Source: an optimization exercise on an open RTL-to-GDS flow (aim: small area and a short achievable clock period). Production flows keep margins and buffers that such runs may drop. RTL that was checked went through simulation tests only; none was proved equivalent to the original. Some runs may be left out. An edit can pass the tests and still lose a function that they never use. The RTL of run 9 was laid out without a check of its function.

[flow/run.sh]
#!/bin/bash
# synth_recipe.tcl (not shown) runs the flow's synth.tcl, then flattens the netlist and writes it again
# the make line also repeats each setting of config.mk as NAME=value (left out here)
make -C /OpenROAD-flow-scripts/flow DESIGN_CONFIG=/design/flow/config.mk WORK_HOME=/design/flow/orfs CLKGATE_MAP_FILE= SYNTH_SCRIPT=/design/flow/synth_recipe.tcl finish
[flow/config.mk]
export PLATFORM = sky130hd
export DESIGN_NAME = ERM16_microprocessor
export DESIGN_NICKNAME = ERM16_microprocessor
export VERILOG_FILES = /design/flow/design.v
export SDC_FILE = /design/flow/constraint.sdc
export NUM_CORES = 4
export LEC_CHECK = 0
export CAP_MARGIN = 20
export CORE_MARGIN = 2
export CORE_UTILIZATION = 40
export SLEW_MARGIN = 20
[flow/constraint.sdc]
create_clock -name core_clock -period 30.0 [get_ports {clk}]
set_input_delay 6.0000 -clock core_clock [delete_from_list [all_inputs] [get_ports {clk}]]
set_output_delay 6.0000 -clock core_clock [all_outputs]
set_load 0.01 [all_outputs]
[flow/design.v]
module muxN
 #(parameter bits = 16,size = 2,set=1)
 (input logic [size-1:0] [bits-1:0] DI,input logic [set-1:0] sel,output logic [bits-1:0] DO);
 assign DO = DI[sel];
 endmodule
module muxflags (input logic [5:0] DI,input logic [2:0] sel,output logic DO);
assign DO = DI[sel];
endmodule
module register 
 #(parameter bits = 6)
 (input logic [bits-1:0]  D,input logic clk,rst,hlt,output logic [bits-1:0] Q);
 always_ff @ (posedge clk,posedge rst) begin
	 if (rst) Q <= 'b0;
	 else if (hlt) Q <= D;
 end
endmodule
module reg_file
 #(parameter bits = 16,N = 3)
 (input logic [N-1:0] RA1,RA2,WA3,input logic WE3,clk,rst,input logic [bits-1:0] WD3,output logic [bits-1:0] RD1,RD2);
 logic [bits-1:0] sram [2**N-1:0];
 always_ff @ (posedge clk,posedge rst) begin
	 if (rst) begin
		 sram[0] <= 'b0;
		 sram[1] <= 'b0;
		 sram[2] <= 'b0;
		 sram[3] <= 'b0;
		 sram[4] <= 'b0;
		 sram[5] <= 'b0;
		 sram[6] <= 'b0;
		 sram[7] <= 'b0;
	end
	 else if (WE3) sram[WA3] <= WD3;
 end
 assign RD1 = sram[RA1];
 assign RD2 = sram[RA2];
endmodule
module extension
#(parameter inp_bits = 6)
(input logic [inp_bits-1:0] DI,output logic [2*inp_bits-1:0] DO);
always_comb begin
	DO = 'b0;
	case(DI[inp_bits-1])
		1: begin 
			DO[inp_bits-1:0] = DI;
			DO[2*inp_bits-1:inp_bits] = 'b11111111;
		end
		0: begin
			DO[inp_bits-1:0] = DI;
			DO[2*inp_bits-1:inp_bits] = 'b0;
		 end
		default: DO = 'b0;
	endcase
end
endmodule
module alu16
 #(parameter control_alu = 5)
 (input logic [15:0] a,b,input logic [control_alu-1:0] func,input logic [5:0] flagsin,output logic [5:0] flagsout,output logic [15:0] y);
 always_comb begin
	flagsout = 'b0;
	y = 'b0;
	case(func)
		0: {flagsout[4],y} = a+b+flagsin[3];  
		1: {flagsout[4],y} = a-b-flagsin[3];
		2: {flagsout[4],y} = a*b;
		3: {flagsout[4],y} = (b == 16'b0) ? 17'h0ffff : a/b;  
		4: y = (b == 16'b0) ? a : a%b;  
		5: y = ~b;
		6: y = a|b;
		7: y = a&b;
		8: y = ~(a|b);
		9: y = ~(a&b);
		10: y = a^b;
		11: y = ~(a^b);
		12: begin
			y[7:0] = b[15:8];
			y[15:8] = b[7:0];
		    end
		13: {flagsout[3],y} = a << b;
		14: {flagsout[3],y} = a >> b;
		15: {flagsout[3],y} = a >>> b;
		16: y = y;
		17: begin
		flagsout[5] = (a == b);
		flagsout[2] = (y%2);
		flagsout[1] = (a>b);
		flagsout[0] = (a<b); 
		end
		default: begin
			y = 'b0;
			flagsout = 'b0;
		 end
	endcase
 end	 
endmodule
module control_unit
 #(parameter FLAGS_size = 6)
 (input logic [6:0] opcode,input logic clk,state_flag_bit,init,
 output logic wrmem,ioe,intreq,decodeinstr,we3,rst,hlt,wrpc,prefix,jump,ch,ret,wrflags,seladdr,
 output logic [FLAGS_size-1:0] Jcc,output logic [4:0] func,output logic [3:0] stwr,
 output logic [1:0] spc_a,output logic [2:0] spc_b);
 typedef enum logic [5:0] {LDW = 6'b0,STW,MOV,
			HLT,RST,INT,IN,OUT,CH,RET,
			ADD,SUB,MUL,DIV,
			MVN,OR,AND,ORN,ANDN,EOR,EON,LSL,
			LSR,ASR,REV,
			J,JZ,JNZ,JC,JNC,JO,JNO,JP,JNP,JG,JL,JNG,JNL,CMP,MOD} instr;
	typedef enum logic [4:0] {ADD_OP = 5'b0,SUB_OP,MUL_OP,DIV_OP,MOD_OP,
			MVN_OP,OR_OP,AND_OP,ORN_OP,ANDN_OP,EOR_OP,EON_OP,REV_OP,
			LSL_OP,LSR_OP,ASR_OP,
			NOP_OP,CMP_OP} alu;
 typedef enum logic {r=1'b0,i} prefx;
 instr command;
 prefx ext;
 logic [2:0] state;
 assign {command,ext} = opcode;
 always_ff @(posedge clk,posedge init) begin
	if (init) begin
		func <= NOP_OP;
		wrmem <= 0;
		ioe <= 0;
		intreq <= 0;
		decodeinstr <= 1; 
		stwr <= 'b0;
		we3 <= 0;
		rst <= 1;
		wrpc <= 0;
		prefix <= 0;
		jump <= 0;
		ch <= 0;
		hlt <= 0;
		ret <= 0;
		spc_a <= 'b0;
		spc_b <= 'b0;
		wrflags <= 0;
		Jcc <= 'b0;
		seladdr <= 0;
		state <= 0;
	end
	else begin
		if (hlt) state <= state;
		else begin 
			hlt <= 0;
			state <= state + 3'b001;
		end
		case(state)
			0: begin  
				func <= NOP_OP;
				wrmem <= 0;
				ioe <= 0;
				intreq <= 0;
				decodeinstr <= 1;
				stwr <= 'b0;
				we3 <= 0;
				rst <= 0;
				wrpc <= 0; 
				prefix <= 0;
				jump <= 0;
				ch <= 0;
				hlt <= 0;
				ret <= 0;
				spc_a <= 'b0;
				spc_b <= 'b0;
				wrflags <= 0;
				Jcc <= 'b0;
				seladdr <= 0;
			   end
			 1: begin  
				spc_a <= 1;
				spc_b <= 2;
				func <= ADD_OP;
				decodeinstr <= 0;
			   end
			2: begin
				wrpc <= 1;
			  end 
			3: begin  
				case(command)
					LDW: begin  
						seladdr <= 1;
						wrpc <= 0;
						func <= NOP_OP;
					   end
					STW: begin  
						wrpc <= 0;
						func <= NOP_OP;
						seladdr <= 1;
					   end
					 MOV: begin  
						func <= NOP_OP;
						wrpc <= 0;
						we3 <= 1;
						if (ext == r) stwr <= 2;
						else stwr <= 1;
						state <= 0;
					   end
					  RST: begin  
						rst <= 1;
						state <= 0;
					  end
					  HLT: begin  
						hlt <= 1;
						wrpc <= 0;
						state <= 7;
					  end
					  IN: begin  
						wrpc <= 0;
						func <= NOP_OP;
						seladdr <= 1;
					   end
					   OUT: begin  
						wrpc <= 0;
						func <= NOP_OP;
						seladdr <= 1;
					  end
					  INT: begin  
						wrpc <= 0;
						func <= NOP_OP;
						seladdr <= 1;
					   end
					  CH: begin  
						wrpc <= 0;
						ch <= 1;
						if (ext == r) prefix <= 0;
						else prefix <= i;
						jump <= 1;
						stwr <= 0;
					   end
					   RET: begin  
						wrpc <= 0;
						func <= NOP_OP;
						ret <= 1;
						prefix <= 0;
						jump <= 1;
					   end
					   CMP: begin
						   spc_a <=0;
						   func <= CMP_OP;
						   wrflags <= 1;
						   wrpc <= 0;
						   state <= 0;
					     end
					   ADD: begin  
						spc_a <= 0;
						func <= ADD_OP;
						wrflags <= 1;
						wrpc <= 0;
						stwr <= 0;
						we3 <= 1;
						state <= 0;
						if (ext == r) spc_b <= 0;
						else spc_b <= 1;
					    end
					   SUB: begin  
						spc_a <= 0;
						func <= SUB_OP;
						wrflags <= 1;
						wrpc <= 0;
						stwr <= 0;
						we3 <= 1;
						state <= 0;
						if (ext == r) spc_b <= 0;
						else spc_b <= 1;
					    end
					   MUL: begin  
						spc_a <= 0;
						func <= MUL_OP;
						wrflags <= 1;
						wrpc <= 0;
						stwr <= 0;
						we3 <= 1;
						state <= 0;
						if (ext == r) spc_b <= 0;
						else spc_b <= 1;
					    end
					    DIV: begin  
						spc_a <= 0;
						func <= DIV_OP;			
						wrflags <= 1;
						wrpc <= 0;
						stwr <= 0;
						we3 <= 1;
						state <= 0;
						if (ext == r) spc_b <= 0;
						else spc_b <= 1;
					    end
					    MOD: begin  
						spc_a <= 0;
						func <= MOD_OP;
						wrflags <= 1;
						wrpc <= 0;
						stwr <= 0;
						we3 <= 1;
						state <= 0;
						if (ext == r) spc_b <= 0;
						else spc_b <= 1;
					    end
					   MVN: begin  
						spc_a <= 0;
						func <= MVN_OP;
						wrflags <= 1;
						wrpc <= 0;
						stwr <= 0;
						we3 <= 1;
						state <= 0;
						if (ext == r) spc_b <= 0;
						else spc_b <= 1;
					    end
					    OR: begin  
						spc_a <= 0;
						func <= OR_OP;
						wrflags <= 1;
						wrpc <= 0;
						stwr <= 0;
						we3 <= 1;
						state <= 0;
						if (ext == r) spc_b <= 0;
						else spc_b <= 1;
					    end
					    AND: begin  
						spc_a <= 0;
						func <= AND_OP;
						wrflags <= 1;
						wrpc <= 0;
						stwr <= 0;
						we3 <= 1;
						state <= 0;
						if (ext == r) spc_b <= 0;
						else spc_b <= 1;
					    end
					   ANDN: begin  
						spc_a <= 0;
						func <= ANDN_OP;
						wrflags <= 1;
						wrpc <= 0;
						stwr <= 0;
						we3 <= 1;
						state <= 0;
						if (ext == r) spc_b <= 0;
						else spc_b <= 1;
					    end
					    ORN: begin  
						spc_a <= 0;
						func <= ORN_OP;
						wrflags <= 1;
						wrpc <= 0;
						stwr <= 0;
						we3 <= 1;
						state <= 0;
						if (ext == r) spc_b <= 0;
						else spc_b <= 1;
					    end
						EOR: begin  
						spc_a <= 0;
						func <= EOR_OP;
						wrflags <= 1;
						wrpc <= 0;
						stwr <= 0;
						we3 <= 1;
						state <= 0;
						if (ext == r) spc_b <= 0;
						else spc_b <= 1;
					    end
					    EON: begin  
						spc_a <= 0;
						func <= EON_OP;
						wrflags <= 1;
						wrpc <= 0;
						stwr <= 0;
						we3 <= 1;
						state <= 0;
						if (ext == r) spc_b <= 0;
						else spc_b <= 1;
					    end
					    REV: begin  
						spc_a <= 0;
						func <= REV_OP;
						wrflags <= 1;
						wrpc <= 0;
						stwr <= 0;
						we3 <= 1;
						state <= 0;
						if (ext == r) spc_b <= 0;
						else spc_b <= 1;
					    end
					    LSL: begin  
						spc_a <= 0;
						func <= LSL_OP;
						wrflags <= 1;
						wrpc <= 0;
						stwr <= 0;
						we3 <= 1;
						state <= 0;
						if (ext == r) spc_b <= 0;
						else spc_b <= 1;
					    end
					    LSR: begin  
						spc_a <= 0;
						func <= LSR_OP;
						wrflags <= 1;
						wrpc <= 0;
						stwr <= 0;
						we3 <= 1;
						state <= 0;
						if (ext == r) spc_b <= 0;
						else spc_b <= 1;
					    end
					    ASR: begin  
						spc_a <= 0;
						func <= ASR_OP;
						wrflags <= 1;
						wrpc <= 0;
						stwr <= 0;
						we3 <= 1;
						state <= 0;
						if (ext == r) spc_b <= 0;
						else spc_b <= 1;
					    end
					    J: begin  
						if (ext == r) prefix <= 0;
						else prefix <= 1;
						jump <= 1;
						func <= NOP_OP;
						end
						JZ: begin  
						if (ext == r) prefix <= 0;
						else prefix <= 1;
						Jcc <= 5;
						jump <= 1;
						func <= NOP_OP;
						wrpc <= 0;
						end
						JNZ: begin  
						if (ext == r) prefix <= 0;
						else prefix <= 1;
						Jcc <= 5;
						jump <= 1;
						func <= NOP_OP;
						wrpc <= 0;
						end
						JC: begin  
						if (ext == r) prefix <= 0;
						else prefix <= 1;
						Jcc <= 3;
						jump <= 1;
						func <= NOP_OP;
						wrpc <= 0;
						end
						JNC: begin  
						if (ext == r) prefix <= 0;
						else prefix <= 1;
						Jcc <= 3;
						jump <= 1;
						func <= NOP_OP;
						wrpc <= 0;
						end
						JO: begin  
						if (ext == r) prefix <= 0;
						else prefix <= 1;
						Jcc <= 4;
						jump <= 1;
						func <= NOP_OP;
						wrpc <= 0;
						end
						JNO: begin  
						if (ext == r) prefix <= 0;
						else prefix <= 1;
						Jcc <= 4;
						jump <= 1;
						func <= NOP_OP;
						wrpc <= 0;
						end
						JP: begin  
						if (ext == r) prefix <= 0;
						else prefix <= 1;
						Jcc <= 2;
						jump <= 1;
						func <= NOP_OP;
						wrpc <= 0;
						end
						JNP: begin  
						if (ext == r) prefix <= 0;
						else prefix <= 1;
						Jcc <= 2;
						jump <= 1;
						func <= NOP_OP;
						wrpc <= 0;
						end
						JG: begin  
						if (ext == r) prefix <= 0;
						else prefix <= 1;
						Jcc <= 1;
						jump <= 1;
						func <= NOP_OP;
						wrpc <= 0;
						end
						JL: begin  
						if (ext == r) prefix <= 0;
						else prefix <= 1;
						Jcc <= 0;
						jump <= 1;
						func <= NOP_OP;
						wrpc <= 0;
						end
						JNG: begin  
						if (ext == r) prefix <= 0;
						else prefix <= 1;
						Jcc <= 1;
						jump <= 1;
						func <= NOP_OP;
						wrpc <= 0;
						end
						JNL: begin  
						if (ext == r) prefix <= 0;
						else prefix <= 1;
						Jcc <= 0;
						jump <= 1;
						func <= NOP_OP;
						wrpc <= 0;
						end
					    default: state <= 0;
				endcase
			   end
			4: begin  
				case(command)
					LDW: begin  
						stwr <= 3;
						we3 <= 1;
						seladdr <= 0;
						state <= 0;
					   end
					STW: begin  
						wrmem <= 1;
						state <= 0;
					   end
					IN: begin  
							ioe <= 1;
					end
					OUT: begin  
							ioe <= 1;
							state <= 0;
					end
					INT: begin  
							intreq <= 1;
							state <= 0;
					end
					CH: begin  
						we3 <= 1;
						ch <= 0;
					 end
					RET: begin  
						wrpc <= 1;
						state <= 0;
					end
					JZ: begin  
						state <= 0;
						wrpc <= state_flag_bit;
					end
					JNZ: begin  
						state <= 0;
						wrpc <= ~state_flag_bit;
					end
					JC: begin  
						state <= 0;
						wrpc <= state_flag_bit;
					end
					JNC: begin  
						state <= 0;
						wrpc <= ~state_flag_bit;
					end
					JO: begin  
						state <= 0;
						wrpc <= state_flag_bit;
					end
					JNO: begin  
						state <= 0;
						wrpc <= ~state_flag_bit;
					end
					JP: begin  
						state <= 0;
						wrpc <= state_flag_bit;
					end
					JNP: begin  
						state <= 0;
						wrpc <= ~state_flag_bit;
					end
					JG: begin  
						state <= 0;
						wrpc <= state_flag_bit;
					end
					JL: begin  
						state <= 0;
						wrpc <= state_flag_bit;
					end
					JNG: begin  
						state <= 0;
						wrpc <= ~state_flag_bit;
					end
					JNL: begin  
						state <= 0;
						wrpc <= ~state_flag_bit;
					end				
				endcase
			end
			    5: begin  
					if(command == CH) begin
						wrpc <= 1;
						state <= 0;
					end
					else if(command == IN) begin
						stwr <= 4;
						we3 <= 1;
						state <= 0;
					end
				end 
			endcase	
		end
 end
endmodule
module ERM16_microprocessor (input logic init,clk,input logic [15:0] DI,output logic [15:0] ADDR_BUS,DO,output logic wrmem,ioe,intreq);
logic [15:0] WD3,RD1,RD2;
logic [6:0] q_ir;
logic [8:0] q_op;
logic [15:0] imm,a,b,ALUresult;
logic [15:0] DI_PC,DO_PC;
logic [2:0] A1,A3;
logic [2:0] raf_const;
logic [15:0] w1,w2;
logic [15:0] A_ALU,B_ALU;
logic [5:0] flags_in,flags_out;
logic decodeinstr,we3,rst,hlt,wrpc,prefix,jump,ch,ret,wrflags,seladdr,state_flag_bit;
 logic [5:0] Jcc;
 logic [4:0] func;
 logic [3:0] stwr;
 logic [1:0] spc_a;
 logic [2:0] spc_b;
 logic [15:0] w_ALUresult;
register #(7) IR(DI[15:9],clk,rst,~hlt|decodeinstr,q_ir);
register #(9) AR(DI[8:0],clk,rst,~hlt|decodeinstr,q_op);
muxN #(16,5,3) mux4({DI,a,b,imm,w_ALUresult},stwr,WD3);
assign raf_const = 3'b111; 
muxN #(3) mux_A1 ({raf_const,q_op[8:6]},ret,A1);
muxN #(3) mux_A3 ({raf_const,q_op[8:6]},ch,A3);
reg_file regfile(A1,q_op[5:3],A3,we3,clk,rst,WD3,RD1,RD2);
logic [11:0] imm12;
extension ext16(q_op[5:0],imm12);
assign imm = {4'b0,imm12};  
register #(16*2) DR({RD1,RD2},clk,rst,~hlt,{a,b});
muxN mux_spc_a ({DO_PC,a},spc_a,A_ALU);
muxN #(16,3,2) mux_spc_b ({16'b010,imm,b},spc_b,B_ALU);
alu16 ALU(A_ALU,B_ALU,func,flags_out,flags_in,ALUresult);
latch_mem save_aluresultREG(ALUresult,clk,rst,~wrpc,w_ALUresult);
register flags(flags_in,clk,rst,wrflags,flags_out);
muxflags mux_Jcc(flags_out,Jcc,state_flag_bit);
muxN mux_prefix({imm,a},prefix,w1);
muxN mux_jump({w1,w_ALUresult},jump,DI_PC);
register #(16) PC(DI_PC,clk,rst,wrpc,DO_PC);
muxN mux_sel_addr ({b,DO_PC},seladdr,w2);
register #(16) ARR(w2,clk,rst,~hlt,ADDR_BUS);
register #(16) MD(a,clk,rst,~hlt,DO);
control_unit cb(q_ir,clk,state_flag_bit,init,wrmem,ioe,intreq,decodeinstr,we3,rst,hlt,wrpc,prefix,jump,ch,ret,wrflags,seladdr,Jcc,func,stwr,spc_a,spc_b);
endmodule
module latch_mem (input logic [15:0] DI,input logic clk,rst,wrpc,output logic [15:0] DO);
logic [15:0] held;
always_ff @(posedge clk,posedge rst) begin
	if (rst) held <= 16'h0;
	else if (wrpc) held <= DI;
end
assign DO = wrpc ? DI : held;
endmodule
Run 1, placed standard cells:
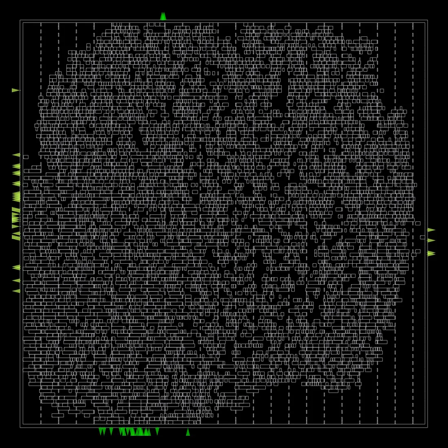
Tap Cells: 1287
Seq cells: 276

Run 1, the metal 2 layer:
Scale: 2 px per um.
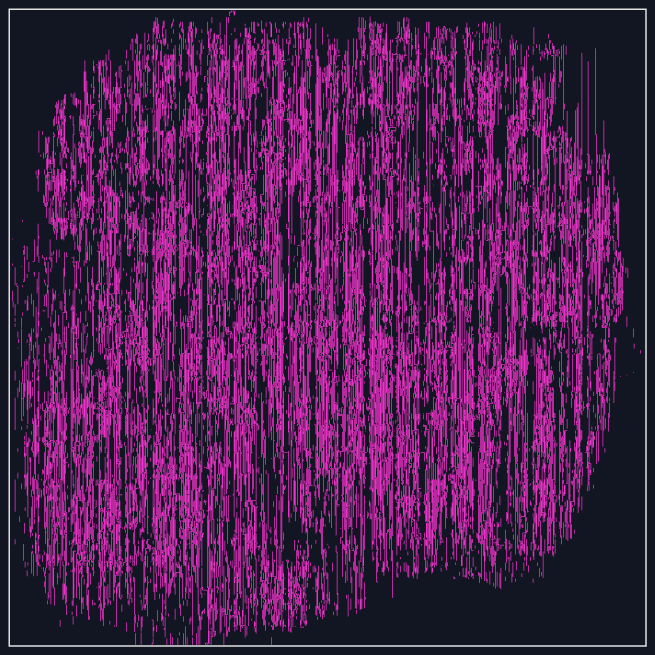
nets with wire on the layer: 5006
share of all routed wire: 43%
DRT Wirelength: 180000 um
met2 Track Usage GR: 52.3%

Run 1, register map, names as in the netlist:
Scale: 1 px per um. Other sequential cells in the stronger grey, the rest of the logic in the fainter grey.
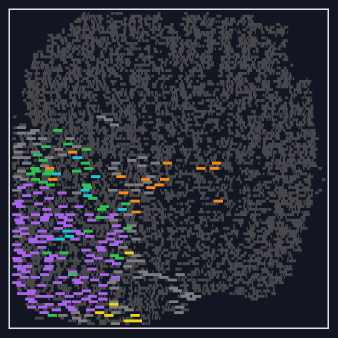
| name in the netlist | colour | flops |
|---|---|---|
| DR.Q | green | 32 |
| save_aluresultREG.held | orange | 16 |
| regfile.sram | purple | 128 |
| IR.Q | yellow | 7 |
| AR.Q | cyan | 9 |
not coloured: 84
Layout Utilization: 48.4%
register area: 0.00692 sq mm
fraction of area in registers: 14.6%

==> results_dict.tcl, run 1 <==
set metrics [dict create \
    multi_input_area_sq_mm 0.0313 \
    row_count 115 \
    io_buffer_count 52 \
    async_flop_share_pct 100 \
    syn_inst 5060 \
    synth_top_cells_by_count "nand2_1, nor2_1, ha_1" \
    gp_congestion 1.03 \
    synth_area_leaders "dfrtp_1, ha_1, nand2_1, fa_1, o21ai_0" \
    fmax_mhz 34.8 \
    grt_start_max_net_pins 97 \
    reg2reg_slack_ns 1.24 \
    grt-ovfl-total 0 \
    crit_type "reg -> reg" \
    cpMostUsedCell "ha_1" \
    fp.dieW_um 318 \
    path_depth 140 \
    grt_util_all_layers_pct 34.2 \
    wl_per_cell_um 26.3 \
    netlist.area_leader.share_pct 17.4 \
    synth-adder-area-share_pct 18.4 \
    route.detailed.drc 0 \
    reg2reg_depth 140 \
    synth-xor-area-share_pct 4.88 \
    clock_sinks 276 \
    hpwl_um 135000 \
    ios 53 \
    cp-end-kind "flop" \
    cp_num_buf_inv 11 \
    syn_area_sq_mm 0.0393 \
    die-area_sq_mm 0.101 \
    cts.clk_slew.worst_paths_ns 0.06 \
    post_synth.cell_area_avg_sq_um 7.77 \
    status "no timing/DRC/antenna violations" \
    drv_slew 0 \
    synth_edf_count 0 \
    synthSimpleGateAreaFrac_pct 18.9 \
    n_fill_cell 9729 \
    yosys_warnings 15 \
    cts_root_buf "clkbuf_16" \
    numCtsBuffers 34 \
    fin_crit_sh_pct 95.9 \
    num_vias 42844 \
    hp-class "reg -> async" \
    dr.first_iter.drc_count 4669 \
    holdWs_ns 0.388 \
    ys_types 113 \
    min_period_ns 28.76 \
    finalInstanceArea_sq_mm 0.0474 \
    drv_cap 0 \
    clock_latency_ns 0.56 \
    ys.flop_type "dfrtp_1" \
    area_delta_synth_final_pct 20.5 \
    drt_first_pass_iters 9 \
    initial_utilization_pct 40.1 \
    synth_compound_area_share_pct 27.1 \
    clock_path_buffers 3 \
    antenna_found_initial 9 \
    die_h_um 318 \
    worst_clock_skew_ns 0.0214 \
    yosys.area.top_type "dfrtp_1" \
    path_max_fanout 14 \
    worst_pin_slew_ns 1.26 \
    grt_pass1_wl_um 263000 \
    tritoncts "yes" \
    critPathMaxStageDelay_ns 0.53 \
    nNetsFinal 6049 \
    setup_viol 0 \
    grt_pass1_vias 40595 \
    slew_headroom_pct 13.6 \
    placed_area_sq_mm 0.0448 \
    cp.required_ns 30.42 \
    vias_per_cell 6.27 \
    worst_setup_path_start_kind "flop" \
    ys_seq_area_share_pct 17.6 \
    htree_levels 2 \
    hold_violations 0 \
]
-- run 1: sequential cells by signal, summed over array words and instances (netlist names), 2 cells and up --
name,cells
AR.Q,9
MD.Q,16
cb.spc_b,2
cb.func,5
flags.Q,5
cb.Jcc,3
DR.Q,32
cb.stwr,3
PC.Q,16
regfile.sram,128
ARR.Q,16
cb.state,3
IR.Q,7
save_aluresultREG.held,16
-- run 1: final timing paths --
kind / to / from
hold reg to reg: flags.Q[4] / cb.rst
hold / removal: flags.Q[4] / cb.rst
setup / recovery: regfile.sram[3][0] / cb.spc_b[0]
min in group core_clock: ARR.Q[1] / ARR.Q[1]
setup reg to reg: regfile.sram[3][0] / cb.spc_b[0]
max in group asynchronous: cb.hlt / init
-- run 1: per-stage QoR --
stage               setup TNS (ns)  std cells  worst slack [ns]  utilization, %
CTS                              0       6784            0.0234            47.1
detailed placement          -56.22       6716            -0.722            45.8
floorplan                        0       5060            0.0465               -
global route                 -2.45       6824            -0.237            48.3
global placement            -21.43       6716            -0.402            45.8
finish                           0       6830              1.24            48.4
-- run 1: layout make-up --
| type | instances | area share, % |
|---|---|---|
| Clock inverter | 11 | 0.393 |
| Antenna cell | 6 | 0.0317 |
| Timing Repair Buffer | 664 | 11.0 |
| Multi-Input combinational cell | 4237 | 66.1 |
| Inverter | 299 | 2.38 |
| Sequential cell | 276 | 14.6 |
| Clock buffer | 50 | 2.09 |
| Tap cell | 1287 | 3.40 |
-- run 1: cell usage in the layout, fill, tap and decap left out, types with 38 or more instances in the layout --
master,n
xor2_1,82
or3_1,47
inv_1,282
ha_1,413
nand2b_1,41
a21oi_1,310
a211oi_1,43
o21a_1,104
nand2_1,538
clkdlybuf4s50_1,52
nand3_1,121
a31oi_1,73
mux2_2,147
o21ai_1,38
o21ai_0,363
a21o_1,98
o22ai_1,40
nor2b_1,49
nor2_1,466
nor3_1,130
o31ai_1,41
dfrtp_1,269
or2_2,43
buf_4,598
mux2i_1,83
o211ai_1,68
xnor2_1,137
fa_1,99
-- run 1: cell families (layout without fill, tap and decap cells) --
group	Yosys count	in the layout
adder cells (fa/ha/maj)	519	519
XOR/XNOR	219	219
AND/OR/NAND/NOR	1627	1627
multiplexers	261	261
other	0	6
buffers and inverters	547	1024
flip-flops	276	276
AO/OA/AOI/OAI	1611	1611
-- run 1: routing by layer --
metal  track usage, %  vias to the layer above  share of wire, %
met5                0                        -             0.036
met1             45.5                    20592                41
li1                 -                    19405                 -
met3             6.74                      559               9.5
met2             52.3                     2280                43
met4             18.2                        8               6.3
-- run 1: timing repair --
item | 4_1_cts | 5_1_grt
setup endpoints to repair | 142 | 149
resized for setup | 28 | 205
hold buffers | 0 | 0
setup buffers | 7 | 38
cloned | 0 | 2
pin swaps | 3 | 59
## Run 2: what changed since run 1
--- a/flow/design.v
+++ b/flow/design.v
@@ -16,19 +16,14 @@
 endmodule
 module reg_file
  #(parameter bits = 16,N = 3)
- (input logic [N-1:0] RA1,RA2,WA3,input logic WE3,clk,rst,input logic [bits-1:0] WD3,output logic [bits-1:0] RD1,RD2);
+ (input logic [N-1:0] RA1,RA2,WA3,input logic WE3,LWE,input logic [N-1:0] LWA,input logic [bits-1:0] LWD,
+  input logic clk,rst,input logic [bits-1:0] WD3,output logic [bits-1:0] RD1,RD2);
  logic [bits-1:0] sram [2**N-1:0];
  always_ff @ (posedge clk,posedge rst) begin
 	 if (rst) begin
-		 sram[0] <= 'b0;
-		 sram[1] <= 'b0;
-		 sram[2] <= 'b0;
-		 sram[3] <= 'b0;
-		 sram[4] <= 'b0;
-		 sram[5] <= 'b0;
-		 sram[6] <= 'b0;
-		 sram[7] <= 'b0;
-	end
+		 for (int i = 0; i < 2**N; i++) sram[i] <= 'b0;
+	 end
+	 else if (LWE) sram[LWA] <= LWD;
 	 else if (WE3) sram[WA3] <= WD3;
  end
  assign RD1 = sram[RA1];
@@ -54,50 +49,52 @@
 endmodule
 module alu16
  #(parameter control_alu = 5)
- (input logic [15:0] a,b,input logic [control_alu-1:0] func,input logic [5:0] flagsin,output logic [5:0] flagsout,output logic [15:0] y);
+ (input logic [15:0] a,b,pc,input logic sel_pc,input logic [control_alu-1:0] func,input logic [5:0] flagsin,output logic [5:0] flagsout,output logic [15:0] y);
+ logic sub,cin,co;
+ logic [15:0] sum,bx;
+ logic [16:0] shl;
+ logic [15:0] shr;
+ assign sub = (func == 5'd1) | (func == 5'd17);
+ assign cin = (func == 5'd17) ? 1'b1 : (sub ^ flagsin[3]);
+ assign bx = sub ? ~b : b;
+ assign {co,sum} = a + bx + cin;
+ assign shl = {1'b0,a} << b;
+ assign shr = a >> b;
  always_comb begin
 	flagsout = 'b0;
 	y = 'b0;
-	case(func)
-		0: {flagsout[4],y} = a+b+flagsin[3];  
-		1: {flagsout[4],y} = a-b-flagsin[3];
-		2: {flagsout[4],y} = a*b;
-		3: {flagsout[4],y} = (b == 16'b0) ? 17'h0ffff : a/b;  
-		4: y = (b == 16'b0) ? a : a%b;  
-		5: y = ~b;
-		6: y = a|b;
-		7: y = a&b;
-		8: y = ~(a|b);
-		9: y = ~(a&b);
-		10: y = a^b;
-		11: y = ~(a^b);
-		12: begin
-			y[7:0] = b[15:8];
-			y[15:8] = b[7:0];
-		    end
-		13: {flagsout[3],y} = a << b;
-		14: {flagsout[3],y} = a >> b;
-		15: {flagsout[3],y} = a >>> b;
-		16: y = y;
-		17: begin
-		flagsout[5] = (a == b);
-		flagsout[2] = (y%2);
-		flagsout[1] = (a>b);
-		flagsout[0] = (a<b); 
+	if (sel_pc) begin
+		if (func == 5'd0) y = pc + {14'b0,1'b1,flagsin[3]};
+	end
+	else case(func)
+		5'd0: begin y = sum; flagsout[4] = co; end
+		5'd1: begin y = sum; flagsout[4] = ~co; end
+		5'd5: y = ~b;
+		5'd6: y = a|b;
+		5'd7: y = a&b;
+		5'd8: y = ~(a|b);
+		5'd9: y = ~(a&b);
+		5'd10: y = a^b;
+		5'd11: y = ~(a^b);
+		5'd12: y = {b[7:0],b[15:8]};
+		5'd13: {flagsout[3],y} = shl;
+		5'd14: y = shr;
+		5'd15: y = shr;
+		5'd17: begin
+			flagsout[5] = (a == b);
+			flagsout[1] = co & (a != b);
+			flagsout[0] = ~co;
 		end
-		default: begin
-			y = 'b0;
-			flagsout = 'b0;
-		 end
+		default: y = 'b0;
 	endcase
- end	 
+ end
 endmodule
 module control_unit
  #(parameter FLAGS_size = 6)
  (input logic [6:0] opcode,input logic clk,state_flag_bit,init,
  output logic wrmem,ioe,intreq,decodeinstr,we3,rst,hlt,wrpc,prefix,jump,ch,ret,wrflags,seladdr,
  output logic [FLAGS_size-1:0] Jcc,output logic [4:0] func,output logic [3:0] stwr,
- output logic [1:0] spc_a,output logic [2:0] spc_b);
+ output logic [1:0] spc_a,output logic [2:0] spc_b,output logic [2:0] state);
  typedef enum logic [5:0] {LDW = 6'b0,STW,MOV,
 			HLT,RST,INT,IN,OUT,CH,RET,
 			ADD,SUB,MUL,DIV,
@@ -111,7 +108,6 @@
  typedef enum logic {r=1'b0,i} prefx;
  instr command;
  prefx ext;
- logic [2:0] state;
  assign {command,ext} = opcode;
  always_ff @(posedge clk,posedge init) begin
 	if (init) begin
@@ -617,53 +613,104 @@
  end
 endmodule
 module ERM16_microprocessor (input logic init,clk,input logic [15:0] DI,output logic [15:0] ADDR_BUS,DO,output logic wrmem,ioe,intreq);
-logic [15:0] WD3,RD1,RD2;
+logic decodeinstr,we3,rst,hlt,wrpc,prefix,jump,ch,ret,wrflags,seladdr,state_flag_bit;
+logic [5:0] Jcc;
+logic [4:0] func;
+logic [3:0] stwr;
+logic [1:0] spc_a;
+logic [2:0] spc_b;
+logic [2:0] state;
 logic [6:0] q_ir;
 logic [8:0] q_op;
-logic [15:0] imm,a,b,ALUresult;
-logic [15:0] DI_PC,DO_PC;
-logic [2:0] A1,A3;
-logic [2:0] raf_const;
-logic [15:0] w1,w2;
-logic [15:0] A_ALU,B_ALU;
+logic [15:0] imm,a,b,Bop,RD1,RD2,WD3,ALUresult,w_ALUresult,held,DI_PC,DO_PC;
 logic [5:0] flags_in,flags_out;
-logic decodeinstr,we3,rst,hlt,wrpc,prefix,jump,ch,ret,wrflags,seladdr,state_flag_bit;
- logic [5:0] Jcc;
- logic [4:0] func;
- logic [3:0] stwr;
- logic [1:0] spc_a;
- logic [2:0] spc_b;
- logic [15:0] w_ALUresult;
-register #(7) IR(DI[15:9],clk,rst,~hlt|decodeinstr,q_ir);
-register #(9) AR(DI[8:0],clk,rst,~hlt|decodeinstr,q_op);
-muxN #(16,5,3) mux4({DI,a,b,imm,w_ALUresult},stwr,WD3);
-assign raf_const = 3'b111; 
-muxN #(3) mux_A1 ({raf_const,q_op[8:6]},ret,A1);
-muxN #(3) mux_A3 ({raf_const,q_op[8:6]},ch,A3);
-reg_file regfile(A1,q_op[5:3],A3,we3,clk,rst,WD3,RD1,RD2);
-logic [11:0] imm12;
-extension ext16(q_op[5:0],imm12);
-assign imm = {4'b0,imm12};  
-register #(16*2) DR({RD1,RD2},clk,rst,~hlt,{a,b});
-muxN mux_spc_a ({DO_PC,a},spc_a,A_ALU);
-muxN #(16,3,2) mux_spc_b ({16'b010,imm,b},spc_b,B_ALU);
-alu16 ALU(A_ALU,B_ALU,func,flags_out,flags_in,ALUresult);
-latch_mem save_aluresultREG(ALUresult,clk,rst,~wrpc,w_ALUresult);
-register flags(flags_in,clk,rst,wrflags,flags_out);
-muxflags mux_Jcc(flags_out,Jcc,state_flag_bit);
-muxN mux_prefix({imm,a},prefix,w1);
-muxN mux_jump({w1,w_ALUresult},jump,DI_PC);
-register #(16) PC(DI_PC,clk,rst,wrpc,DO_PC);
-muxN mux_sel_addr ({b,DO_PC},seladdr,w2);
-register #(16) ARR(w2,clk,rst,~hlt,ADDR_BUS);
-register #(16) MD(a,clk,rst,~hlt,DO);
-control_unit cb(q_ir,clk,state_flag_bit,init,wrmem,ioe,intreq,decodeinstr,we3,rst,hlt,wrpc,prefix,jump,ch,ret,wrflags,seladdr,Jcc,func,stwr,spc_a,spc_b);
-endmodule
-module latch_mem (input logic [15:0] DI,input logic clk,rst,wrpc,output logic [15:0] DO);
-logic [15:0] held;
-always_ff @(posedge clk,posedge rst) begin
-	if (rst) held <= 16'h0;
-	else if (wrpc) held <= DI;
+logic [2:0] A1,A3;
+logic lmul,ldiv,lmod,limm,lany,llast,lhold;
+logic [15:0] lB;
+logic [2:0] ldest;
+logic [15:0] lres;
+logic lp16;
+logic [16:0] acc,lx;
+logic [3:0] lqb;
+control_unit cb(q_ir,clk,state_flag_bit,init,wrmem,ioe,intreq,decodeinstr,we3,rst,hlt,wrpc,prefix,jump,ch,ret,wrflags,seladdr,Jcc,func,stwr,spc_a,spc_b,state);
+always_ff @(posedge clk)
+	{q_ir,q_op} <= DI;
+assign imm = {4'b0,{6{q_op[5]}},q_op[5:0]};
+assign A1 = ret ? 3'b111 : q_op[8:6];
+assign A3 = ch ? 3'b111 : q_op[8:6];
+always_comb
+	case (stwr[2:0])
+		3'd0: WD3 = w_ALUresult;
+		3'd1: WD3 = imm;
+		3'd2: WD3 = b;
+		3'd3: WD3 = a;
+		default: WD3 = DI;
+	endcase
+reg_file regfile(A1,q_op[5:3],A3,we3,llast,ldest,lres,clk,rst,WD3,RD1,RD2);
+always_ff @(posedge clk,posedge rst)
+	if (rst) {lmul,ldiv,lmod,limm} <= 4'b0;
+	else if (state == 3'd3) begin
+		lmul <= q_ir[6:1] == 6'd12;
+		ldiv <= q_ir[6:1] == 6'd13;
+		lmod <= q_ir[6:1] == 6'd39;
+		limm <= q_ir[0] & ((q_ir[6:1] == 6'd12) | (q_ir[6:1] == 6'd13) | (q_ir[6:1] == 6'd39));
+	end
+	else limm <= 1'b0;
+assign lany = lmul | ldiv | lmod;
+assign llast = lany & (state == 3'd3);
+assign lhold = lany & (state != 3'd3);
+always_ff @(posedge clk)
+	if (state == 3'd0) ldest <= q_op[8:6];
+assign lB = limm ? imm : b;
+always_ff @(posedge clk)
+	if (lhold) a <= {a[11:0],lqb};
+	else a <= (llast & (A1 == ldest)) ? lres : RD1;
+always_ff @(posedge clk)
+	if (lhold) b <= lB;
+	else b <= (llast & (q_op[5:3] == ldest)) ? lres : RD2;
+always_comb
+	case (spc_b[1:0])
+		2'd0: Bop = b;
+		2'd1: Bop = imm;
+		default: Bop = 16'd2;
+	endcase
+alu16 ALU(a,Bop,DO_PC,spc_a[0],func,flags_out,flags_in,ALUresult);
+always_comb begin
+	logic [16:0] x,addend,s;
+	logic co;
+	lx = acc;
+	for (int k = 3; k >= 0; k--) begin
+		x = {lx[15:0],lmul ? 1'b0 : a[12+k]};
+		addend = lmul ? {1'b0,lB & {16{a[12+k]}}} : {1'b1,~lB};
+		{co,s} = {1'b0,x} + {1'b0,addend} + {17'b0,~lmul};
+		lqb[k] = co;
+		lx = (lmul | co) ? s : x;
+	end
 end
-assign DO = wrpc ? DI : held;
+always_ff @(posedge clk)
+	acc <= (state == 3'd3) ? 17'b0 : lx;
+assign lres = (lmul | lmod) ? lx[15:0] : {a[11:0],lqb};
+assign lp16 = lx[16];
+always_ff @(posedge clk)
+	if (~wrpc) held <= ALUresult;
+assign w_ALUresult = wrpc ? held : ALUresult;
+logic f5,f4,f3,f1,f0;
+always_ff @(posedge clk,posedge rst)
+	if (rst) {f5,f3,f1,f0} <= 4'b0;
+	else if (wrflags) {f5,f3,f1,f0} <= {flags_in[5],flags_in[3],flags_in[1:0]};
+always_ff @(posedge clk,posedge rst)
+	if (rst) f4 <= 1'b0;
+	else if (wrflags) f4 <= flags_in[4];
+	else if (llast & lmul) f4 <= lp16;
+assign flags_out = {f5,f4,f3,1'b0,f1,f0};
+assign state_flag_bit = flags_out[Jcc[2:0]];
+assign DI_PC = jump ? (prefix ? imm : a) : w_ALUresult;
+always_ff @(posedge clk,posedge rst)
+	if (rst) DO_PC <= 16'b0;
+	else if (wrpc) DO_PC <= DI_PC;
+always_ff @(posedge clk,posedge rst)
+	if (rst) ADDR_BUS <= 16'b0;
+	else if (~hlt) ADDR_BUS <= seladdr ? b : DO_PC;
+always_ff @(posedge clk)
+	DO <= a;
 endmodule
--- a/flow/config.mk
+++ b/flow/config.mk
@@ -5,6 +5,7 @@
 export SDC_FILE = /design/flow/constraint.sdc
 export NUM_CORES = 4
 export LEC_CHECK = 0
+export ABC_AREA = 1
 export CAP_MARGIN = 20
 export CORE_MARGIN = 2
 export CORE_UTILIZATION = 40
==> run 2 against run 1 <==
- routed wire length down 43%
- area after synthesis decreased by 40%
- first-iteration DRC count down 26%
- largest cell class unchanged
- highest routed layer unchanged
==> results_dict.tcl, run 2 <==
set metrics [dict create \
    post_cts_buffers 0 \
    slew_headroom_pct 28.8 \
    hpwl_um 73500 \
    vias_per_cell 5.99 \
    ys.flop_type "dfrtp_1" \
    fin_crit_sh_pct 37.3 \
    fmax_mhz 89.4 \
    cpMostUsedCell "nand2_1" \
    ys_seq_area_share_pct 29.9 \
    async_flop_share_pct 66.8 \
    postCtsHoldBufs 0 \
    drv_cap 0 \
    critPathMaxStageDelay_ns 0.59 \
    clock_path_buffers 3 \
    synth_area_leaders "dfrtp_1, nand2_1, dfxtp_1, inv_1, ha_1" \
    final_common_cell "nand2_1" \
    yosys_warnings 5 \
    grt_util_all_layers_pct 32.9 \
    worst_clock_skew_ns 0.0209 \
    yosys.area.top_type "dfrtp_1" \
    ys_types 62 \
    cp_num_buf_inv 13 \
    path_max_fanout 25 \
    synth_edf_count 3 \
    grt_pass1_vias 23611 \
    numCtsBuffers 37 \
    htree_levels 2 \
    largest_register "regfile.sram" \
    tns_ns 0 \
    clock_sinks 298 \
    setup_viol 0 \
    synth_top_cells_by_count "nand2_1, inv_1, a21oi_1" \
    crit_type "reg -> reg" \
    grt_pass1_wl_um 150000 \
    ios 53 \
    status "no timing/DRC/antenna violations" \
    hp-class "reg -> async" \
    hold_violations 0 \
    fp.dieW_um 246 \
    cts_root_buf "clkbuf_16" \
    cp-end-kind "flop" \
    nNetsFinal 3679 \
    min_period_ns 11.19 \
    post_synth.cell_area_avg_sq_um 6.65 \
    final_cell_mix "nand2_1, inv_1, a21oi_1" \
    clock_latency_ns 0.58 \
    drv_slew 0 \
    cp.required_ns 30.45 \
    io_buffer_count 52 \
    syn_area_sq_mm 0.0234 \
    die_h_um 246 \
    route.detailed.drc 0 \
    antenna_found_initial 6 \
    worst_pin_slew_ns 1.04 \
]
## run 2: logic make-up (layout without fill, tap and decap cells)
kind of cell    after synthesis  in the layout  share of synthesized area [%]
fa+ha+maj                   125            125                           7.00
mux                           4              4                          0.182
flops                       298            298                           29.9
other cells                   0              2                              0
buf+inv                     555            602                           8.99
simple gates               1613           1613                           29.7
compound gates              859            859                           21.9
xor+xnor                     64             64                           2.39
## run 2: metal layers
| metal | up-vias | wire [um] | global-route usage [%] |
|---|---|---|---|
| met2 | 1500 | 42500 | 48.8 |
| met3 | 280 | 10500 | 6.74 |
| li1 | 11988 | - | - |
| met4 | 8 | 4910 | 14.5 |
| met5 | - | 42 | 0 |
| met1 | 12158 | 43500 | 45.7 |
## run 2: path summary, 6_finish.rpt
path / start / end / slack, ns / depth (start not counted)
min in group core_clock: cb.wrflags / f5 / 0.47 / 1
worst min register to register: cb.rst / f1 / 0.21 / 1
worst max register to register: a[15] / regfile.sram[4][14] / 18.81 / 60
worst max-delay path: a[15] / regfile.sram[4][14] / 18.81 / 60
max in group asynchronous: init / cb.rst / 23.80 / 3
worst min-delay path: cb.rst / f1 / 0.21 / 1
## run 2: cell type report
type	count	area, sq um
diodes	2	5.00
flip-flops and latches	298	7000
clock inverters	20	216
fillers	6172	31700
inverters	423	1590
multi-input cells	2665	14300
clock buffers	48	998
repair buffers	111	983
well taps	765	957
## run 2: worst reg2reg max path, delay by kind of cell, from the launching register on
kind / cells / cell delay (ns)
XOR/XNOR: 1 / 0.08
AO/OA/AOI/OAI: 15 / 2.65
AND/OR/NAND/NOR: 26 / 3.22
adder cells (fa/ha/maj): 5 / 1.96
buffers and inverters: 13 / 2.87
flip-flops: 1 / 0.30
## run 2: metrics by stage
step / instance area (sq um) / setup WS (ns) / util [%] / std cells / hold slack (ns)
6_report: 26100 / 18.81 / 45.1 / 4332 / 0.205
5_1_grt: 26100 / 18.01 / 45.1 / 4331 / 0.240
4_1_cts: 26100 / 19.04 / 45.1 / 4329 / 0.476
3_5_place_dp: 24800 / 19.09 / 43.0 / 4261 / 0.465
3_3_place_gp: 24800 / 19.09 / 43.0 / 4261 / 0.462
2_1_floorplan: 23400 / 20.95 / - / 3518 / 0.371
Run 2, register map, names as in the netlist:
Scale: 1.5 px per um. Other sequential cells in the stronger grey, the rest of the logic in the fainter grey.
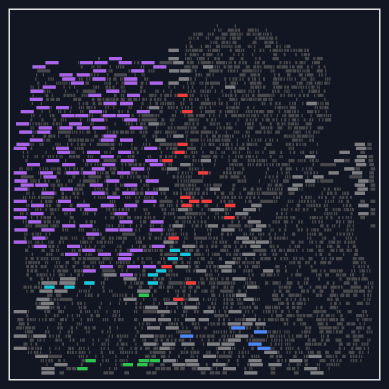
| name in the netlist | colour | flops |
|---|---|---|
| b | red | 16 |
| regfile.sram | purple | 128 |
| cb.func | blue | 5 |
| q_op | cyan | 9 |
| q_ir | green | 7 |
not coloured: 133
fraction of area in registers: 26.8%
Layout Utilization: 45.1%
register area: 0.00700 sq mm

Run 2, cell density map:
Scale: 1.5 px per um. The die is cut into 25 by 25 equal tiles; dark blue is low, red is high, 0 to 100% covered.
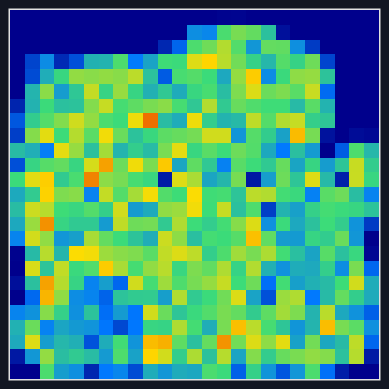
mean over tiles: 42%
tiles over 75% full: 3.2%
fullest tile: 87%
nearly empty tiles: 14%
core area: 0.0578 sq mm
Initial Util: 40.5%

Run 2, the metal 2 layer:
Scale: 2 px per um.
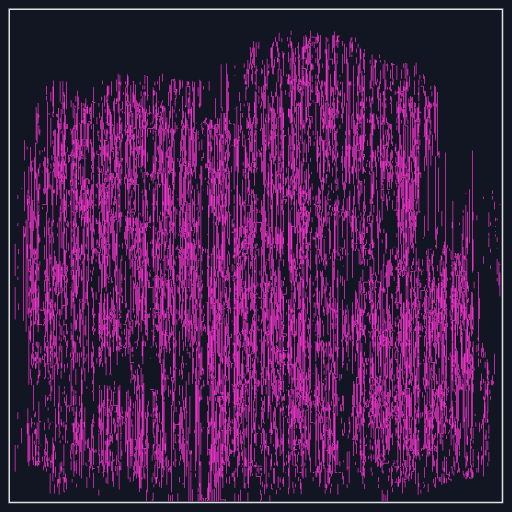
main direction: vertical
wire length on this layer: 42.5 mm
nets with wire on the layer: 2891
Vias: 25934
met2 Track Usage GR: 48.8%
DRT Wirelength: 101000 um

## Run 3: what changed since run 2
--- a/flow/design.v
+++ b/flow/design.v
@@ -50,43 +50,46 @@
 module alu16
  #(parameter control_alu = 5)
  (input logic [15:0] a,b,pc,input logic sel_pc,input logic [control_alu-1:0] func,input logic [5:0] flagsin,output logic [5:0] flagsout,output logic [15:0] y);
- logic sub,cin,co;
- logic [15:0] sum,bx;
- logic [16:0] shl;
- logic [15:0] shr;
- assign sub = (func == 5'd1) | (func == 5'd17);
- assign cin = (func == 5'd17) ? 1'b1 : (sub ^ flagsin[3]);
+ logic sub,co,lsl,shz,s_add,s_log,s_rev,s_sh;
+ logic [15:0] sum,lg,ra,bx;
+ logic [3:0] tt;
+ logic [16:0] sin,sr;
+ assign sub = (func == 5'd1);
  assign bx = sub ? ~b : b;
- assign {co,sum} = a + bx + cin;
- assign shl = {1'b0,a} << b;
- assign shr = a >> b;
+ assign {co,sum} = a + bx + (sub ^ flagsin[3]);
+ always_comb
+	case (func)
+		5'd5: tt = 4'b0101;    
+		5'd6: tt = 4'b1110;    
+		5'd7: tt = 4'b1000;    
+		5'd8: tt = 4'b0001;    
+		5'd9: tt = 4'b0111;    
+		5'd10: tt = 4'b0110;   
+		5'd11: tt = 4'b1001;   
+		default: tt = 4'b0000;
+	endcase
+ always_comb
+	for (int i = 0; i < 16; i++) lg[i] = tt[{a[i],b[i]}];
+ assign lsl = (func == 5'd13);
+ always_comb
+	for (int i = 0; i < 16; i++) ra[i] = a[15-i];
+ assign sin = lsl ? {ra,1'b0} : {1'b0,a};
+ assign shz = |b[15:5];
+ assign sr = shz ? 17'b0 : sin >> b[4:0];
+ assign s_add = (func == 5'd0) | sub;
+ assign s_rev = (func == 5'd12);
+ assign s_sh = lsl | (func == 5'd14) | (func == 5'd15);
  always_comb begin
+	logic [15:0] shy;
+	for (int i = 0; i < 16; i++) shy[i] = lsl ? sr[16-i] : sr[i];
 	flagsout = 'b0;
-	y = 'b0;
-	if (sel_pc) begin
-		if (func == 5'd0) y = pc + {14'b0,1'b1,flagsin[3]};
-	end
-	else case(func)
-		5'd0: begin y = sum; flagsout[4] = co; end
-		5'd1: begin y = sum; flagsout[4] = ~co; end
-		5'd5: y = ~b;
-		5'd6: y = a|b;
-		5'd7: y = a&b;
-		5'd8: y = ~(a|b);
-		5'd9: y = ~(a&b);
-		5'd10: y = a^b;
-		5'd11: y = ~(a^b);
-		5'd12: y = {b[7:0],b[15:8]};
-		5'd13: {flagsout[3],y} = shl;
-		5'd14: y = shr;
-		5'd15: y = shr;
-		5'd17: begin
-			flagsout[5] = (a == b);
-			flagsout[1] = co & (a != b);
-			flagsout[0] = ~co;
-		end
-		default: y = 'b0;
-	endcase
+	if (sel_pc) y = pc + {14'b0,1'b1,flagsin[3]};
+	else y = ({16{s_add}} & sum) | lg | ({16{s_rev}} & {b[7:0],b[15:8]}) | ({16{s_sh}} & shy);
+	flagsout[4] = (func == 5'd0) ? co : (sub & ~co);
+	flagsout[3] = lsl & sr[0];
+	flagsout[5] = (func == 5'd17) & (a == 16'd2);
+	flagsout[1] = (func == 5'd17) & (a > 16'd2);
+	flagsout[0] = (func == 5'd17) & (a < 16'd2);
  end
 endmodule
 module control_unit
@@ -622,7 +625,7 @@
 logic [2:0] state;
 logic [6:0] q_ir;
 logic [8:0] q_op;
-logic [15:0] imm,a,b,Bop,RD1,RD2,WD3,ALUresult,w_ALUresult,held,DI_PC,DO_PC;
+logic [15:0] imm,a,b,Bop,RD1,RD2,WD3,ALUresult,DI_PC,DO_PC;
 logic [5:0] flags_in,flags_out;
 logic [2:0] A1,A3;
 logic lmul,ldiv,lmod,limm,lany,llast,lhold;
@@ -640,7 +643,7 @@
 assign A3 = ch ? 3'b111 : q_op[8:6];
 always_comb
 	case (stwr[2:0])
-		3'd0: WD3 = w_ALUresult;
+		3'd0: WD3 = ALUresult;
 		3'd1: WD3 = imm;
 		3'd2: WD3 = b;
 		3'd3: WD3 = a;
@@ -668,12 +671,7 @@
 always_ff @(posedge clk)
 	if (lhold) b <= lB;
 	else b <= (llast & (q_op[5:3] == ldest)) ? lres : RD2;
-always_comb
-	case (spc_b[1:0])
-		2'd0: Bop = b;
-		2'd1: Bop = imm;
-		default: Bop = 16'd2;
-	endcase
+assign Bop = spc_b[0] ? imm : b;
 alu16 ALU(a,Bop,DO_PC,spc_a[0],func,flags_out,flags_in,ALUresult);
 always_comb begin
 	logic [16:0] x,addend,s;
@@ -691,9 +689,6 @@
 	acc <= (state == 3'd3) ? 17'b0 : lx;
 assign lres = (lmul | lmod) ? lx[15:0] : {a[11:0],lqb};
 assign lp16 = lx[16];
-always_ff @(posedge clk)
-	if (~wrpc) held <= ALUresult;
-assign w_ALUresult = wrpc ? held : ALUresult;
 logic f5,f4,f3,f1,f0;
 always_ff @(posedge clk,posedge rst)
 	if (rst) {f5,f3,f1,f0} <= 4'b0;
@@ -704,10 +699,10 @@
 	else if (llast & lmul) f4 <= lp16;
 assign flags_out = {f5,f4,f3,1'b0,f1,f0};
 assign state_flag_bit = flags_out[Jcc[2:0]];
-assign DI_PC = jump ? (prefix ? imm : a) : w_ALUresult;
+assign DI_PC = jump ? (prefix ? imm : a) : ALUresult;
 always_ff @(posedge clk,posedge rst)
 	if (rst) DO_PC <= 16'b0;
-	else if (wrpc) DO_PC <= DI_PC;
+	else if (wrpc & (jump | (state != 3'd0))) DO_PC <= DI_PC;
 always_ff @(posedge clk,posedge rst)
 	if (rst) ADDR_BUS <= 16'b0;
 	else if (~hlt) ADDR_BUS <= seladdr ? b : DO_PC;
Run 3, the metal 2 layer:
Scale: 2 px per um.
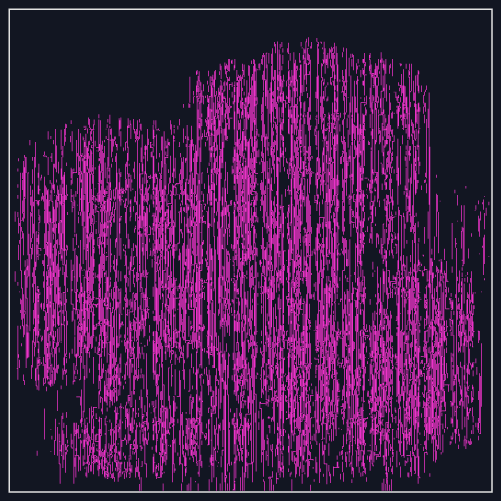
share of all routed wire: 42%
wire length on this layer: 38.9 mm
longest straight run: 100 um
DRT Wirelength: 93100 um
met2 Track Usage GR: 47.4%

Run 3, cell density map:
Scale: 1.5 px per um. The die is cut into 24 by 24 equal tiles; dark blue is low, red is high, 0 to 100% covered.
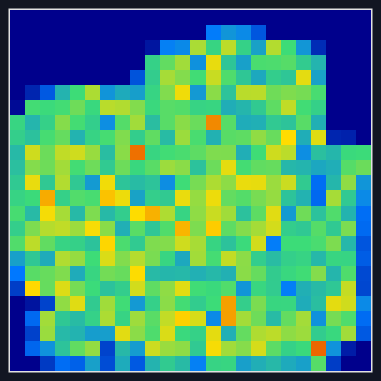
fullest tile: 88%
emptiest ninth of the die: north-west
mean over tiles: 41%
tiles over 75% full: 2.3%
nearly empty tiles: 17%
Layout Utilization: 45.0%
Initial Util: 40.6%
core area: 0.0552 sq mm

==> run 3 against run 2 <==
- setup slack worse by 0.14 ns
- critical endpoint is now regfile.sram[3][1]
- still clean on timing, DRC and antenna
- largest cell class unchanged
- sequential share of layout area about the same
- highest routed layer unchanged
- register-to-register slack got worse by 0.14 ns
==> results_dict.tcl, run 3 <==
set metrics [dict create \
    worstReg2RegStart "a[15]" \
    dr.first_iter.drc_count 3527 \
    drv_slew 0 \
    ys.flop_type "dfrtp_1" \
    postCtsHoldBufs 0 \
    slew_headroom_pct 30.9 \
    crit_type "reg -> reg" \
    syn_nets 3468 \
    hold_violations 0 \
    worst_clock_skew_ns 0.0339 \
    final_cell_mix "nand2_1, inv_1, o21ai_0" \
    hpwl_um 69000 \
    yosysMostFrequentCell "nand2_1" \
    synth_top_cells_by_count "nand2_1, inv_1, o21ai_0" \
    clock_sinks 281 \
    path_max_fanout 27 \
    netlist.area_leader.share_pct 21.9 \
    wl_met3_um 10400 \
    n_fill_cell 5804 \
    fp.dieW_um 241 \
    drive_gt1_share_pct 6.44 \
    multi_input_area_sq_mm 0.0136 \
    grt_util_all_layers_pct 31.7 \
    ys_seq_area_share_pct 29.7 \
    largest_register "regfile.sram" \
    grt_pass1_vias 22029 \
    final_common_cell "nand2_1" \
    fin_crit_sh_pct 37.8 \
    io_buffer_count 52 \
    reg2reg_depth 61 \
    grt_pass1_wl_um 138000 \
    rsz0062_at_grt "no" \
    row_count 86 \
    ios 53 \
    clock_path_buffers 3 \
    ys_ff_latch 281 \
    drt.antenna.violating_nets 0 \
    num_vias 24373 \
    synth_edf_count 3 \
    tritoncts "yes" \
    cpMaxStageDelayCell "dfxtp_1" \
    cpMostUsedCell "inv_1" \
    routed.top_layer "met5" \
    reg2reg_slack_ns 18.67 \
    cp-end-kind "flop" \
    die_h_um 241 \
    critPathMaxStageDelay_ns 0.90 \
    vias_per_cell 5.89 \
    syn_area_sq_mm 0.0224 \
    drv_cap 0 \
    area_delta_synth_final_pct 10.7 \
    min_period_ns 11.33 \
    yosys_warnings 5 \
    numCtsBuffers 34 \
    cp.required_ns 30.39 \
    fmax_mhz 88.3 \
    largest_reg_flops 128 \
    antenna_found_initial 2 \
    regToRegEndpoint "regfile.sram[3][1]" \
    worst_setup_path_start_kind "flop" \
    nNetsFinal 3474 \
    grt_start_max_net_pins 82 \
    htree_levels 2 \
    hp-class "reg -> async" \
    cts.clk_slew.worst_paths_ns 0.07 \
    cts_root_buf "clkbuf_16" \
    met1_length_um 39900 \
    async_flop_share_pct 70.5 \
    ctsResizeCount 0 \
    worst_pin_slew_ns 1.01 \
    drt_first_pass_iters 6 \
    clock_latency_ns 0.55 \
    gp_congestion 1.02 \
    grt-ovfl-total 0 \
    yosys.area.top_type "dfrtp_1" \
    post_cts_buffers 0 \
    setup_viol 0 \
    syn_inst 3357 \
    route.detailed.drc 0 \
    status "no timing/DRC/antenna violations" \
    wl_met2_um 38900 \
    tns_ns 0 \
    wl_per_cell_um 22.5 \
    cp.arrival_ns 11.72 \
    synth_area_leaders "dfrtp_1, nand2_1, dfxtp_1, inv_1, o21ai_0" \
    ys_types 71 \
    post_synth.cell_area_avg_sq_um 6.67 \
    die-area_sq_mm 0.0579 \
]
Run 3, register map, names as in the netlist:
Scale: 1.5 px per um. Other sequential cells in the stronger grey, the rest of the logic in the fainter grey.
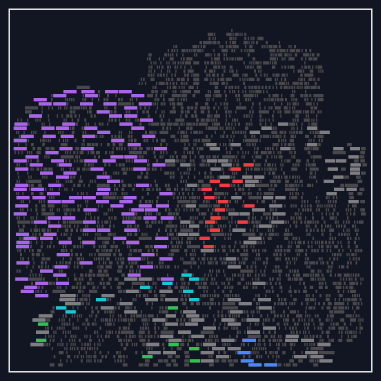
| name in the netlist | colour | flops |
|---|---|---|
| cb.func | blue | 5 |
| q_op | cyan | 9 |
| b | red | 16 |
| regfile.sram | purple | 128 |
| q_ir | green | 7 |
register area: 0.00665 sq mm
fraction of area in registers: 26.8%

## run 3: final cells by class
type                            instances  share of cell area [%]
Clock buffer                           47                    3.99
Inverter                              417                    6.34
Multi-Input combinational cell       2526                    54.8
Timing Repair Buffer                  103                    3.64
Sequential cell                       281                    26.8
Tap cell                              748                    3.77
Clock inverter                         13                   0.645
Antenna cell                            1                  0.0101
## run 3: how the worst max path moves through the flow
stage                      from                  end  cells after the start
after global routing       lmul   regfile.sram[3][1]                     60
after global placement    a[15]   regfile.sram[3][1]                     61
after floorplan            lmul  regfile.sram[4][12]                     65
after detailed placement  a[15]   regfile.sram[3][1]                     59
final                     a[15]   regfile.sram[3][1]                     61
after CTS                 a[15]   regfile.sram[3][1]                     59
## run 3: cells by family (layout without fill, tap and decap cells)
kind of cell             count (synthesis)  in the layout  synth area share [%]
AO/OA/AOI/OAI                          845            845                  21.7
XOR/XNOR                                66             66                  2.58
adder cells (fa/ha/maj)                 93             93                  5.53
buffers and inverters                  550            580                  9.93
flip-flops                             281            281                  29.7
multiplexers                             5              5                 0.229
other                                    0              1                     0
AND/OR/NAND/NOR                       1517           1517                  30.4
## run 3: routing by layer
layer	vias up	GRT usage, %
met5	-	0
met4	2	12.2
met3	246	6.37
met2	1421	47.4
met1	11363	44.8
li1	11341	-
## run 3: worst max-delay path: cells and delay by family (launching register included)
kind,cells,cell delay (ns)
adder cells (fa/ha/maj),5,1.87
buffers and inverters,11,1.65
AO/OA/AOI/OAI,18,3.38
AND/OR/NAND/NOR,26,3.25
XOR/XNOR,1,0.05
flip-flops,1,0.90
## run 3: through the flow
step | area [sq um] | cells | hold WS, ns | setup WS [ns]
5_1_grt | 24800 | 4135 | 0.338 | 17.54
3_3_place_gp | 23700 | 4075 | 0.305 | 19.05
4_1_cts | 24800 | 4135 | 0.304 | 18.85
3_5_place_dp | 23700 | 4075 | 0.306 | 18.89
2_1_floorplan | 22400 | 3357 | 0.352 | 20.47
6_report | 24800 | 4136 | 0.296 | 18.67
## Run 4: what changed since run 3
--- a/flow/design.v
+++ b/flow/design.v
@@ -16,14 +16,12 @@
 endmodule
 module reg_file
  #(parameter bits = 16,N = 3)
- (input logic [N-1:0] RA1,RA2,WA3,input logic WE3,LWE,input logic [N-1:0] LWA,input logic [bits-1:0] LWD,
-  input logic clk,rst,input logic [bits-1:0] WD3,output logic [bits-1:0] RD1,RD2);
+ (input logic [N-1:0] RA1,RA2,WA3,input logic WE3,clk,rst,input logic [bits-1:0] WD3,output logic [bits-1:0] RD1,RD2);
  logic [bits-1:0] sram [2**N-1:0];
  always_ff @ (posedge clk,posedge rst) begin
 	 if (rst) begin
 		 for (int i = 0; i < 2**N; i++) sram[i] <= 'b0;
 	 end
-	 else if (LWE) sram[LWA] <= LWD;
 	 else if (WE3) sram[WA3] <= WD3;
  end
  assign RD1 = sram[RA1];
@@ -630,6 +628,7 @@
 logic [2:0] A1,A3;
 logic lmul,ldiv,lmod,limm,lany,llast,lhold;
 logic [15:0] lB;
+logic [17:0] lB3;
 logic [2:0] ldest;
 logic [15:0] lres;
 logic lp16;
@@ -640,16 +639,17 @@
 	{q_ir,q_op} <= DI;
 assign imm = {4'b0,{6{q_op[5]}},q_op[5:0]};
 assign A1 = ret ? 3'b111 : q_op[8:6];
-assign A3 = ch ? 3'b111 : q_op[8:6];
+assign A3 = llast ? ldest : ch ? 3'b111 : q_op[8:6];
 always_comb
-	case (stwr[2:0])
+	if (llast) WD3 = lres;
+	else case (stwr[2:0])
 		3'd0: WD3 = ALUresult;
 		3'd1: WD3 = imm;
 		3'd2: WD3 = b;
 		3'd3: WD3 = a;
 		default: WD3 = DI;
 	endcase
-reg_file regfile(A1,q_op[5:3],A3,we3,llast,ldest,lres,clk,rst,WD3,RD1,RD2);
+reg_file regfile(A1,q_op[5:3],A3,we3 | llast,clk,rst,WD3,RD1,RD2);
 always_ff @(posedge clk,posedge rst)
 	if (rst) {lmul,ldiv,lmod,limm} <= 4'b0;
 	else if (state == 3'd3) begin
@@ -673,16 +673,43 @@
 	else b <= (llast & (q_op[5:3] == ldest)) ? lres : RD2;
 assign Bop = spc_b[0] ? imm : b;
 alu16 ALU(a,Bop,DO_PC,spc_a[0],func,flags_out,flags_in,ALUresult);
+assign lB3 = {2'b0,lB} + {1'b0,lB,1'b0};
 always_comb begin
-	logic [16:0] x,addend,s;
-	logic co;
+	logic [17:0] t,m,y1;
+	logic [18:0] d1,d2,d3;
 	lx = acc;
-	for (int k = 3; k >= 0; k--) begin
-		x = {lx[15:0],lmul ? 1'b0 : a[12+k]};
-		addend = lmul ? {1'b0,lB & {16{a[12+k]}}} : {1'b1,~lB};
-		{co,s} = {1'b0,x} + {1'b0,addend} + {17'b0,~lmul};
-		lqb[k] = co;
-		lx = (lmul | co) ? s : x;
+	for (int k = 1; k >= 0; k--) begin
+		t = {lx[15:0],lmul ? 2'b00 : a[12+2*k +: 2]};
+		case (a[12+2*k +: 2])
+			2'd0: m = 18'b0;
+			2'd1: m = {2'b0,lB};
+			2'd2: m = {1'b0,lB,1'b0};
+			default: m = lB3;
+		endcase
+		y1 = lmul ? m : ~{2'b0,lB};
+		d1 = {1'b0,t} + {1'b0,y1} + {18'b0,~lmul};
+		d2 = {1'b0,t} - {2'b0,lB,1'b0};
+		d3 = {1'b0,t} - {1'b0,lB3};
+		if (lmul) begin
+			lx = d1[16:0];
+			lqb[2*k +: 2] = 2'd0;
+		end
+		else if (!d3[18]) begin
+			lx = d3[16:0];
+			lqb[2*k +: 2] = 2'd3;
+		end
+		else if (!d2[18]) begin
+			lx = d2[16:0];
+			lqb[2*k +: 2] = 2'd2;
+		end
+		else if (d1[18]) begin
+			lx = d1[16:0];
+			lqb[2*k +: 2] = 2'd1;
+		end
+		else begin
+			lx = t[16:0];
+			lqb[2*k +: 2] = 2'd0;
+		end
 	end
 end
 always_ff @(posedge clk)
==> run 4 against run 3 <==
- sequential cell count is the same
- highest routed layer unchanged
- routed wire length grew 23%
- critical endpoint is now regfile.sram[6][10]
- global-route usage grew 3.0 points
- area after synthesis grew 12%
- first-iteration DRC count grew 14%
- die area grew 12%
- non-clock buffer count grew 3
- synthesized cell count grew 16%
- maximum frequency grew 10%
==> results_dict.tcl, run 4 <==
set metrics [dict create \
    status "no timing/DRC/antenna violations" \
    hp-class "reg -> async" \
    setup_viol 0 \
    cp.required_ns 30.51 \
    yosys.area.top_type "dfrtp_1" \
    yosys_warnings 5 \
    area_delta_synth_final_pct 10.0 \
    slew_headroom_pct 16.2 \
    cp-end-kind "flop" \
    drt.antenna.violating_nets 0 \
    synthSimpleGateAreaFrac_pct 32.4 \
    htree_levels 2 \
    muxShareOfSynthArea_pct 0.199 \
    post-place-cells 4714 \
    min_period_ns 10.28 \
    grt_util_all_layers_pct 34.6 \
    worst_clock_skew_ns 0.0347 \
    placed_area_sq_mm 0.0266 \
    cts_root_buf "clkbuf_16" \
    gp_congestion 1.05 \
    numCtsBuffers 34 \
    tritoncts "yes" \
    synth_edf_count 3 \
    synth_top_cells_by_count "nand2_1, inv_1, a21oi_1" \
    crit_type "reg -> reg" \
    synth_area_leaders "dfrtp_1, nand2_1, ha_1, a21oi_1, nand3_1" \
    hpwl_um 85600 \
    clock_latency_ns 0.58 \
    tns_ns 0 \
    cts.clk_slew.worst_paths_ns 0.06 \
    finalInstanceArea_sq_mm 0.0277 \
    rsz0062_at_grt "no" \
    final_cell_mix "nand2_1, inv_1, a21oi_1" \
    cp.arrival_ns 10.79 \
    wl_per_cell_um 24.0 \
    path_max_fanout 19 \
    wirelength_um 115000 \
    largest_reg_flops 128 \
    worst_pin_slew_ns 1.26 \
    die-area_sq_mm 0.0650 \
    nNetsFinal 4075 \
]
-- run 4: cell types whose count changed after synthesis, sizes merged, moves of 33 or more --
cell / delta
xor2: +33
nand3: +74
ha: +59
o21ai: -62
nor2: +74
nand2: +196
a21oi: +56
-- run 4: path summary, 6_finish.rpt --
kind / from / end / slack, ns / cells past startpoint
max: limm / regfile.sram[6][10] / 19.72 / 48
min: cb.rst / ADDR_BUS[0] / 0.29 / 1
max reg2reg: limm / regfile.sram[6][10] / 19.72 / 48
min reg2reg: cb.rst / ADDR_BUS[0] / 0.29 / 1
max in group asynchronous: init / cb.rst / 23.84 / 3
min in group core_clock: regfile.sram[7][5] / regfile.sram[7][5] / 0.48 / 2
-- run 4: routing by layer --
metal | up-vias | GRT usage [%] | wire length, um
met5 | - | 0 | 13
met1 | 13469 | 48.8 | 48300
met2 | 1706 | 52.3 | 48400
li1 | 13196 | - | -
met4 | 2 | 15.1 | 5640
met3 | 318 | 5.55 | 12200
-- run 4: final cells by class --
class	count	area (sq um)	area share [%]
timing repair buffer	106	926	3.34
inverter	421	1590	5.72
multi-input combinational	3060	16400	59.1
sequential	281	6650	24.0
clock buffer	50	993	3.58
clock inverter	11	131	0.474
tap	846	1060	3.82
-- run 4: kinds of logic (layout without fill, tap and decap cells) --
logic type      count (synthesis)  after routing
compound gates                906            906
xor+xnor                      100            100
fa+ha+maj                     153            153
buf+inv                       556            588
flops                         281            281
mux                             5              5
simple gates                 1896           1896
-- run 4: critical path: cells and delay by family, from the launching register on --
kind,cells,cell delay (ns)
flops,1,0.61
compound gates,12,3.04
simple gates,26,3.61
xor+xnor,1,0.32
buf+inv,6,1.54
fa+ha+maj,3,1.07
Run 4, register map, names as in the netlist:
Scale: 1.5 px per um. Other sequential cells in the stronger grey, the rest of the logic in the fainter grey.
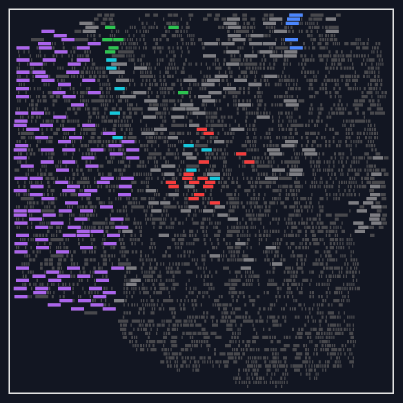
| name in the netlist | colour | flops |
|---|---|---|
| q_op | cyan | 9 |
| regfile.sram | purple | 128 |
| q_ir | green | 7 |
| b | red | 16 |
| cb.func | blue | 5 |
not coloured: 116
fraction of area in registers: 24.0%
Layout Utilization: 44.2%

Run 4, cell density map:
Scale: 1.5 px per um. The die is cut into 26 by 26 equal tiles; dark blue is low, red is high, 0 to 100% covered.
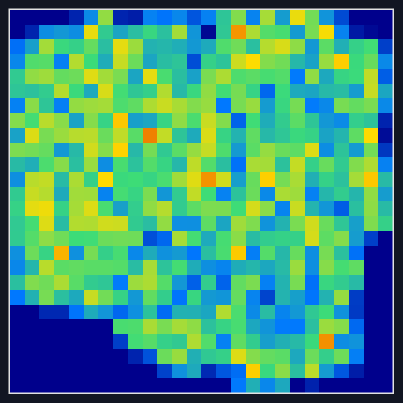
fullest tile: 85%
tiles over 75% full: 2.1%
emptiest ninth of the die: south-west
nearly empty tiles: 13%
mean over tiles: 41%
core area: 0.0627 sq mm
Initial Util: 40.2%

Run 4, placed standard cells:
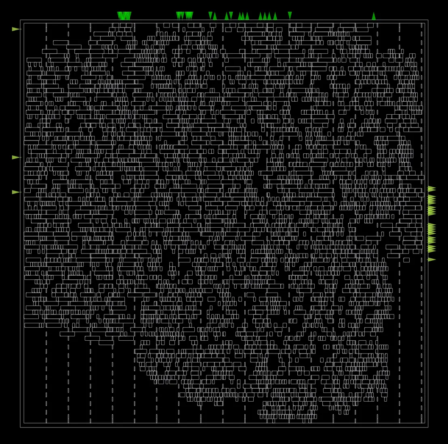
layout filler cell count: 6749
Seq cells: 281
Core Rows: 92

## Run 5: what changed since run 4
--- a/flow/design.v
+++ b/flow/design.v
@@ -18,12 +18,11 @@
  #(parameter bits = 16,N = 3)
  (input logic [N-1:0] RA1,RA2,WA3,input logic WE3,clk,rst,input logic [bits-1:0] WD3,output logic [bits-1:0] RD1,RD2);
  logic [bits-1:0] sram [2**N-1:0];
- always_ff @ (posedge clk,posedge rst) begin
-	 if (rst) begin
-		 for (int i = 0; i < 2**N; i++) sram[i] <= 'b0;
-	 end
-	 else if (WE3) sram[WA3] <= WD3;
- end
+ logic [bits-1:0] wd;
+ assign wd = rst ? {bits{1'b0}} : WD3;
+ always_ff @ (posedge clk)
+	 for (int i = 0; i < 2**N; i++)
+		 if (rst | (WE3 & (WA3 == i))) sram[i] <= wd;
  assign RD1 = sram[RA1];
  assign RD2 = sram[RA2];
 endmodule
@@ -651,26 +650,25 @@
 	endcase
 reg_file regfile(A1,q_op[5:3],A3,we3 | llast,clk,rst,WD3,RD1,RD2);
 always_ff @(posedge clk,posedge rst)
-	if (rst) {lmul,ldiv,lmod,limm} <= 4'b0;
+	if (rst) {lmul,ldiv,lmod} <= 3'b0;
 	else if (state == 3'd3) begin
 		lmul <= q_ir[6:1] == 6'd12;
 		ldiv <= q_ir[6:1] == 6'd13;
 		lmod <= q_ir[6:1] == 6'd39;
-		limm <= q_ir[0] & ((q_ir[6:1] == 6'd12) | (q_ir[6:1] == 6'd13) | (q_ir[6:1] == 6'd39));
 	end
-	else limm <= 1'b0;
+assign limm = (state == 3'd3) & q_ir[0] & ((q_ir[6:1] == 6'd12) | (q_ir[6:1] == 6'd13) | (q_ir[6:1] == 6'd39));
 assign lany = lmul | ldiv | lmod;
 assign llast = lany & (state == 3'd3);
 assign lhold = lany & (state != 3'd3);
 always_ff @(posedge clk)
 	if (state == 3'd0) ldest <= q_op[8:6];
-assign lB = limm ? imm : b;
+assign lB = b;
 always_ff @(posedge clk)
 	if (lhold) a <= {a[11:0],lqb};
 	else a <= (llast & (A1 == ldest)) ? lres : RD1;
 always_ff @(posedge clk)
-	if (lhold) b <= lB;
-	else b <= (llast & (q_op[5:3] == ldest)) ? lres : RD2;
+	if (limm) b <= {4'b0,{6{DI[5]}},DI[5:0]};
+	else if (~lhold) b <= (llast & (q_op[5:3] == ldest)) ? lres : RD2;
 assign Bop = spc_b[0] ? imm : b;
 alu16 ALU(a,Bop,DO_PC,spc_a[0],func,flags_out,flags_in,ALUresult);
 assign lB3 = {2'b0,lB} + {1'b0,lB,1'b0};
==> flow/flow/run.sh (new file) <==
#!/bin/bash
set -euo pipefail
export SETUP_SLACK_MARGIN=22.5
bash standard.sh > standard.log 2>&1
==> flow/standard.sh (new file) <==
#!/bin/bash
# synth_recipe.tcl (not shown) runs the flow's synth.tcl, then flattens the netlist and writes it again
# the make line also repeats each setting of config.mk as NAME=value (left out here)
make -C /OpenROAD-flow-scripts/flow DESIGN_CONFIG=/design/flow/config.mk WORK_HOME=/design/flow/orfs CLKGATE_MAP_FILE= SYNTH_SCRIPT=/design/flow/synth_recipe.tcl "${@:-finish}"
--- a/flow/config.mk
+++ b/flow/config.mk
@@ -8,5 +8,5 @@
 export ABC_AREA = 1
 export CAP_MARGIN = 20
 export CORE_MARGIN = 2
-export CORE_UTILIZATION = 40
+export CORE_UTILIZATION = 50
 export SLEW_MARGIN = 20
removed: flow/run.sh
==> run 5 against run 4 <==
- still clean on timing, DRC and antenna
- critical path depth down 47
- register-to-register slack better by 2.9 ns
- die area decreased by 24%
- count of clock-buffer cells in the layout is 7 lower
- non-clock buffer count is 75 higher
- synthesized cell count fell by 13%
- area after synthesis shrank 5.8%
- maximum frequency grew 38%
- first-iteration DRC count grew 4.9%
==> results_dict.tcl, run 5 <==
set metrics [dict create \
    syn_nets 3553 \
    num_vias 26886 \
    synth_edf_count 143 \
    path_max_fanout 2 \
    dr.first_iter.drc_count 4230 \
    slew_headroom_pct 15.8 \
    rsz0062_at_grt "yes" \
    antenna_found_initial 2 \
    cpMaxStageDelayCell "clkdlybuf4s50_1" \
    drv_slew 0 \
    critPathMaxStageDelay_ns 0.56 \
    die_h_um 222 \
    cp.arrival_ns 1.47 \
    use_met2_pct 62.8 \
    cp_num_buf_inv 1 \
    drv_cap 0 \
    worst_pin_slew_ns 1.26 \
    cp_top_family "buffers and inverters" \
    crit_type "reg -> out" \
    setup_viol 0 \
    cts_root_buf "clkbuf_16" \
    drt.antenna.violating_nets 0 \
    fmax_mhz 134 \
    hpwl_um 78500 \
    die-area_sq_mm 0.0492 \
    area_delta_synth_final_pct 16.9 \
    ios 53 \
    tritoncts "yes" \
    async_flop_share_pct 24.6 \
    min_period_ns 7.47 \
    grt-ovfl-total 0 \
    placed_area_sq_mm 0.0250 \
    post_synth.cell_area_avg_sq_um 7.02 \
    cts.clk_slew.worst_paths_ns 0.06 \
    ys_types 69 \
    route.detailed.drc 0 \
    ys_ff_latch 280 \
    ys.flop_type "edfxtp_1" \
    largest_register "regfile.sram" \
    final_common_cell "nand2_1" \
    hp-class "reg -> async" \
    ys_seq_area_share_pct 31.1 \
    yosys_warnings 5 \
    register_area_sq_mm 0.00739 \
    clock_sinks 280 \
    drive_gt1_share_pct 11.5 \
    synth_area_leaders "edfxtp_1, nand2_1, ha_1, a21oi_1, dfrtp_1" \
    wl_per_cell_um 25.7 \
    use_met1_pct 54.1 \
    io_buffer_count 52 \
    use_met3_pct 9.38 \
    status "no timing/DRC/antenna violations" \
    htree_levels 2 \
    gp_congestion 1.06 \
    wirelength_um 106000 \
    clock_latency_ns 0.60 \
    cp.required_ns 24.00 \
    netlist.area_leader.share_pct 18.1 \
    fin_crit_sh_pct 24.9 \
    yosysMostFrequentCell "nand2_1" \
    syn_area_sq_mm 0.0237 \
    numCtsBuffers 34 \
    grt_pass1_vias 24692 \
    vias_per_cell 6.52 \
    synth_top_cells_by_count "nand2_1, inv_1, a21oi_1" \
]
run 5: cell count changes after synthesis, sizes merged, moves of 11 or more:
cell    before  now
a221oi      34   50
buf         54   24
dfrtp      196   67
dfxtp       80   68
edfxtp       3  143
nand2     1086  782
nand3      344  238
nor2       309  238
o21ai      271  286
o21bai      10   21
o221ai      12   29
o22ai       89   50
or2         36   24
xor2        77   65
run 5: cell families after synthesis:
kind of cell | after synthesis | share of synthesized area (%)
adder cells (fa/ha/maj) | 151 | 8.31
buffers and inverters | 522 | 8.39
multiplexers | 3 | 0.127
AO/OA/AOI/OAI | 943 | 23.4
flip-flops | 280 | 31.1
AND/OR/NAND/NOR | 1394 | 25.3
XOR/XNOR | 91 | 3.44
run 5: layout make-up:
cell class | count | share of cell area (%)
Timing Repair Buffer | 181 | 5.73
Clock buffer | 43 | 3.30
Inverter | 411 | 5.72
Antenna cell | 2 | 0.0180
Sequential cell | 280 | 26.6
Multi-Input combinational cell | 2585 | 54.9
Clock inverter | 17 | 0.938
Tap cell | 607 | 2.74
run 5: per-stage QoR:
step,util [%],instances,setup WS [ns],hold slack (ns)
4_1_cts,57.0,4071,22.50,0.303
2_1_floorplan,-,3384,23.23,0.354
3_3_place_gp,53.4,3981,21.10,0.274
6_report,59.3,4126,22.53,0.312
5_1_grt,59.3,4124,22.21,0.334
3_5_place_dp,53.4,3981,20.93,0.283
run 5: worst paths after layout:
kind | slack (ns) | start | cells after the start | to
worst max-delay path | 22.53 | ADDR_BUS[7] | 1 | ADDR_BUS[7]
worst min-delay path | 0.31 | cb.rst | 1 | ldiv
worst max register to register | 22.60 | b[4] | 52 | regfile.sram[0][10]
worst min register to register | 0.31 | cb.rst | 1 | ldiv
max in group asynchronous | 23.83 | init | 3 | cb.func[4]
min in group core_clock | 0.49 | cb.wrpc | 2 | cb.wrpc
run 5: what timing repair did:
action,in CTS,in global routing
setup buffers,29,51
hold buffers,0,0
pin swaps,10,79
resized for setup,66,165
gates cloned,1,2
endpoints found under the setup margin,176,189
run 5: per-layer routing:
metal  share of wire [%]  up-vias
li1                    -    11987
met1                  39    12620
met2                  43     1859
met3                  12      418
met4                 6.6        2
met5               0.013        -
Run 5, register map, names as in the netlist:
Scale: 1.5 px per um. Other sequential cells in the stronger grey, the rest of the logic in the fainter grey.
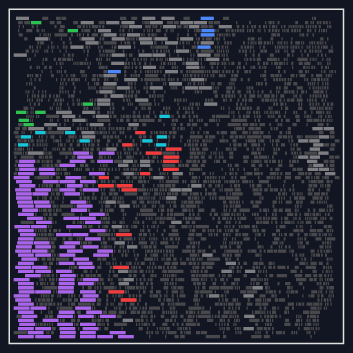
| name in the netlist | colour | flops |
|---|---|---|
| cb.func | blue | 5 |
| q_ir | green | 7 |
| q_op | cyan | 9 |
| b | red | 16 |
| regfile.sram | purple | 128 |
Layout Utilization: 59.3%
fraction of area in registers: 26.6%

Run 5, placement by cell class:
Scale: 2 px per um.
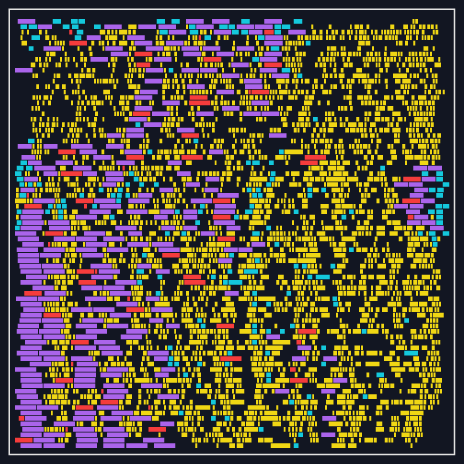
| class | colour | cells | share of their area |
|---|---|---|---|
| combinational and other logic | yellow | 2996 | 62% |
| flops | purple | 280 | 27% |
| clock drivers and dummy loads | red | 60 | 4.4% |
| other buffers and delay cells | cyan | 181 | 5.9% |
design area: 0.0277 sq mm
core area: 0.0468 sq mm

Run 5, cell density map:
Scale: 1.5 px per um. The die is cut into 22 by 22 equal tiles; dark blue is low, red is high, 0 to 100% covered.
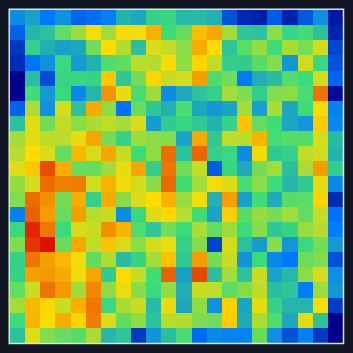
mean over tiles: 55%
fullest tile: 98%
tiles over 75% full: 16%
nearly empty tiles: 0.80%
Initial Util: 50.8%

## Run 6: what changed since run 5
==> flow/flow/run.sh (replaced) <==
#!/bin/bash
# Layout: the standard flow (standard.sh: the standard synthesis, then ORFS
# floorplan, placement, CTS, routing and finish), unchanged except for two
# ORFS settings:
#  - SETUP_SLACK_MARGIN: repair_timing aims for this setup slack (ns)
#    instead of 0, so it works on the critical paths;
set -euo pipefail
export SETUP_SLACK_MARGIN=22.5
export BUFFER_PORTS_ARGS="-buffer_cell sky130_fd_sc_hd__buf_2"
bash standard.sh > standard.log 2>&1
Run 6, register map, names as in the netlist:
Scale: 1.5 px per um. Other sequential cells in the stronger grey, the rest of the logic in the fainter grey.
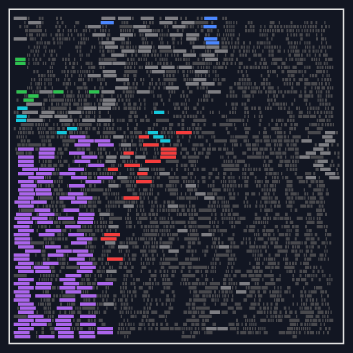
| name in the netlist | colour | flops |
|---|---|---|
| q_op | cyan | 9 |
| cb.func | blue | 5 |
| q_ir | green | 7 |
| regfile.sram | purple | 128 |
| b | red | 16 |
not coloured: 115
fraction of area in registers: 27.0%
register area: 0.00739 sq mm

Run 6, placement by cell class:
Scale: 2 px per um.
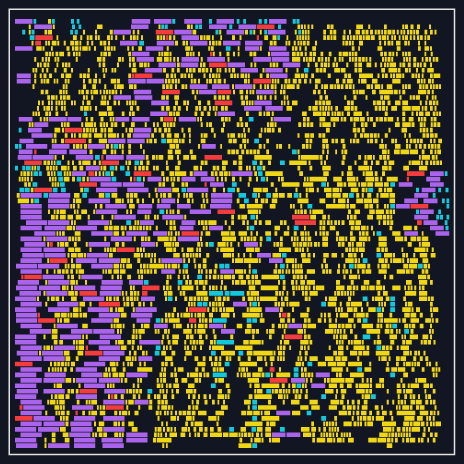
| class | colour | cells | share of their area |
|---|---|---|---|
| other buffers and delay cells | cyan | 177 | 4.8% |
| clock drivers and dummy loads | red | 62 | 4.1% |
| combinational and other logic | yellow | 2997 | 63% |
| flops | purple | 280 | 28% |
Layout Utilization: 58.6%
Core Rows: 79
design area: 0.0274 sq mm

Run 6, cell density map:
Scale: 1.5 px per um. The die is cut into 22 by 22 equal tiles; dark blue is low, red is high, 0 to 100% covered.
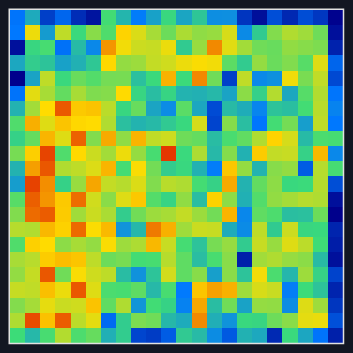
nearly empty tiles: 0.60%
fullest tile: 94%
mean over tiles: 54%
tiles over 75% full: 14%

==> run 6 against run 5 <==
- still clean
- setup slack gained 0.075 ns
- sequential share of layout area grew 0.35 points
- clock skew is 0.0088 ns lower
- utilization shrank 0.77 points
==> results_dict.tcl, run 6 <==
set metrics [dict create \
    coreArea_sq_mm 0.0468 \
    syn_nets 3553 \
    clock_sinks 280 \
    cp.arrival_ns 7.69 \
    hp-class "reg -> reg" \
    fp.dieW_um 222 \
    placed_area_sq_mm 0.0246 \
    syn_inst 3384 \
    ys.flop_type "edfxtp_1" \
    antenna_found_initial 3 \
    cpMostUsedCell "nand2_1" \
    cpMaxStageDelayCell "dfxtp_1" \
    async_flop_share_pct 24.6 \
    postCtsHoldBufs 0 \
    cp-end-kind "flop" \
    yosys.area.top_type "edfxtp_1" \
    setup_viol 0 \
    muxShareOfSynthArea_pct 0.126 \
    drv_cap 0 \
    wl_met2_um 44800 \
    drt_first_pass_iters 6 \
    largest_reg_flops 128 \
    ys_ff_latch 280 \
    hpwl_um 78600 \
    cp.required_ns 30.29 \
    n_fill_cell 4455 \
    num_vias 26857 \
    grt_pass1_wl_um 152000 \
    ios 53 \
    grt-ovfl-total 0 \
    status "no timing/DRC/antenna violations" \
    tritoncts "yes" \
    ys_seq_area_share_pct 31.1 \
    synthSimpleGateAreaFrac_pct 25.3 \
    critPathMaxStageDelay_ns 0.88 \
    netlist.area_leader.share_pct 18.1 \
    slew_headroom_pct 23.5 \
    ys_types 69 \
    synth_compound_area_share_pct 23.4 \
    largest_register "regfile.sram" \
    nNetsFinal 3659 \
    wirelength_um 105000 \
    hold_violations 0 \
    fin_crit_sh_pct 24.7 \
    routed.top_layer "met5" \
    drv_slew 0 \
    holdWs_ns 0.487 \
    die-area_sq_mm 0.0492 \
]
run 6: cell types whose count changed in the layout (fill, tap and decap cells not counted), sizes merged:
cell	previous run	this run
buf	129	176
bufinv	4	2
nand2	783	784
dlymetal6s2s	13	0
clkbuf	43	45
clkinvlp	4	5
clkdlybuf4s50	39	0
inv	396	398
diode	2	1
run 6: final timing paths:
kind,start,slack [ns],endpoint
setup / recovery,a[14],22.60,regfile.sram[7][10]
hold / removal,cb.wrpc,0.49,cb.wrpc
setup reg to reg,a[14],22.60,regfile.sram[7][10]
hold reg to reg,cb.wrpc,0.49,cb.wrpc
max in group asynchronous,init,24.13,cb.func[4]
min in group asynchronous,cb.rst,0.61,DO_PC[15]
run 6: metal layers:
layer / vias to the layer above / GRT usage, %
li1: 11978 / -
met1: 12541 / 54.3
met2: 1937 / 61.9
met3: 399 / 8.10
met4: 2 / 21.9
met5: - / 0
run 6: timing repair:
item / 4_1_cts / 5_1_grt
pin swaps: 7 / 54
hold endpoints to repair: 0 / 0
gates cloned: 1 / 4
setup endpoints to repair: 176 / 176
buffers inserted: 21 / 59
resized for setup: 49 / 160
run 6: cells by family (layout without fill, tap and decap cells):
kind of cell    count (synthesis)  after routing
xor+xnor                       91             91
flops                         280            280
buf+inv                       522            650
other cells                     0              1
fa+ha+maj                     151            151
mux                             3              3
simple gates                 1394           1398
compound gates                943            943
run 6: critical path: cells and delay by family (launching register included):
kind / cells / cell delay, ns
simple gates: 21 / 2.58
compound gates: 8 / 1.86
flops: 1 / 0.88
fa+ha+maj: 2 / 0.64
buf+inv: 7 / 1.15
run 6: final cells by class:
class | count | area share [%]
Antenna cell | 1 | 0.00914
Clock buffer | 44 | 3.28
Clock inverter | 18 | 0.731
Inverter | 411 | 5.74
Multi-Input combinational cell | 2586 | 55.8
Sequential cell | 280 | 27.0
Tap cell | 607 | 2.77
Timing Repair Buffer | 177 | 4.67
run 6: through the flow:
stage | utilization (%) | setup slack [ns] | instances
after floorplan | - | 23.23 | 3384
after global placement | 52.7 | 21.10 | 3976
after detailed placement | 52.7 | 20.88 | 3976
after CTS | 55.9 | 22.50 | 4060
after global routing | 58.6 | 22.33 | 4124
final | 58.6 | 22.60 | 4124
## Run 7: what changed since run 6
--- a/flow/config.mk
+++ b/flow/config.mk
@@ -9,4 +9,5 @@
 export CAP_MARGIN = 20
 export CORE_MARGIN = 2
 export CORE_UTILIZATION = 50
+export PLACE_DENSITY = 0.75
 export SLEW_MARGIN = 20
Run 7, placement by cell class:
Scale: 2 px per um.
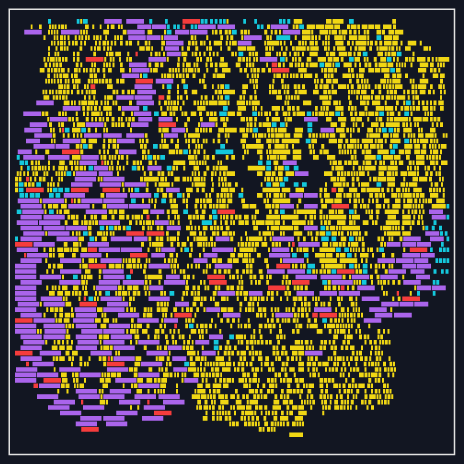
| class | colour | cells | share of their area |
|---|---|---|---|
| combinational and other logic | yellow | 2996 | 63% |
| clock drivers and dummy loads | red | 58 | 3.7% |
| flops | purple | 280 | 28% |
| other buffers and delay cells | cyan | 181 | 4.9% |
fraction of area in registers: 27.3%
design area: 0.0271 sq mm

Run 7, register map, names as in the netlist:
Scale: 1.5 px per um. Other sequential cells in the stronger grey, the rest of the logic in the fainter grey.
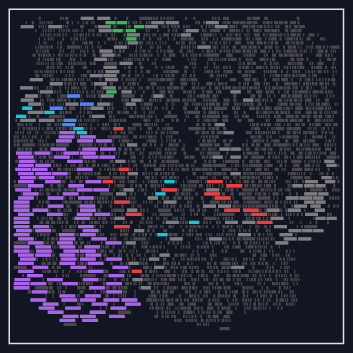
| name in the netlist | colour | flops |
|---|---|---|
| b | red | 16 |
| regfile.sram | purple | 128 |
| q_ir | green | 7 |
| cb.func | blue | 5 |
| q_op | cyan | 9 |
not coloured: 115
Layout Utilization: 57.9%

==> run 7 against run 6 <==
- still clean
- setup slack lost 0.029 ns
- largest cell class unchanged
==> results_dict.tcl, run 7 <==
set metrics [dict create \
    drt.antenna.violating_nets 0 \
    path_max_fanout 8 \
    final_common_cell "nand2_1" \
    netlist.area_leader.share_pct 18.1 \
    ys_types 69 \
    htree_levels 1 \
    hold_violations 0 \
    n_fill_cell 4460 \
    fp.dieW_um 222 \
    synth_area_leaders "edfxtp_1, nand2_1, ha_1, a21oi_1, dfrtp_1" \
    grt-ovfl-total 0 \
    tritoncts "yes" \
    area_delta_synth_final_pct 14.1 \
    postCtsHoldBufs 0 \
    clock_sinks 280 \
    crit_type "reg -> reg" \
    clock_latency_ns 0.62 \
    worstReg2RegStart "b[3]" \
    yosysMostFrequentCell "nand2_1" \
    crit_start "b[3]" \
    synth_edf_count 143 \
    num_vias 26888 \
    grt_util_all_layers_pct 40.3 \
    cp-end-kind "flop" \
    drt_first_pass_iters 8 \
    io_buffer_count 52 \
    vias_per_cell 6.51 \
    die-area_sq_mm 0.0492 \
    nNetsFinal 3659 \
    syn_nets 3553 \
    cp.arrival_ns 7.88 \
    antenna_found_initial 12 \
    initial_utilization_pct 50.8 \
    cp.required_ns 30.45 \
    syn_area_sq_mm 0.0237 \
    syn_inst 3384 \
    final_cells 4128 \
    hpwl_um 76900 \
    drv_slew 0 \
    muxShareOfSynthArea_pct 0.126 \
    status "no timing/DRC/antenna violations" \
    largest_reg_flops 128 \
    coreArea_sq_mm 0.0468 \
    tns_ns 0 \
    post_synth.cell_area_avg_sq_um 7.02 \
    worst_pin_slew_ns 1.13 \
    ios 53 \
    grt_start_max_net_pins 81 \
    critPathMaxStageDelay_ns 0.41 \
    largest_register "regfile.sram" \
    slew_headroom_pct 24.5 \
    cpMostUsedCell "nand2_1" \
    cts.clk_slew.worst_paths_ns 0.07 \
    route.detailed.drc 0 \
    synth_top_family_by_area "simple AND/OR/NAND/NOR gates" \
    wl_per_cell_um 25.3 \
    synth-xor-area-share_pct 3.44 \
    setup_viol 0 \
    dr.first_iter.drc_count 4781 \
    async_flop_share_pct 24.6 \
    drv_cap 0 \
    wirelength_um 104000 \
]
Run 7, cell density map:
Scale: 1.5 px per um. The die is cut into 22 by 22 equal tiles; dark blue is low, red is high, 0 to 100% covered.
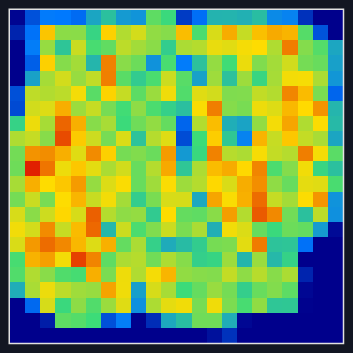
tiles over 75% full: 16%
emptiest ninth of the die: south-east
densest ninth of the die: west
nearly empty tiles: 11%
fullest tile: 96%
mean over tiles: 53%

## run 7: cell families after synthesis
kind of cell / after synthesis
XOR/XNOR: 91
AO/OA/AOI/OAI: 943
AND/OR/NAND/NOR: 1394
buffers and inverters: 522
adder cells (fa/ha/maj): 151
flip-flops: 280
multiplexers: 3
## run 7: worst max-delay path, delay by kind of cell, from the launching register on
kind                     cells  cell delay [ns]
flip-flops                   1             0.41
XOR/XNOR                     1             0.37
AND/OR/NAND/NOR             21             2.32
adder cells (fa/ha/maj)      3             0.90
buffers and inverters       11             1.37
AO/OA/AOI/OAI               13             1.90
## run 7: repair_timing
| item | CTS | global route |
|---|---|---|
| resized for setup | 46 | 142 |
| buffers inserted | 17 | 57 |
| cloned | 1 | 3 |
| pin swaps | 5 | 58 |
| setup endpoints to repair | 176 | 176 |
## run 7: worst paths after layout
kind	depth (start not counted)	to	slack (ns)
setup / recovery	49	regfile.sram[5][3]	22.57
hold / removal	1	lmul	0.46
setup reg to reg	49	regfile.sram[5][3]	22.57
hold reg to reg	1	lmul	0.46
max in group asynchronous	3	cb.rst	24.23
min in group core_clock	2	cb.ioe	0.50
## run 7: area by class of cell
type / instances / area, sq um / share of cell area, %
multi-input combinational: 2585 / 15100 / 55.8
antenna: 6 / 15.0 / 0.0554
sequential: 280 / 7390 / 27.3
clock inverter: 22 / 136 / 0.504
clock buffer: 36 / 826 / 3.05
timing repair buffer: 181 / 1280 / 4.72
tap: 607 / 759 / 2.80
inverter: 411 / 1580 / 5.84
## run 7: metal layers
metal | global-route usage [%] | part of all wire, % | vias to the layer above
met5 | 0 | 0.012 | -
met4 | 24.9 | 8.0 | 2
met3 | 12.1 | 15 | 516
met2 | 57.9 | 40 | 2171
met1 | 53.0 | 37 | 12195
li1 | - | - | 12004
## run 7: stage by stage
step	utilization (%)	setup slack, ns	hold WS (ns)	cell area (sq um)
final	57.9	22.57	0.464	27100
after global routing	57.9	22.34	0.482	27100
after CTS	55.7	22.51	0.448	26000
after detailed placement	52.9	21.41	0.447	24700
after global placement	52.9	21.55	0.440	24700
after floorplan	-	23.23	0.354	23700
## Run 8: what changed since run 7
--- a/flow/config.mk
+++ b/flow/config.mk
@@ -9,5 +9,5 @@
 export CAP_MARGIN = 20
 export CORE_MARGIN = 2
 export CORE_UTILIZATION = 50
-export PLACE_DENSITY = 0.75
 export SLEW_MARGIN = 20
+export TNS_END_PERCENT = 20
Run 8, placement by cell class:
Scale: 2 px per um.
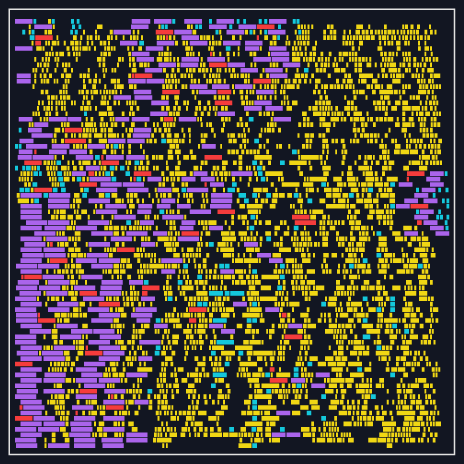
| class | colour | cells | share of their area |
|---|---|---|---|
| combinational and other logic | yellow | 2997 | 63% |
| flops | purple | 280 | 28% |
| other buffers and delay cells | cyan | 177 | 4.8% |
| clock drivers and dummy loads | red | 62 | 4.1% |
fraction of area in registers: 27.0%
design area: 0.0274 sq mm
Layout Utilization: 58.5%

Run 8, placed standard cells:
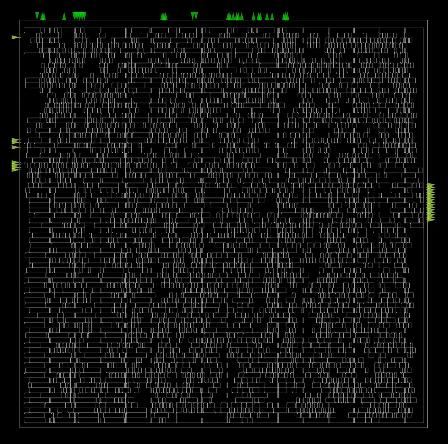
fin cells: 4124
Tap Cells: 607
layout filler cell count: 4457
Seq cells: 280

Run 8, the metal 2 layer:
Scale: 2 px per um.
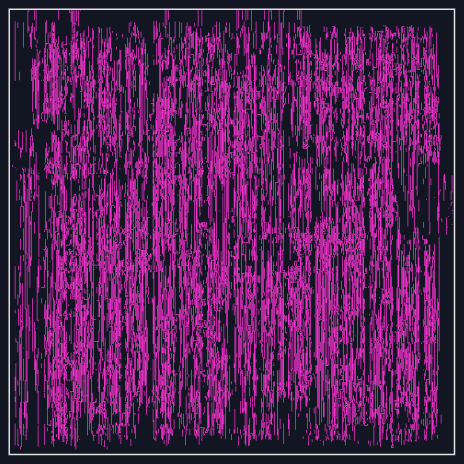
longest straight run: 74.8 um
share of all routed wire: 42%
nets with wire on the layer: 3086
main direction: vertical
wire length on this layer: 44.5 mm
DRT Wirelength: 105000 um
met2 Track Usage GR: 61.9%
Vias: 26825

==> run 8 against run 7 <==
- still clean
- area after synthesis stayed put
- clock skew is 0.0014 ns higher
- register-to-register slack better by 0.11 ns
- setup slack better by 0.11 ns
==> results_dict.tcl, run 8 <==
set metrics [dict create \
    status "no timing/DRC/antenna violations" \
    grt-ovfl-total 0 \
    fin_crit_sh_pct 24.4 \
    min_to "cb.wrpc" \
    ys_types 69 \
    synth_top_cells_by_count "nand2_1, inv_1, a21oi_1" \
    cp.required_ns 30.29 \
    io_buffer_count 52 \
    antenna_found_initial 3 \
    cp.arrival_ns 7.61 \
    synthSimpleGateAreaFrac_pct 25.3 \
    netlist.area_leader.share_pct 18.1 \
    numCtsBuffers 34 \
    yosysMostFrequentCell "nand2_1" \
    rsz0062_at_grt "yes" \
    grt_pass1_wl_um 152000 \
    largest_register "regfile.sram" \
    fp.dieW_um 222 \
    holdWs_ns 0.487 \
    cts.clk_slew.worst_paths_ns 0.06 \
    drv_slew 0 \
    post_synth.cell_area_avg_sq_um 7.02 \
    hold_violations 0 \
    synth_top_family_by_area "simple AND/OR/NAND/NOR gates" \
    synth_area_leaders "edfxtp_1, nand2_1, ha_1, a21oi_1, dfrtp_1" \
    path_max_fanout 26 \
    regToRegEndpoint "regfile.sram[1][10]" \
    vias_per_cell 6.50 \
    hp-start "cb.wrpc" \
    die-area_sq_mm 0.0492 \
    drv_cap 0 \
    fmax_mhz 137 \
    final_cell_mix "nand2_1, inv_1, a21oi_1" \
    nNetsFinal 3659 \
    yosys.area.top_type "edfxtp_1" \
    synth_compound_area_share_pct 23.4 \
    die_h_um 222 \
    coreArea_sq_mm 0.0468 \
    route.detailed.drc 0 \
    worstReg2RegStart "a[14]" \
    worst_clock_skew_ns 0.0245 \
    grt_pass1_vias 24117 \
    ys_seq_area_share_pct 31.1 \
    cp-end-kind "flop" \
    reg2reg_depth 38 \
    tritoncts "yes" \
    syn_area_sq_mm 0.0237 \
    crit_type "reg -> reg" \
    hp-class "reg -> reg" \
    slew_headroom_pct 22.7 \
    wl_per_cell_um 25.5 \
    postCtsHoldBufs 0 \
    syn_inst 3384 \
    syn_nets 3553 \
    tns_ns 0 \
    worst_setup_path_start_kind "flop" \
    hpwl_um 78600 \
    synth_edf_count 143 \
    worst_slack_ns 22.69 \
    grt_util_all_layers_pct 40.6 \
    cpMostUsedCell "nand2_1" \
    cts_root_buf "clkbuf_16" \
    largest_reg_flops 128 \
    area_delta_synth_final_pct 15.2 \
    yosys_warnings 5 \
]
-- run 8: repair_timing --
| item | in CTS | in global routing |
|---|---|---|
| pin swaps | 7 | 54 |
| cloned | 1 | 4 |
| buffers inserted | 21 | 59 |
| hold endpoints to repair | 0 | 0 |
| gates resized for setup | 49 | 155 |
| endpoints found under the setup margin | 176 | 176 |
-- run 8: layer usage --
metal  vias to the layer above  track usage (%)  wire length [um]
met4                         2             21.9              7320
met2                      1896             61.9             44500
li1                      11977                -                 -
met3                       399             8.10             12500
met1                     12551             54.3             40800
met5                         -                0                13
-- run 8: final cells by class --
class / count / area (sq um)
Tap cell: 607 / 759
Antenna cell: 1 / 2.50
Clock buffer: 44 / 898
Sequential cell: 280 / 7390
Timing Repair Buffer: 177 / 1280
Clock inverter: 18 / 200
Fill cell: 4457 / 19400
Multi-Input combinational cell: 2586 / 15300
Inverter: 411 / 1570
-- run 8: kinds of logic (layout without fill, tap and decap cells) --
logic type,Yosys count,count (layout)
buffers and inverters,522,650
adders and majority gates,151,151
and+or+nand+nor,1394,1398
xor gates and xnor gates,91,91
DFF,280,280
other,0,1
muxes,3,3
AOI/OAI and AO/OA,943,943
-- run 8: critical path: cells and delay by family (launching register included) --
kind,cells,cell delay [ns]
flops,1,0.86
simple gates,21,2.56
compound gates,8,1.84
buf+inv,7,1.12
fa+ha+maj,2,0.63
-- run 8: stage by stage --
| step | utilization, % | area, sq um | std cells |
|---|---|---|---|
| after floorplan | - | 23700 | 3384 |
| after global placement | 52.7 | 24600 | 3976 |
| after detailed placement | 52.7 | 24600 | 3976 |
| after CTS | 55.9 | 26100 | 4060 |
| after global routing | 58.5 | 27400 | 4124 |
| final | 58.5 | 27400 | 4124 |
-- run 8: how the worst max path moves through the flow --
stage	from	to	cells after the start
after global placement	b[0]	regfile.sram[0][12]	45
after floorplan	b[2]	regfile.sram[0][15]	50
after CTS	b[2]	regfile.sram[1][10]	50
after global routing	b[1]	regfile.sram[3][1]	45
final	a[14]	regfile.sram[1][10]	38
after detailed placement	b[0]	regfile.sram[7][12]	45
==> run 9: too many edits to list; what changed since run 8 <==
flow/design.v: 736 -> 739 lines; modules unchanged: 5
  reg_file: edited, 12 -> 15 lines
  alu16: edited, 45 -> 42 lines
  long_unit: new, 38 lines
  ERM16_microprocessor: edited, 122 -> 87 lines
==> module ERM16_microprocessor as of run 9 <==
module ERM16_microprocessor (input logic init,clk,input logic [15:0] DI,output logic [15:0] ADDR_BUS,DO,output logic wrmem,ioe,intreq);
logic decodeinstr,we3,rst,hlt,wrpc,prefix,jump,ch,ret,wrflags,seladdr,state_flag_bit;
logic [5:0] Jcc;
logic [4:0] func;
logic [3:0] stwr;
logic [1:0] spc_a;
logic [2:0] spc_b;
logic [2:0] state;
logic [6:0] q_ir;
logic [8:0] q_op;
logic [15:0] imm,a,b,Bop,RD1,RD2,WD3,ALUresult,w_ALUresult,held,DI_PC,DO_PC;
logic [5:0] flags_in,flags_out;
logic [2:0] A1,A3;
logic lstart,lmul,ldiv,lmod,lbusy,llast,lhold,lcur_mul;
logic [2:0] ldest;
logic [15:0] lres;
logic lp16;
control_unit cb(q_ir,clk,state_flag_bit,init,wrmem,ioe,intreq,decodeinstr,we3,rst,hlt,wrpc,prefix,jump,ch,ret,wrflags,seladdr,Jcc,func,stwr,spc_a,spc_b,state);
always_ff @(posedge clk,posedge rst)
	if (rst) {q_ir,q_op} <= 16'b0;
	else if (~hlt|decodeinstr) {q_ir,q_op} <= DI;
assign imm = {4'b0,{6{q_op[5]}},q_op[5:0]};
assign A1 = ret ? 3'b111 : q_op[8:6];
assign A3 = ch ? 3'b111 : q_op[8:6];
always_comb
	case (stwr[2:0])
		3'd0: WD3 = w_ALUresult;
		3'd1: WD3 = imm;
		3'd2: WD3 = b;
		3'd3: WD3 = a;
		default: WD3 = DI;
	endcase
reg_file regfile(A1,q_op[5:3],A3,we3,llast,ldest,lres,clk,rst,WD3,RD1,RD2);
assign lstart = (func == 5'd2) | (func == 5'd3) | (func == 5'd4);
assign lbusy = lmul | ldiv | lmod;
assign llast = lbusy & (state == 3'd3);
assign lhold = lstart | (lbusy & ~llast);
always_ff @(posedge clk,posedge rst)
	if (rst) {lmul,ldiv,lmod} <= 3'b0;
	else if (lstart) {lmul,ldiv,lmod} <= {func == 5'd2,func == 5'd3,func == 5'd4};
	else if (llast) {lmul,ldiv,lmod} <= 3'b0;
always_ff @(posedge clk)
	if (lstart) ldest <= q_op[8:6];
always_ff @(posedge clk,posedge rst)
	if (rst) a <= 16'b0;
	else if (~hlt & ~lhold) a <= (llast & (A1 == ldest)) ? lres : RD1;
always_ff @(posedge clk,posedge rst)
	if (rst) b <= 16'b0;
	else if (~hlt) b <= lhold ? Bop : (llast & (q_op[5:3] == ldest)) ? lres : RD2;
always_comb
	if (lbusy) Bop = b;
	else case (spc_b[1:0])
		2'd0: Bop = b;
		2'd1: Bop = imm;
		default: Bop = 16'd2;
	endcase
assign lcur_mul = lbusy ? lmul : (func == 5'd2);
alu16 ALU(a,Bop,DO_PC,spc_a[0],func,flags_out,flags_in,ALUresult);
long_unit LU(clk,a,Bop,state[1:0],lcur_mul,lmod,lres,lp16);
always_ff @(posedge clk,posedge rst)
	if (rst) held <= 16'b0;
	else if (~wrpc) held <= ALUresult;
assign w_ALUresult = wrpc ? held : ALUresult;
logic f5,f4,f3,f1,f0;
always_ff @(posedge clk,posedge rst)
	if (rst) {f5,f3,f1,f0} <= 4'b0;
	else if (wrflags) {f5,f3,f1,f0} <= {flags_in[5],flags_in[3],flags_in[1:0]};
always_ff @(posedge clk,posedge rst)
	if (rst) f4 <= 1'b0;
	else if (wrflags) f4 <= flags_in[4];
	else if (llast & lmul) f4 <= lp16;
assign flags_out = {f5,f4,f3,1'b0,f1,f0};
assign state_flag_bit = flags_out[Jcc[2:0]];
assign DI_PC = jump ? (prefix ? imm : a) : w_ALUresult;
always_ff @(posedge clk,posedge rst)
	if (rst) DO_PC <= 16'b0;
	else if (wrpc) DO_PC <= DI_PC;
always_ff @(posedge clk,posedge rst)
	if (rst) begin
		ADDR_BUS <= 16'b0;
		DO <= 16'b0;
	end
	else if (~hlt) begin
		ADDR_BUS <= seladdr ? b : DO_PC;
		DO <= a;
	end
endmodule
==> module long_unit as of run 9 <==
module long_unit
 (input logic clk,input logic [15:0] a,b,input logic [1:0] step,input logic is_mul,is_mod,
  output logic [15:0] res,output logic p16);
 logic [15:0] r;
 logic [11:0] q;
 logic [3:0] dn,bn,qb;
 logic [16:0] t,mt;
 logic [15:0] rd;
 always_comb
	case (step)
		2'd0: begin dn = a[15:12]; bn = b[3:0]; end
		2'd1: begin dn = a[11:8]; bn = b[7:4]; end
		2'd2: begin dn = a[7:4]; bn = b[11:8]; end
		default: begin dn = a[3:0]; bn = b[15:12]; end
	endcase
 always_comb begin
	rd = r;
	for (int k = 3; k >= 0; k--) begin
		t = {rd,dn[k]};
		if (t >= {1'b0,b}) begin
			rd = t[15:0] - b;
			qb[k] = 1'b1;
		end
		else begin
			rd = t[15:0];
			qb[k] = 1'b0;
		end
	end
 end
 assign mt = {1'b0,r} + {1'b0,a} * bn;
 always_ff @(posedge clk) begin
	if (step == 2'd3) r <= 16'b0;
	else r <= is_mul ? {3'b0,mt[16:4]} : rd;
	q <= {q[7:0],is_mul ? mt[3:0] : qb};
 end
 assign res = is_mul ? {mt[3:0],q[3:0],q[7:4],q[11:8]} : is_mod ? rd : {q,qb};
 assign p16 = mt[4];
endmodule
==> module reg_file as of run 9 <==
module reg_file
 #(parameter bits = 16,N = 3)
 (input logic [N-1:0] RA1,RA2,WA3,input logic WE3,LWE,input logic [N-1:0] LWA,input logic [bits-1:0] LWD,
  input logic clk,rst,input logic [bits-1:0] WD3,output logic [bits-1:0] RD1,RD2);
 logic [bits-1:0] sram [2**N-1:0];
 always_ff @ (posedge clk,posedge rst) begin
	 if (rst) begin
		 for (int i = 0; i < 2**N; i++) sram[i] <= 'b0;
	 end
	 else if (LWE) sram[LWA] <= LWD;
	 else if (WE3) sram[WA3] <= WD3;
 end
 assign RD1 = sram[RA1];
 assign RD2 = sram[RA2];
endmodule
==> flow/run.sh (new file) <==
#!/bin/bash
# synth_recipe.tcl (not shown) runs the flow's synth.tcl, then flattens the netlist and writes it again
# the make line also repeats each setting of config.mk as NAME=value (left out here)
make -C /OpenROAD-flow-scripts/flow DESIGN_CONFIG=/design/flow/config.mk WORK_HOME=/design/flow/orfs CLKGATE_MAP_FILE= SYNTH_SCRIPT=/design/flow/synth_recipe.tcl finish
--- a/flow/config.mk
+++ b/flow/config.mk
@@ -6,8 +6,6 @@
 export NUM_CORES = 4
 export LEC_CHECK = 0
-export ABC_AREA = 1
 export CAP_MARGIN = 20
 export CORE_MARGIN = 2
-export CORE_UTILIZATION = 50
+export CORE_UTILIZATION = 40
 export SLEW_MARGIN = 20
-export TNS_END_PERCENT = 20
removed: flow/flow/run.sh
removed: flow/standard.sh
Run 9, placed standard cells:
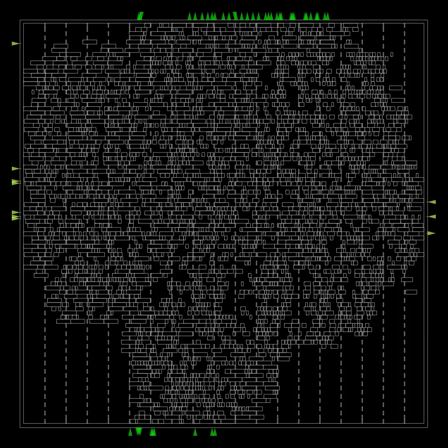
Layout Utilization: 44.4%
Tap Cells: 882
fin cells: 4244

Run 9, the metal 2 layer:
Scale: 2 px per um.
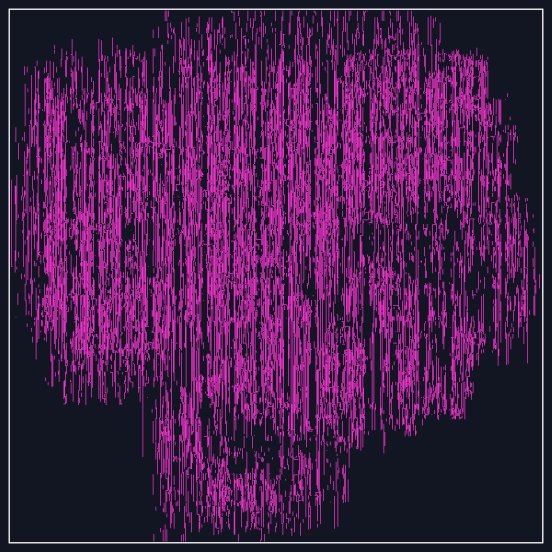
share of all routed wire: 41%
nets with wire on the layer: 2887
longest straight run: 95.0 um
main direction: vertical
Vias: 28108
DRT Wirelength: 119000 um
met2 Track Usage GR: 47.8%

Run 9, cell density map:
Scale: 1.5 px per um. The die is cut into 27 by 27 equal tiles; dark blue is low, red is high, 0 to 100% covered.
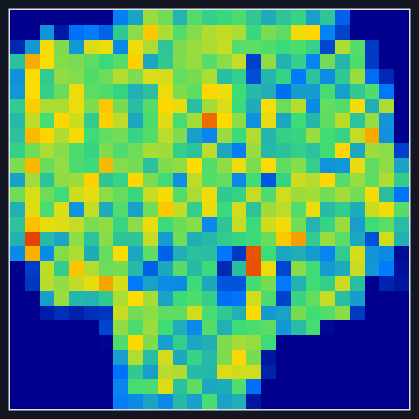
mean over tiles: 41%
fullest tile: 93%
tiles over 75% full: 4.5%
nearly empty tiles: 18%
emptiest ninth of the die: south-east
core area: 0.0682 sq mm
Initial Util: 40.2%

==> run 9 against run 8 <==
- routed wire length up 14%
- sequential cell count is 30 higher
- area after synthesis grew 16%
- setup slack worse by 8.5 ns
==> results_dict.tcl, run 9 <==
set metrics [dict create \
    status "no timing/DRC/antenna violations" \
    ys.flop_type "dfrtp_1" \
    cp_top_family "compound AO/OA/AOI/OAI gates" \
    rsz0062_at_grt "no" \
    dr.first_iter.drc_count 3672 \
    fmax_mhz 63.1 \
    post_cts_buffers 0 \
    grt_util_all_layers_pct 33.1 \
    drv_slew 0 \
    finalInstanceArea_sq_mm 0.0303 \
    antenna_found_initial 2 \
    worst_setup_path_start_kind "flop" \
    slew_headroom_pct 19.1 \
    reg2reg_depth 44 \
    nNetsFinal 3533 \
    setup_viol 0 \
    drive_gt1_share_pct 10.6 \
    worst_clock_skew_ns 0.0214 \
    synth_area_leaders "dfrtp_1, ha_1, a21oi_1, nand2_1, o21ai_0" \
    hold_violations 0 \
    async_flop_share_pct 90.0 \
    hpwl_um 86200 \
    post_synth.cell_area_avg_sq_um 8.13 \
    critPathMaxStageDelay_ns 0.91 \
    postCtsHoldBufs 0 \
    synth_edf_count 3 \
    path_depth 44 \
    htree_levels 2 \
    grt-ovfl-total 0 \
    grt_start_max_net_pins 113 \
    tns_ns 0 \
    cpMaxStageDelayCell "a21oi_1" \
    min_period_ns 15.84 \
    yosysMostFrequentCell "nand2_1" \
    final_cell_mix "nand2_1, nor2_1, a21oi_1" \
    antenna_cells 0 \
    grt_pass1_wl_um 175000 \
    cpMostUsedCell "a21oi_1" \
    syn_nets 3578 \
    cp-end-kind "flop" \
    drv_cap 0 \
    post-place-ws_ns 14.72 \
    worst_slack_ns 14.16 \
    holdWs_ns 0.367 \
    crit_start "lmod" \
    drt_first_pass_iters 8 \
    reg2reg_slack_ns 14.16 \
    area_delta_synth_final_pct 10.4 \
    row_count 96 \
    ys_types 115 \
    fin_crit_sh_pct 52.8 \
    clock_latency_ns 0.60 \
    tritoncts "yes" \
    fp.dieW_um 266 \
    hp-start "LU.q[4]" \
    vias_per_cell 6.62 \
    cp_num_buf_inv 2 \
    grt_pass1_vias 26643 \
    worst_pin_slew_ns 1.20 \
    path_max_fanout 25 \
    synth_top_cells_by_count "nand2_1, nor2_1, a21oi_1" \
    io_buffer_count 52 \
    crit_path_end "regfile.sram[6][7]" \
    crit_type "reg -> reg" \
    gp_congestion 1.05 \
    cts_root_buf "clkbuf_16" \
    syn_inst 3378 \
    yosys_warnings 6 \
    n_fill_cell 6838 \
    worstReg2RegStart "lmod" \
    syn_area_sq_mm 0.0275 \
    final_common_cell "nand2_1" \
    cp.arrival_ns 16.27 \
    clock_sinks 310 \
    ys_ff_latch 310 \
    ctsResizeCount 0 \
    wl_per_cell_um 28.1 \
    ys_seq_area_share_pct 27.8 \
    ios 53 \
    placed_area_sq_mm 0.0289 \
    regToRegEndpoint "regfile.sram[6][7]" \
    cts.clk_slew.worst_paths_ns 0.06 \
    post-place-cells 4174 \
    clock_path_buffers 3 \
    numCtsBuffers 39 \
    drt.antenna.violating_nets 0 \
]
==> run 9: cell types whose count changed in the layout (fill, tap and decap cells not counted), moves of 52 or more <==
cell,change
nor2_1,+71
mux2i_1,+67
clkdlybuf4s50_1,+52
dfrtp_1,+209
nor3_1,+61
edfxtp_1,-140
mux2_2,+106
nand2_1,-387
xnor2_1,+58
inv_1,-243
buf_2,-52
nand3_1,-125
==> run 9: area by class of cell <==
class / instances / area (sq um) / share of cell area (%)
clock buffers: 57 / 1130 / 3.74
clock inverters: 13 / 251 / 0.830
inverters: 138 / 526 / 1.73
multi-input cells: 2701 / 18400 / 60.9
flip-flops and latches: 310 / 7640 / 25.2
well taps: 882 / 1100 / 3.64
repair buffers: 143 / 1200 / 3.97
==> run 9: kinds of logic (layout without fill, tap and decap cells) <==
logic type / after synthesis / after routing / synth area share, %
AOI/OAI and AO/OA: 1119 / 1119 / 27.2
xor gates and xnor gates: 112 / 112 / 3.60
adders and majority gates: 182 / 182 / 9.58
buffers and inverters: 367 / 351 / 5.19
DFF: 310 / 310 / 27.8
muxes: 194 / 194 / 8.31
and+or+nand+nor: 1094 / 1094 / 18.3
==> run 9: routing by layer <==
layer	GRT usage (%)	vias to the layer above	share of wire (%)	wire length, um
li1	-	12343	-	-
met1	43.7	13552	40	47300
met2	47.8	1781	41	49200
met3	8.93	428	12	14000
met4	21.1	4	7.4	8860
met5	0	-	0.021	25
==> run 9: worst min-delay path by stage <==
stage	slack [ns]	depth (start not counted)	endpoint
finish	0.37	0	LU.q[8]
CTS	0.37	0	LU.q[8]
global route	0.38	0	LU.q[10]
detailed placement	0.36	0	LU.q[8]
global placement	0.36	0	LU.q[10]
floorplan	0.34	0	LU.q[5]

[separate check: timing with driven ports]
How much do the figures lean on ideal ports? The routed layouts below were timed once more, with nothing changed but the port constraints.
Step 1: set_driving_cell puts a clkbuf_16 on clk and a buf_2 on each other input, an assumption about the parent block.
Step 2 times the ports against the registers' clock, not the clock port: input delays grow and output delays shrink by t, the midpoint of the rising clock arrivals with the driver on.
a / b / c = ideal ports / drivers / drivers and shift; a / b = the first two.
run | t (ns) | setup WS [ns] | worst setup path at the end | latest minus earliest clock arrival (ns) | worst slew at a driven data input, ns
run 1 | 0.621 | 1.238 / 1.238 / 1.238 | register to register | 0.022 / 0.021 | 0.04
run 2 | 0.633 | 18.809 / 18.809 / 18.809 | register to register | 0.021 / 0.021 | 0.09
run 3 | 0.595 | 18.671 / 18.671 / 18.671 | register to register | 0.034 / 0.033 | 0.03
run 4 | 0.623 | 19.719 / 19.719 / 19.719 | register to register | 0.035 / 0.035 | 0.03
run 5 | 0.635 | 22.529 / 22.472 / 22.074 | input to register | 0.035 / 0.035 | 0.04
run 6 | 0.611 | 22.604 / 22.604 / 22.604 | register to register | 0.025 / 0.025 | 0.06
run 7 | 0.671 | 22.575 / 22.575 / 22.575 | register to register | 0.023 / 0.023 | 0.04
run 8 | 0.611 | 22.687 / 22.687 / 22.636 | input to register | 0.025 / 0.025 | 0.06
run 9 | 0.653 | 14.163 / 14.163 / 14.163 | register to register | 0.021 / 0.021 | 0.05
After both steps setup and hold are still met in every run listed. The setup slack of run 5, which loses most, moves by -0.057 ns with the drivers and by -0.455 ns with both steps.
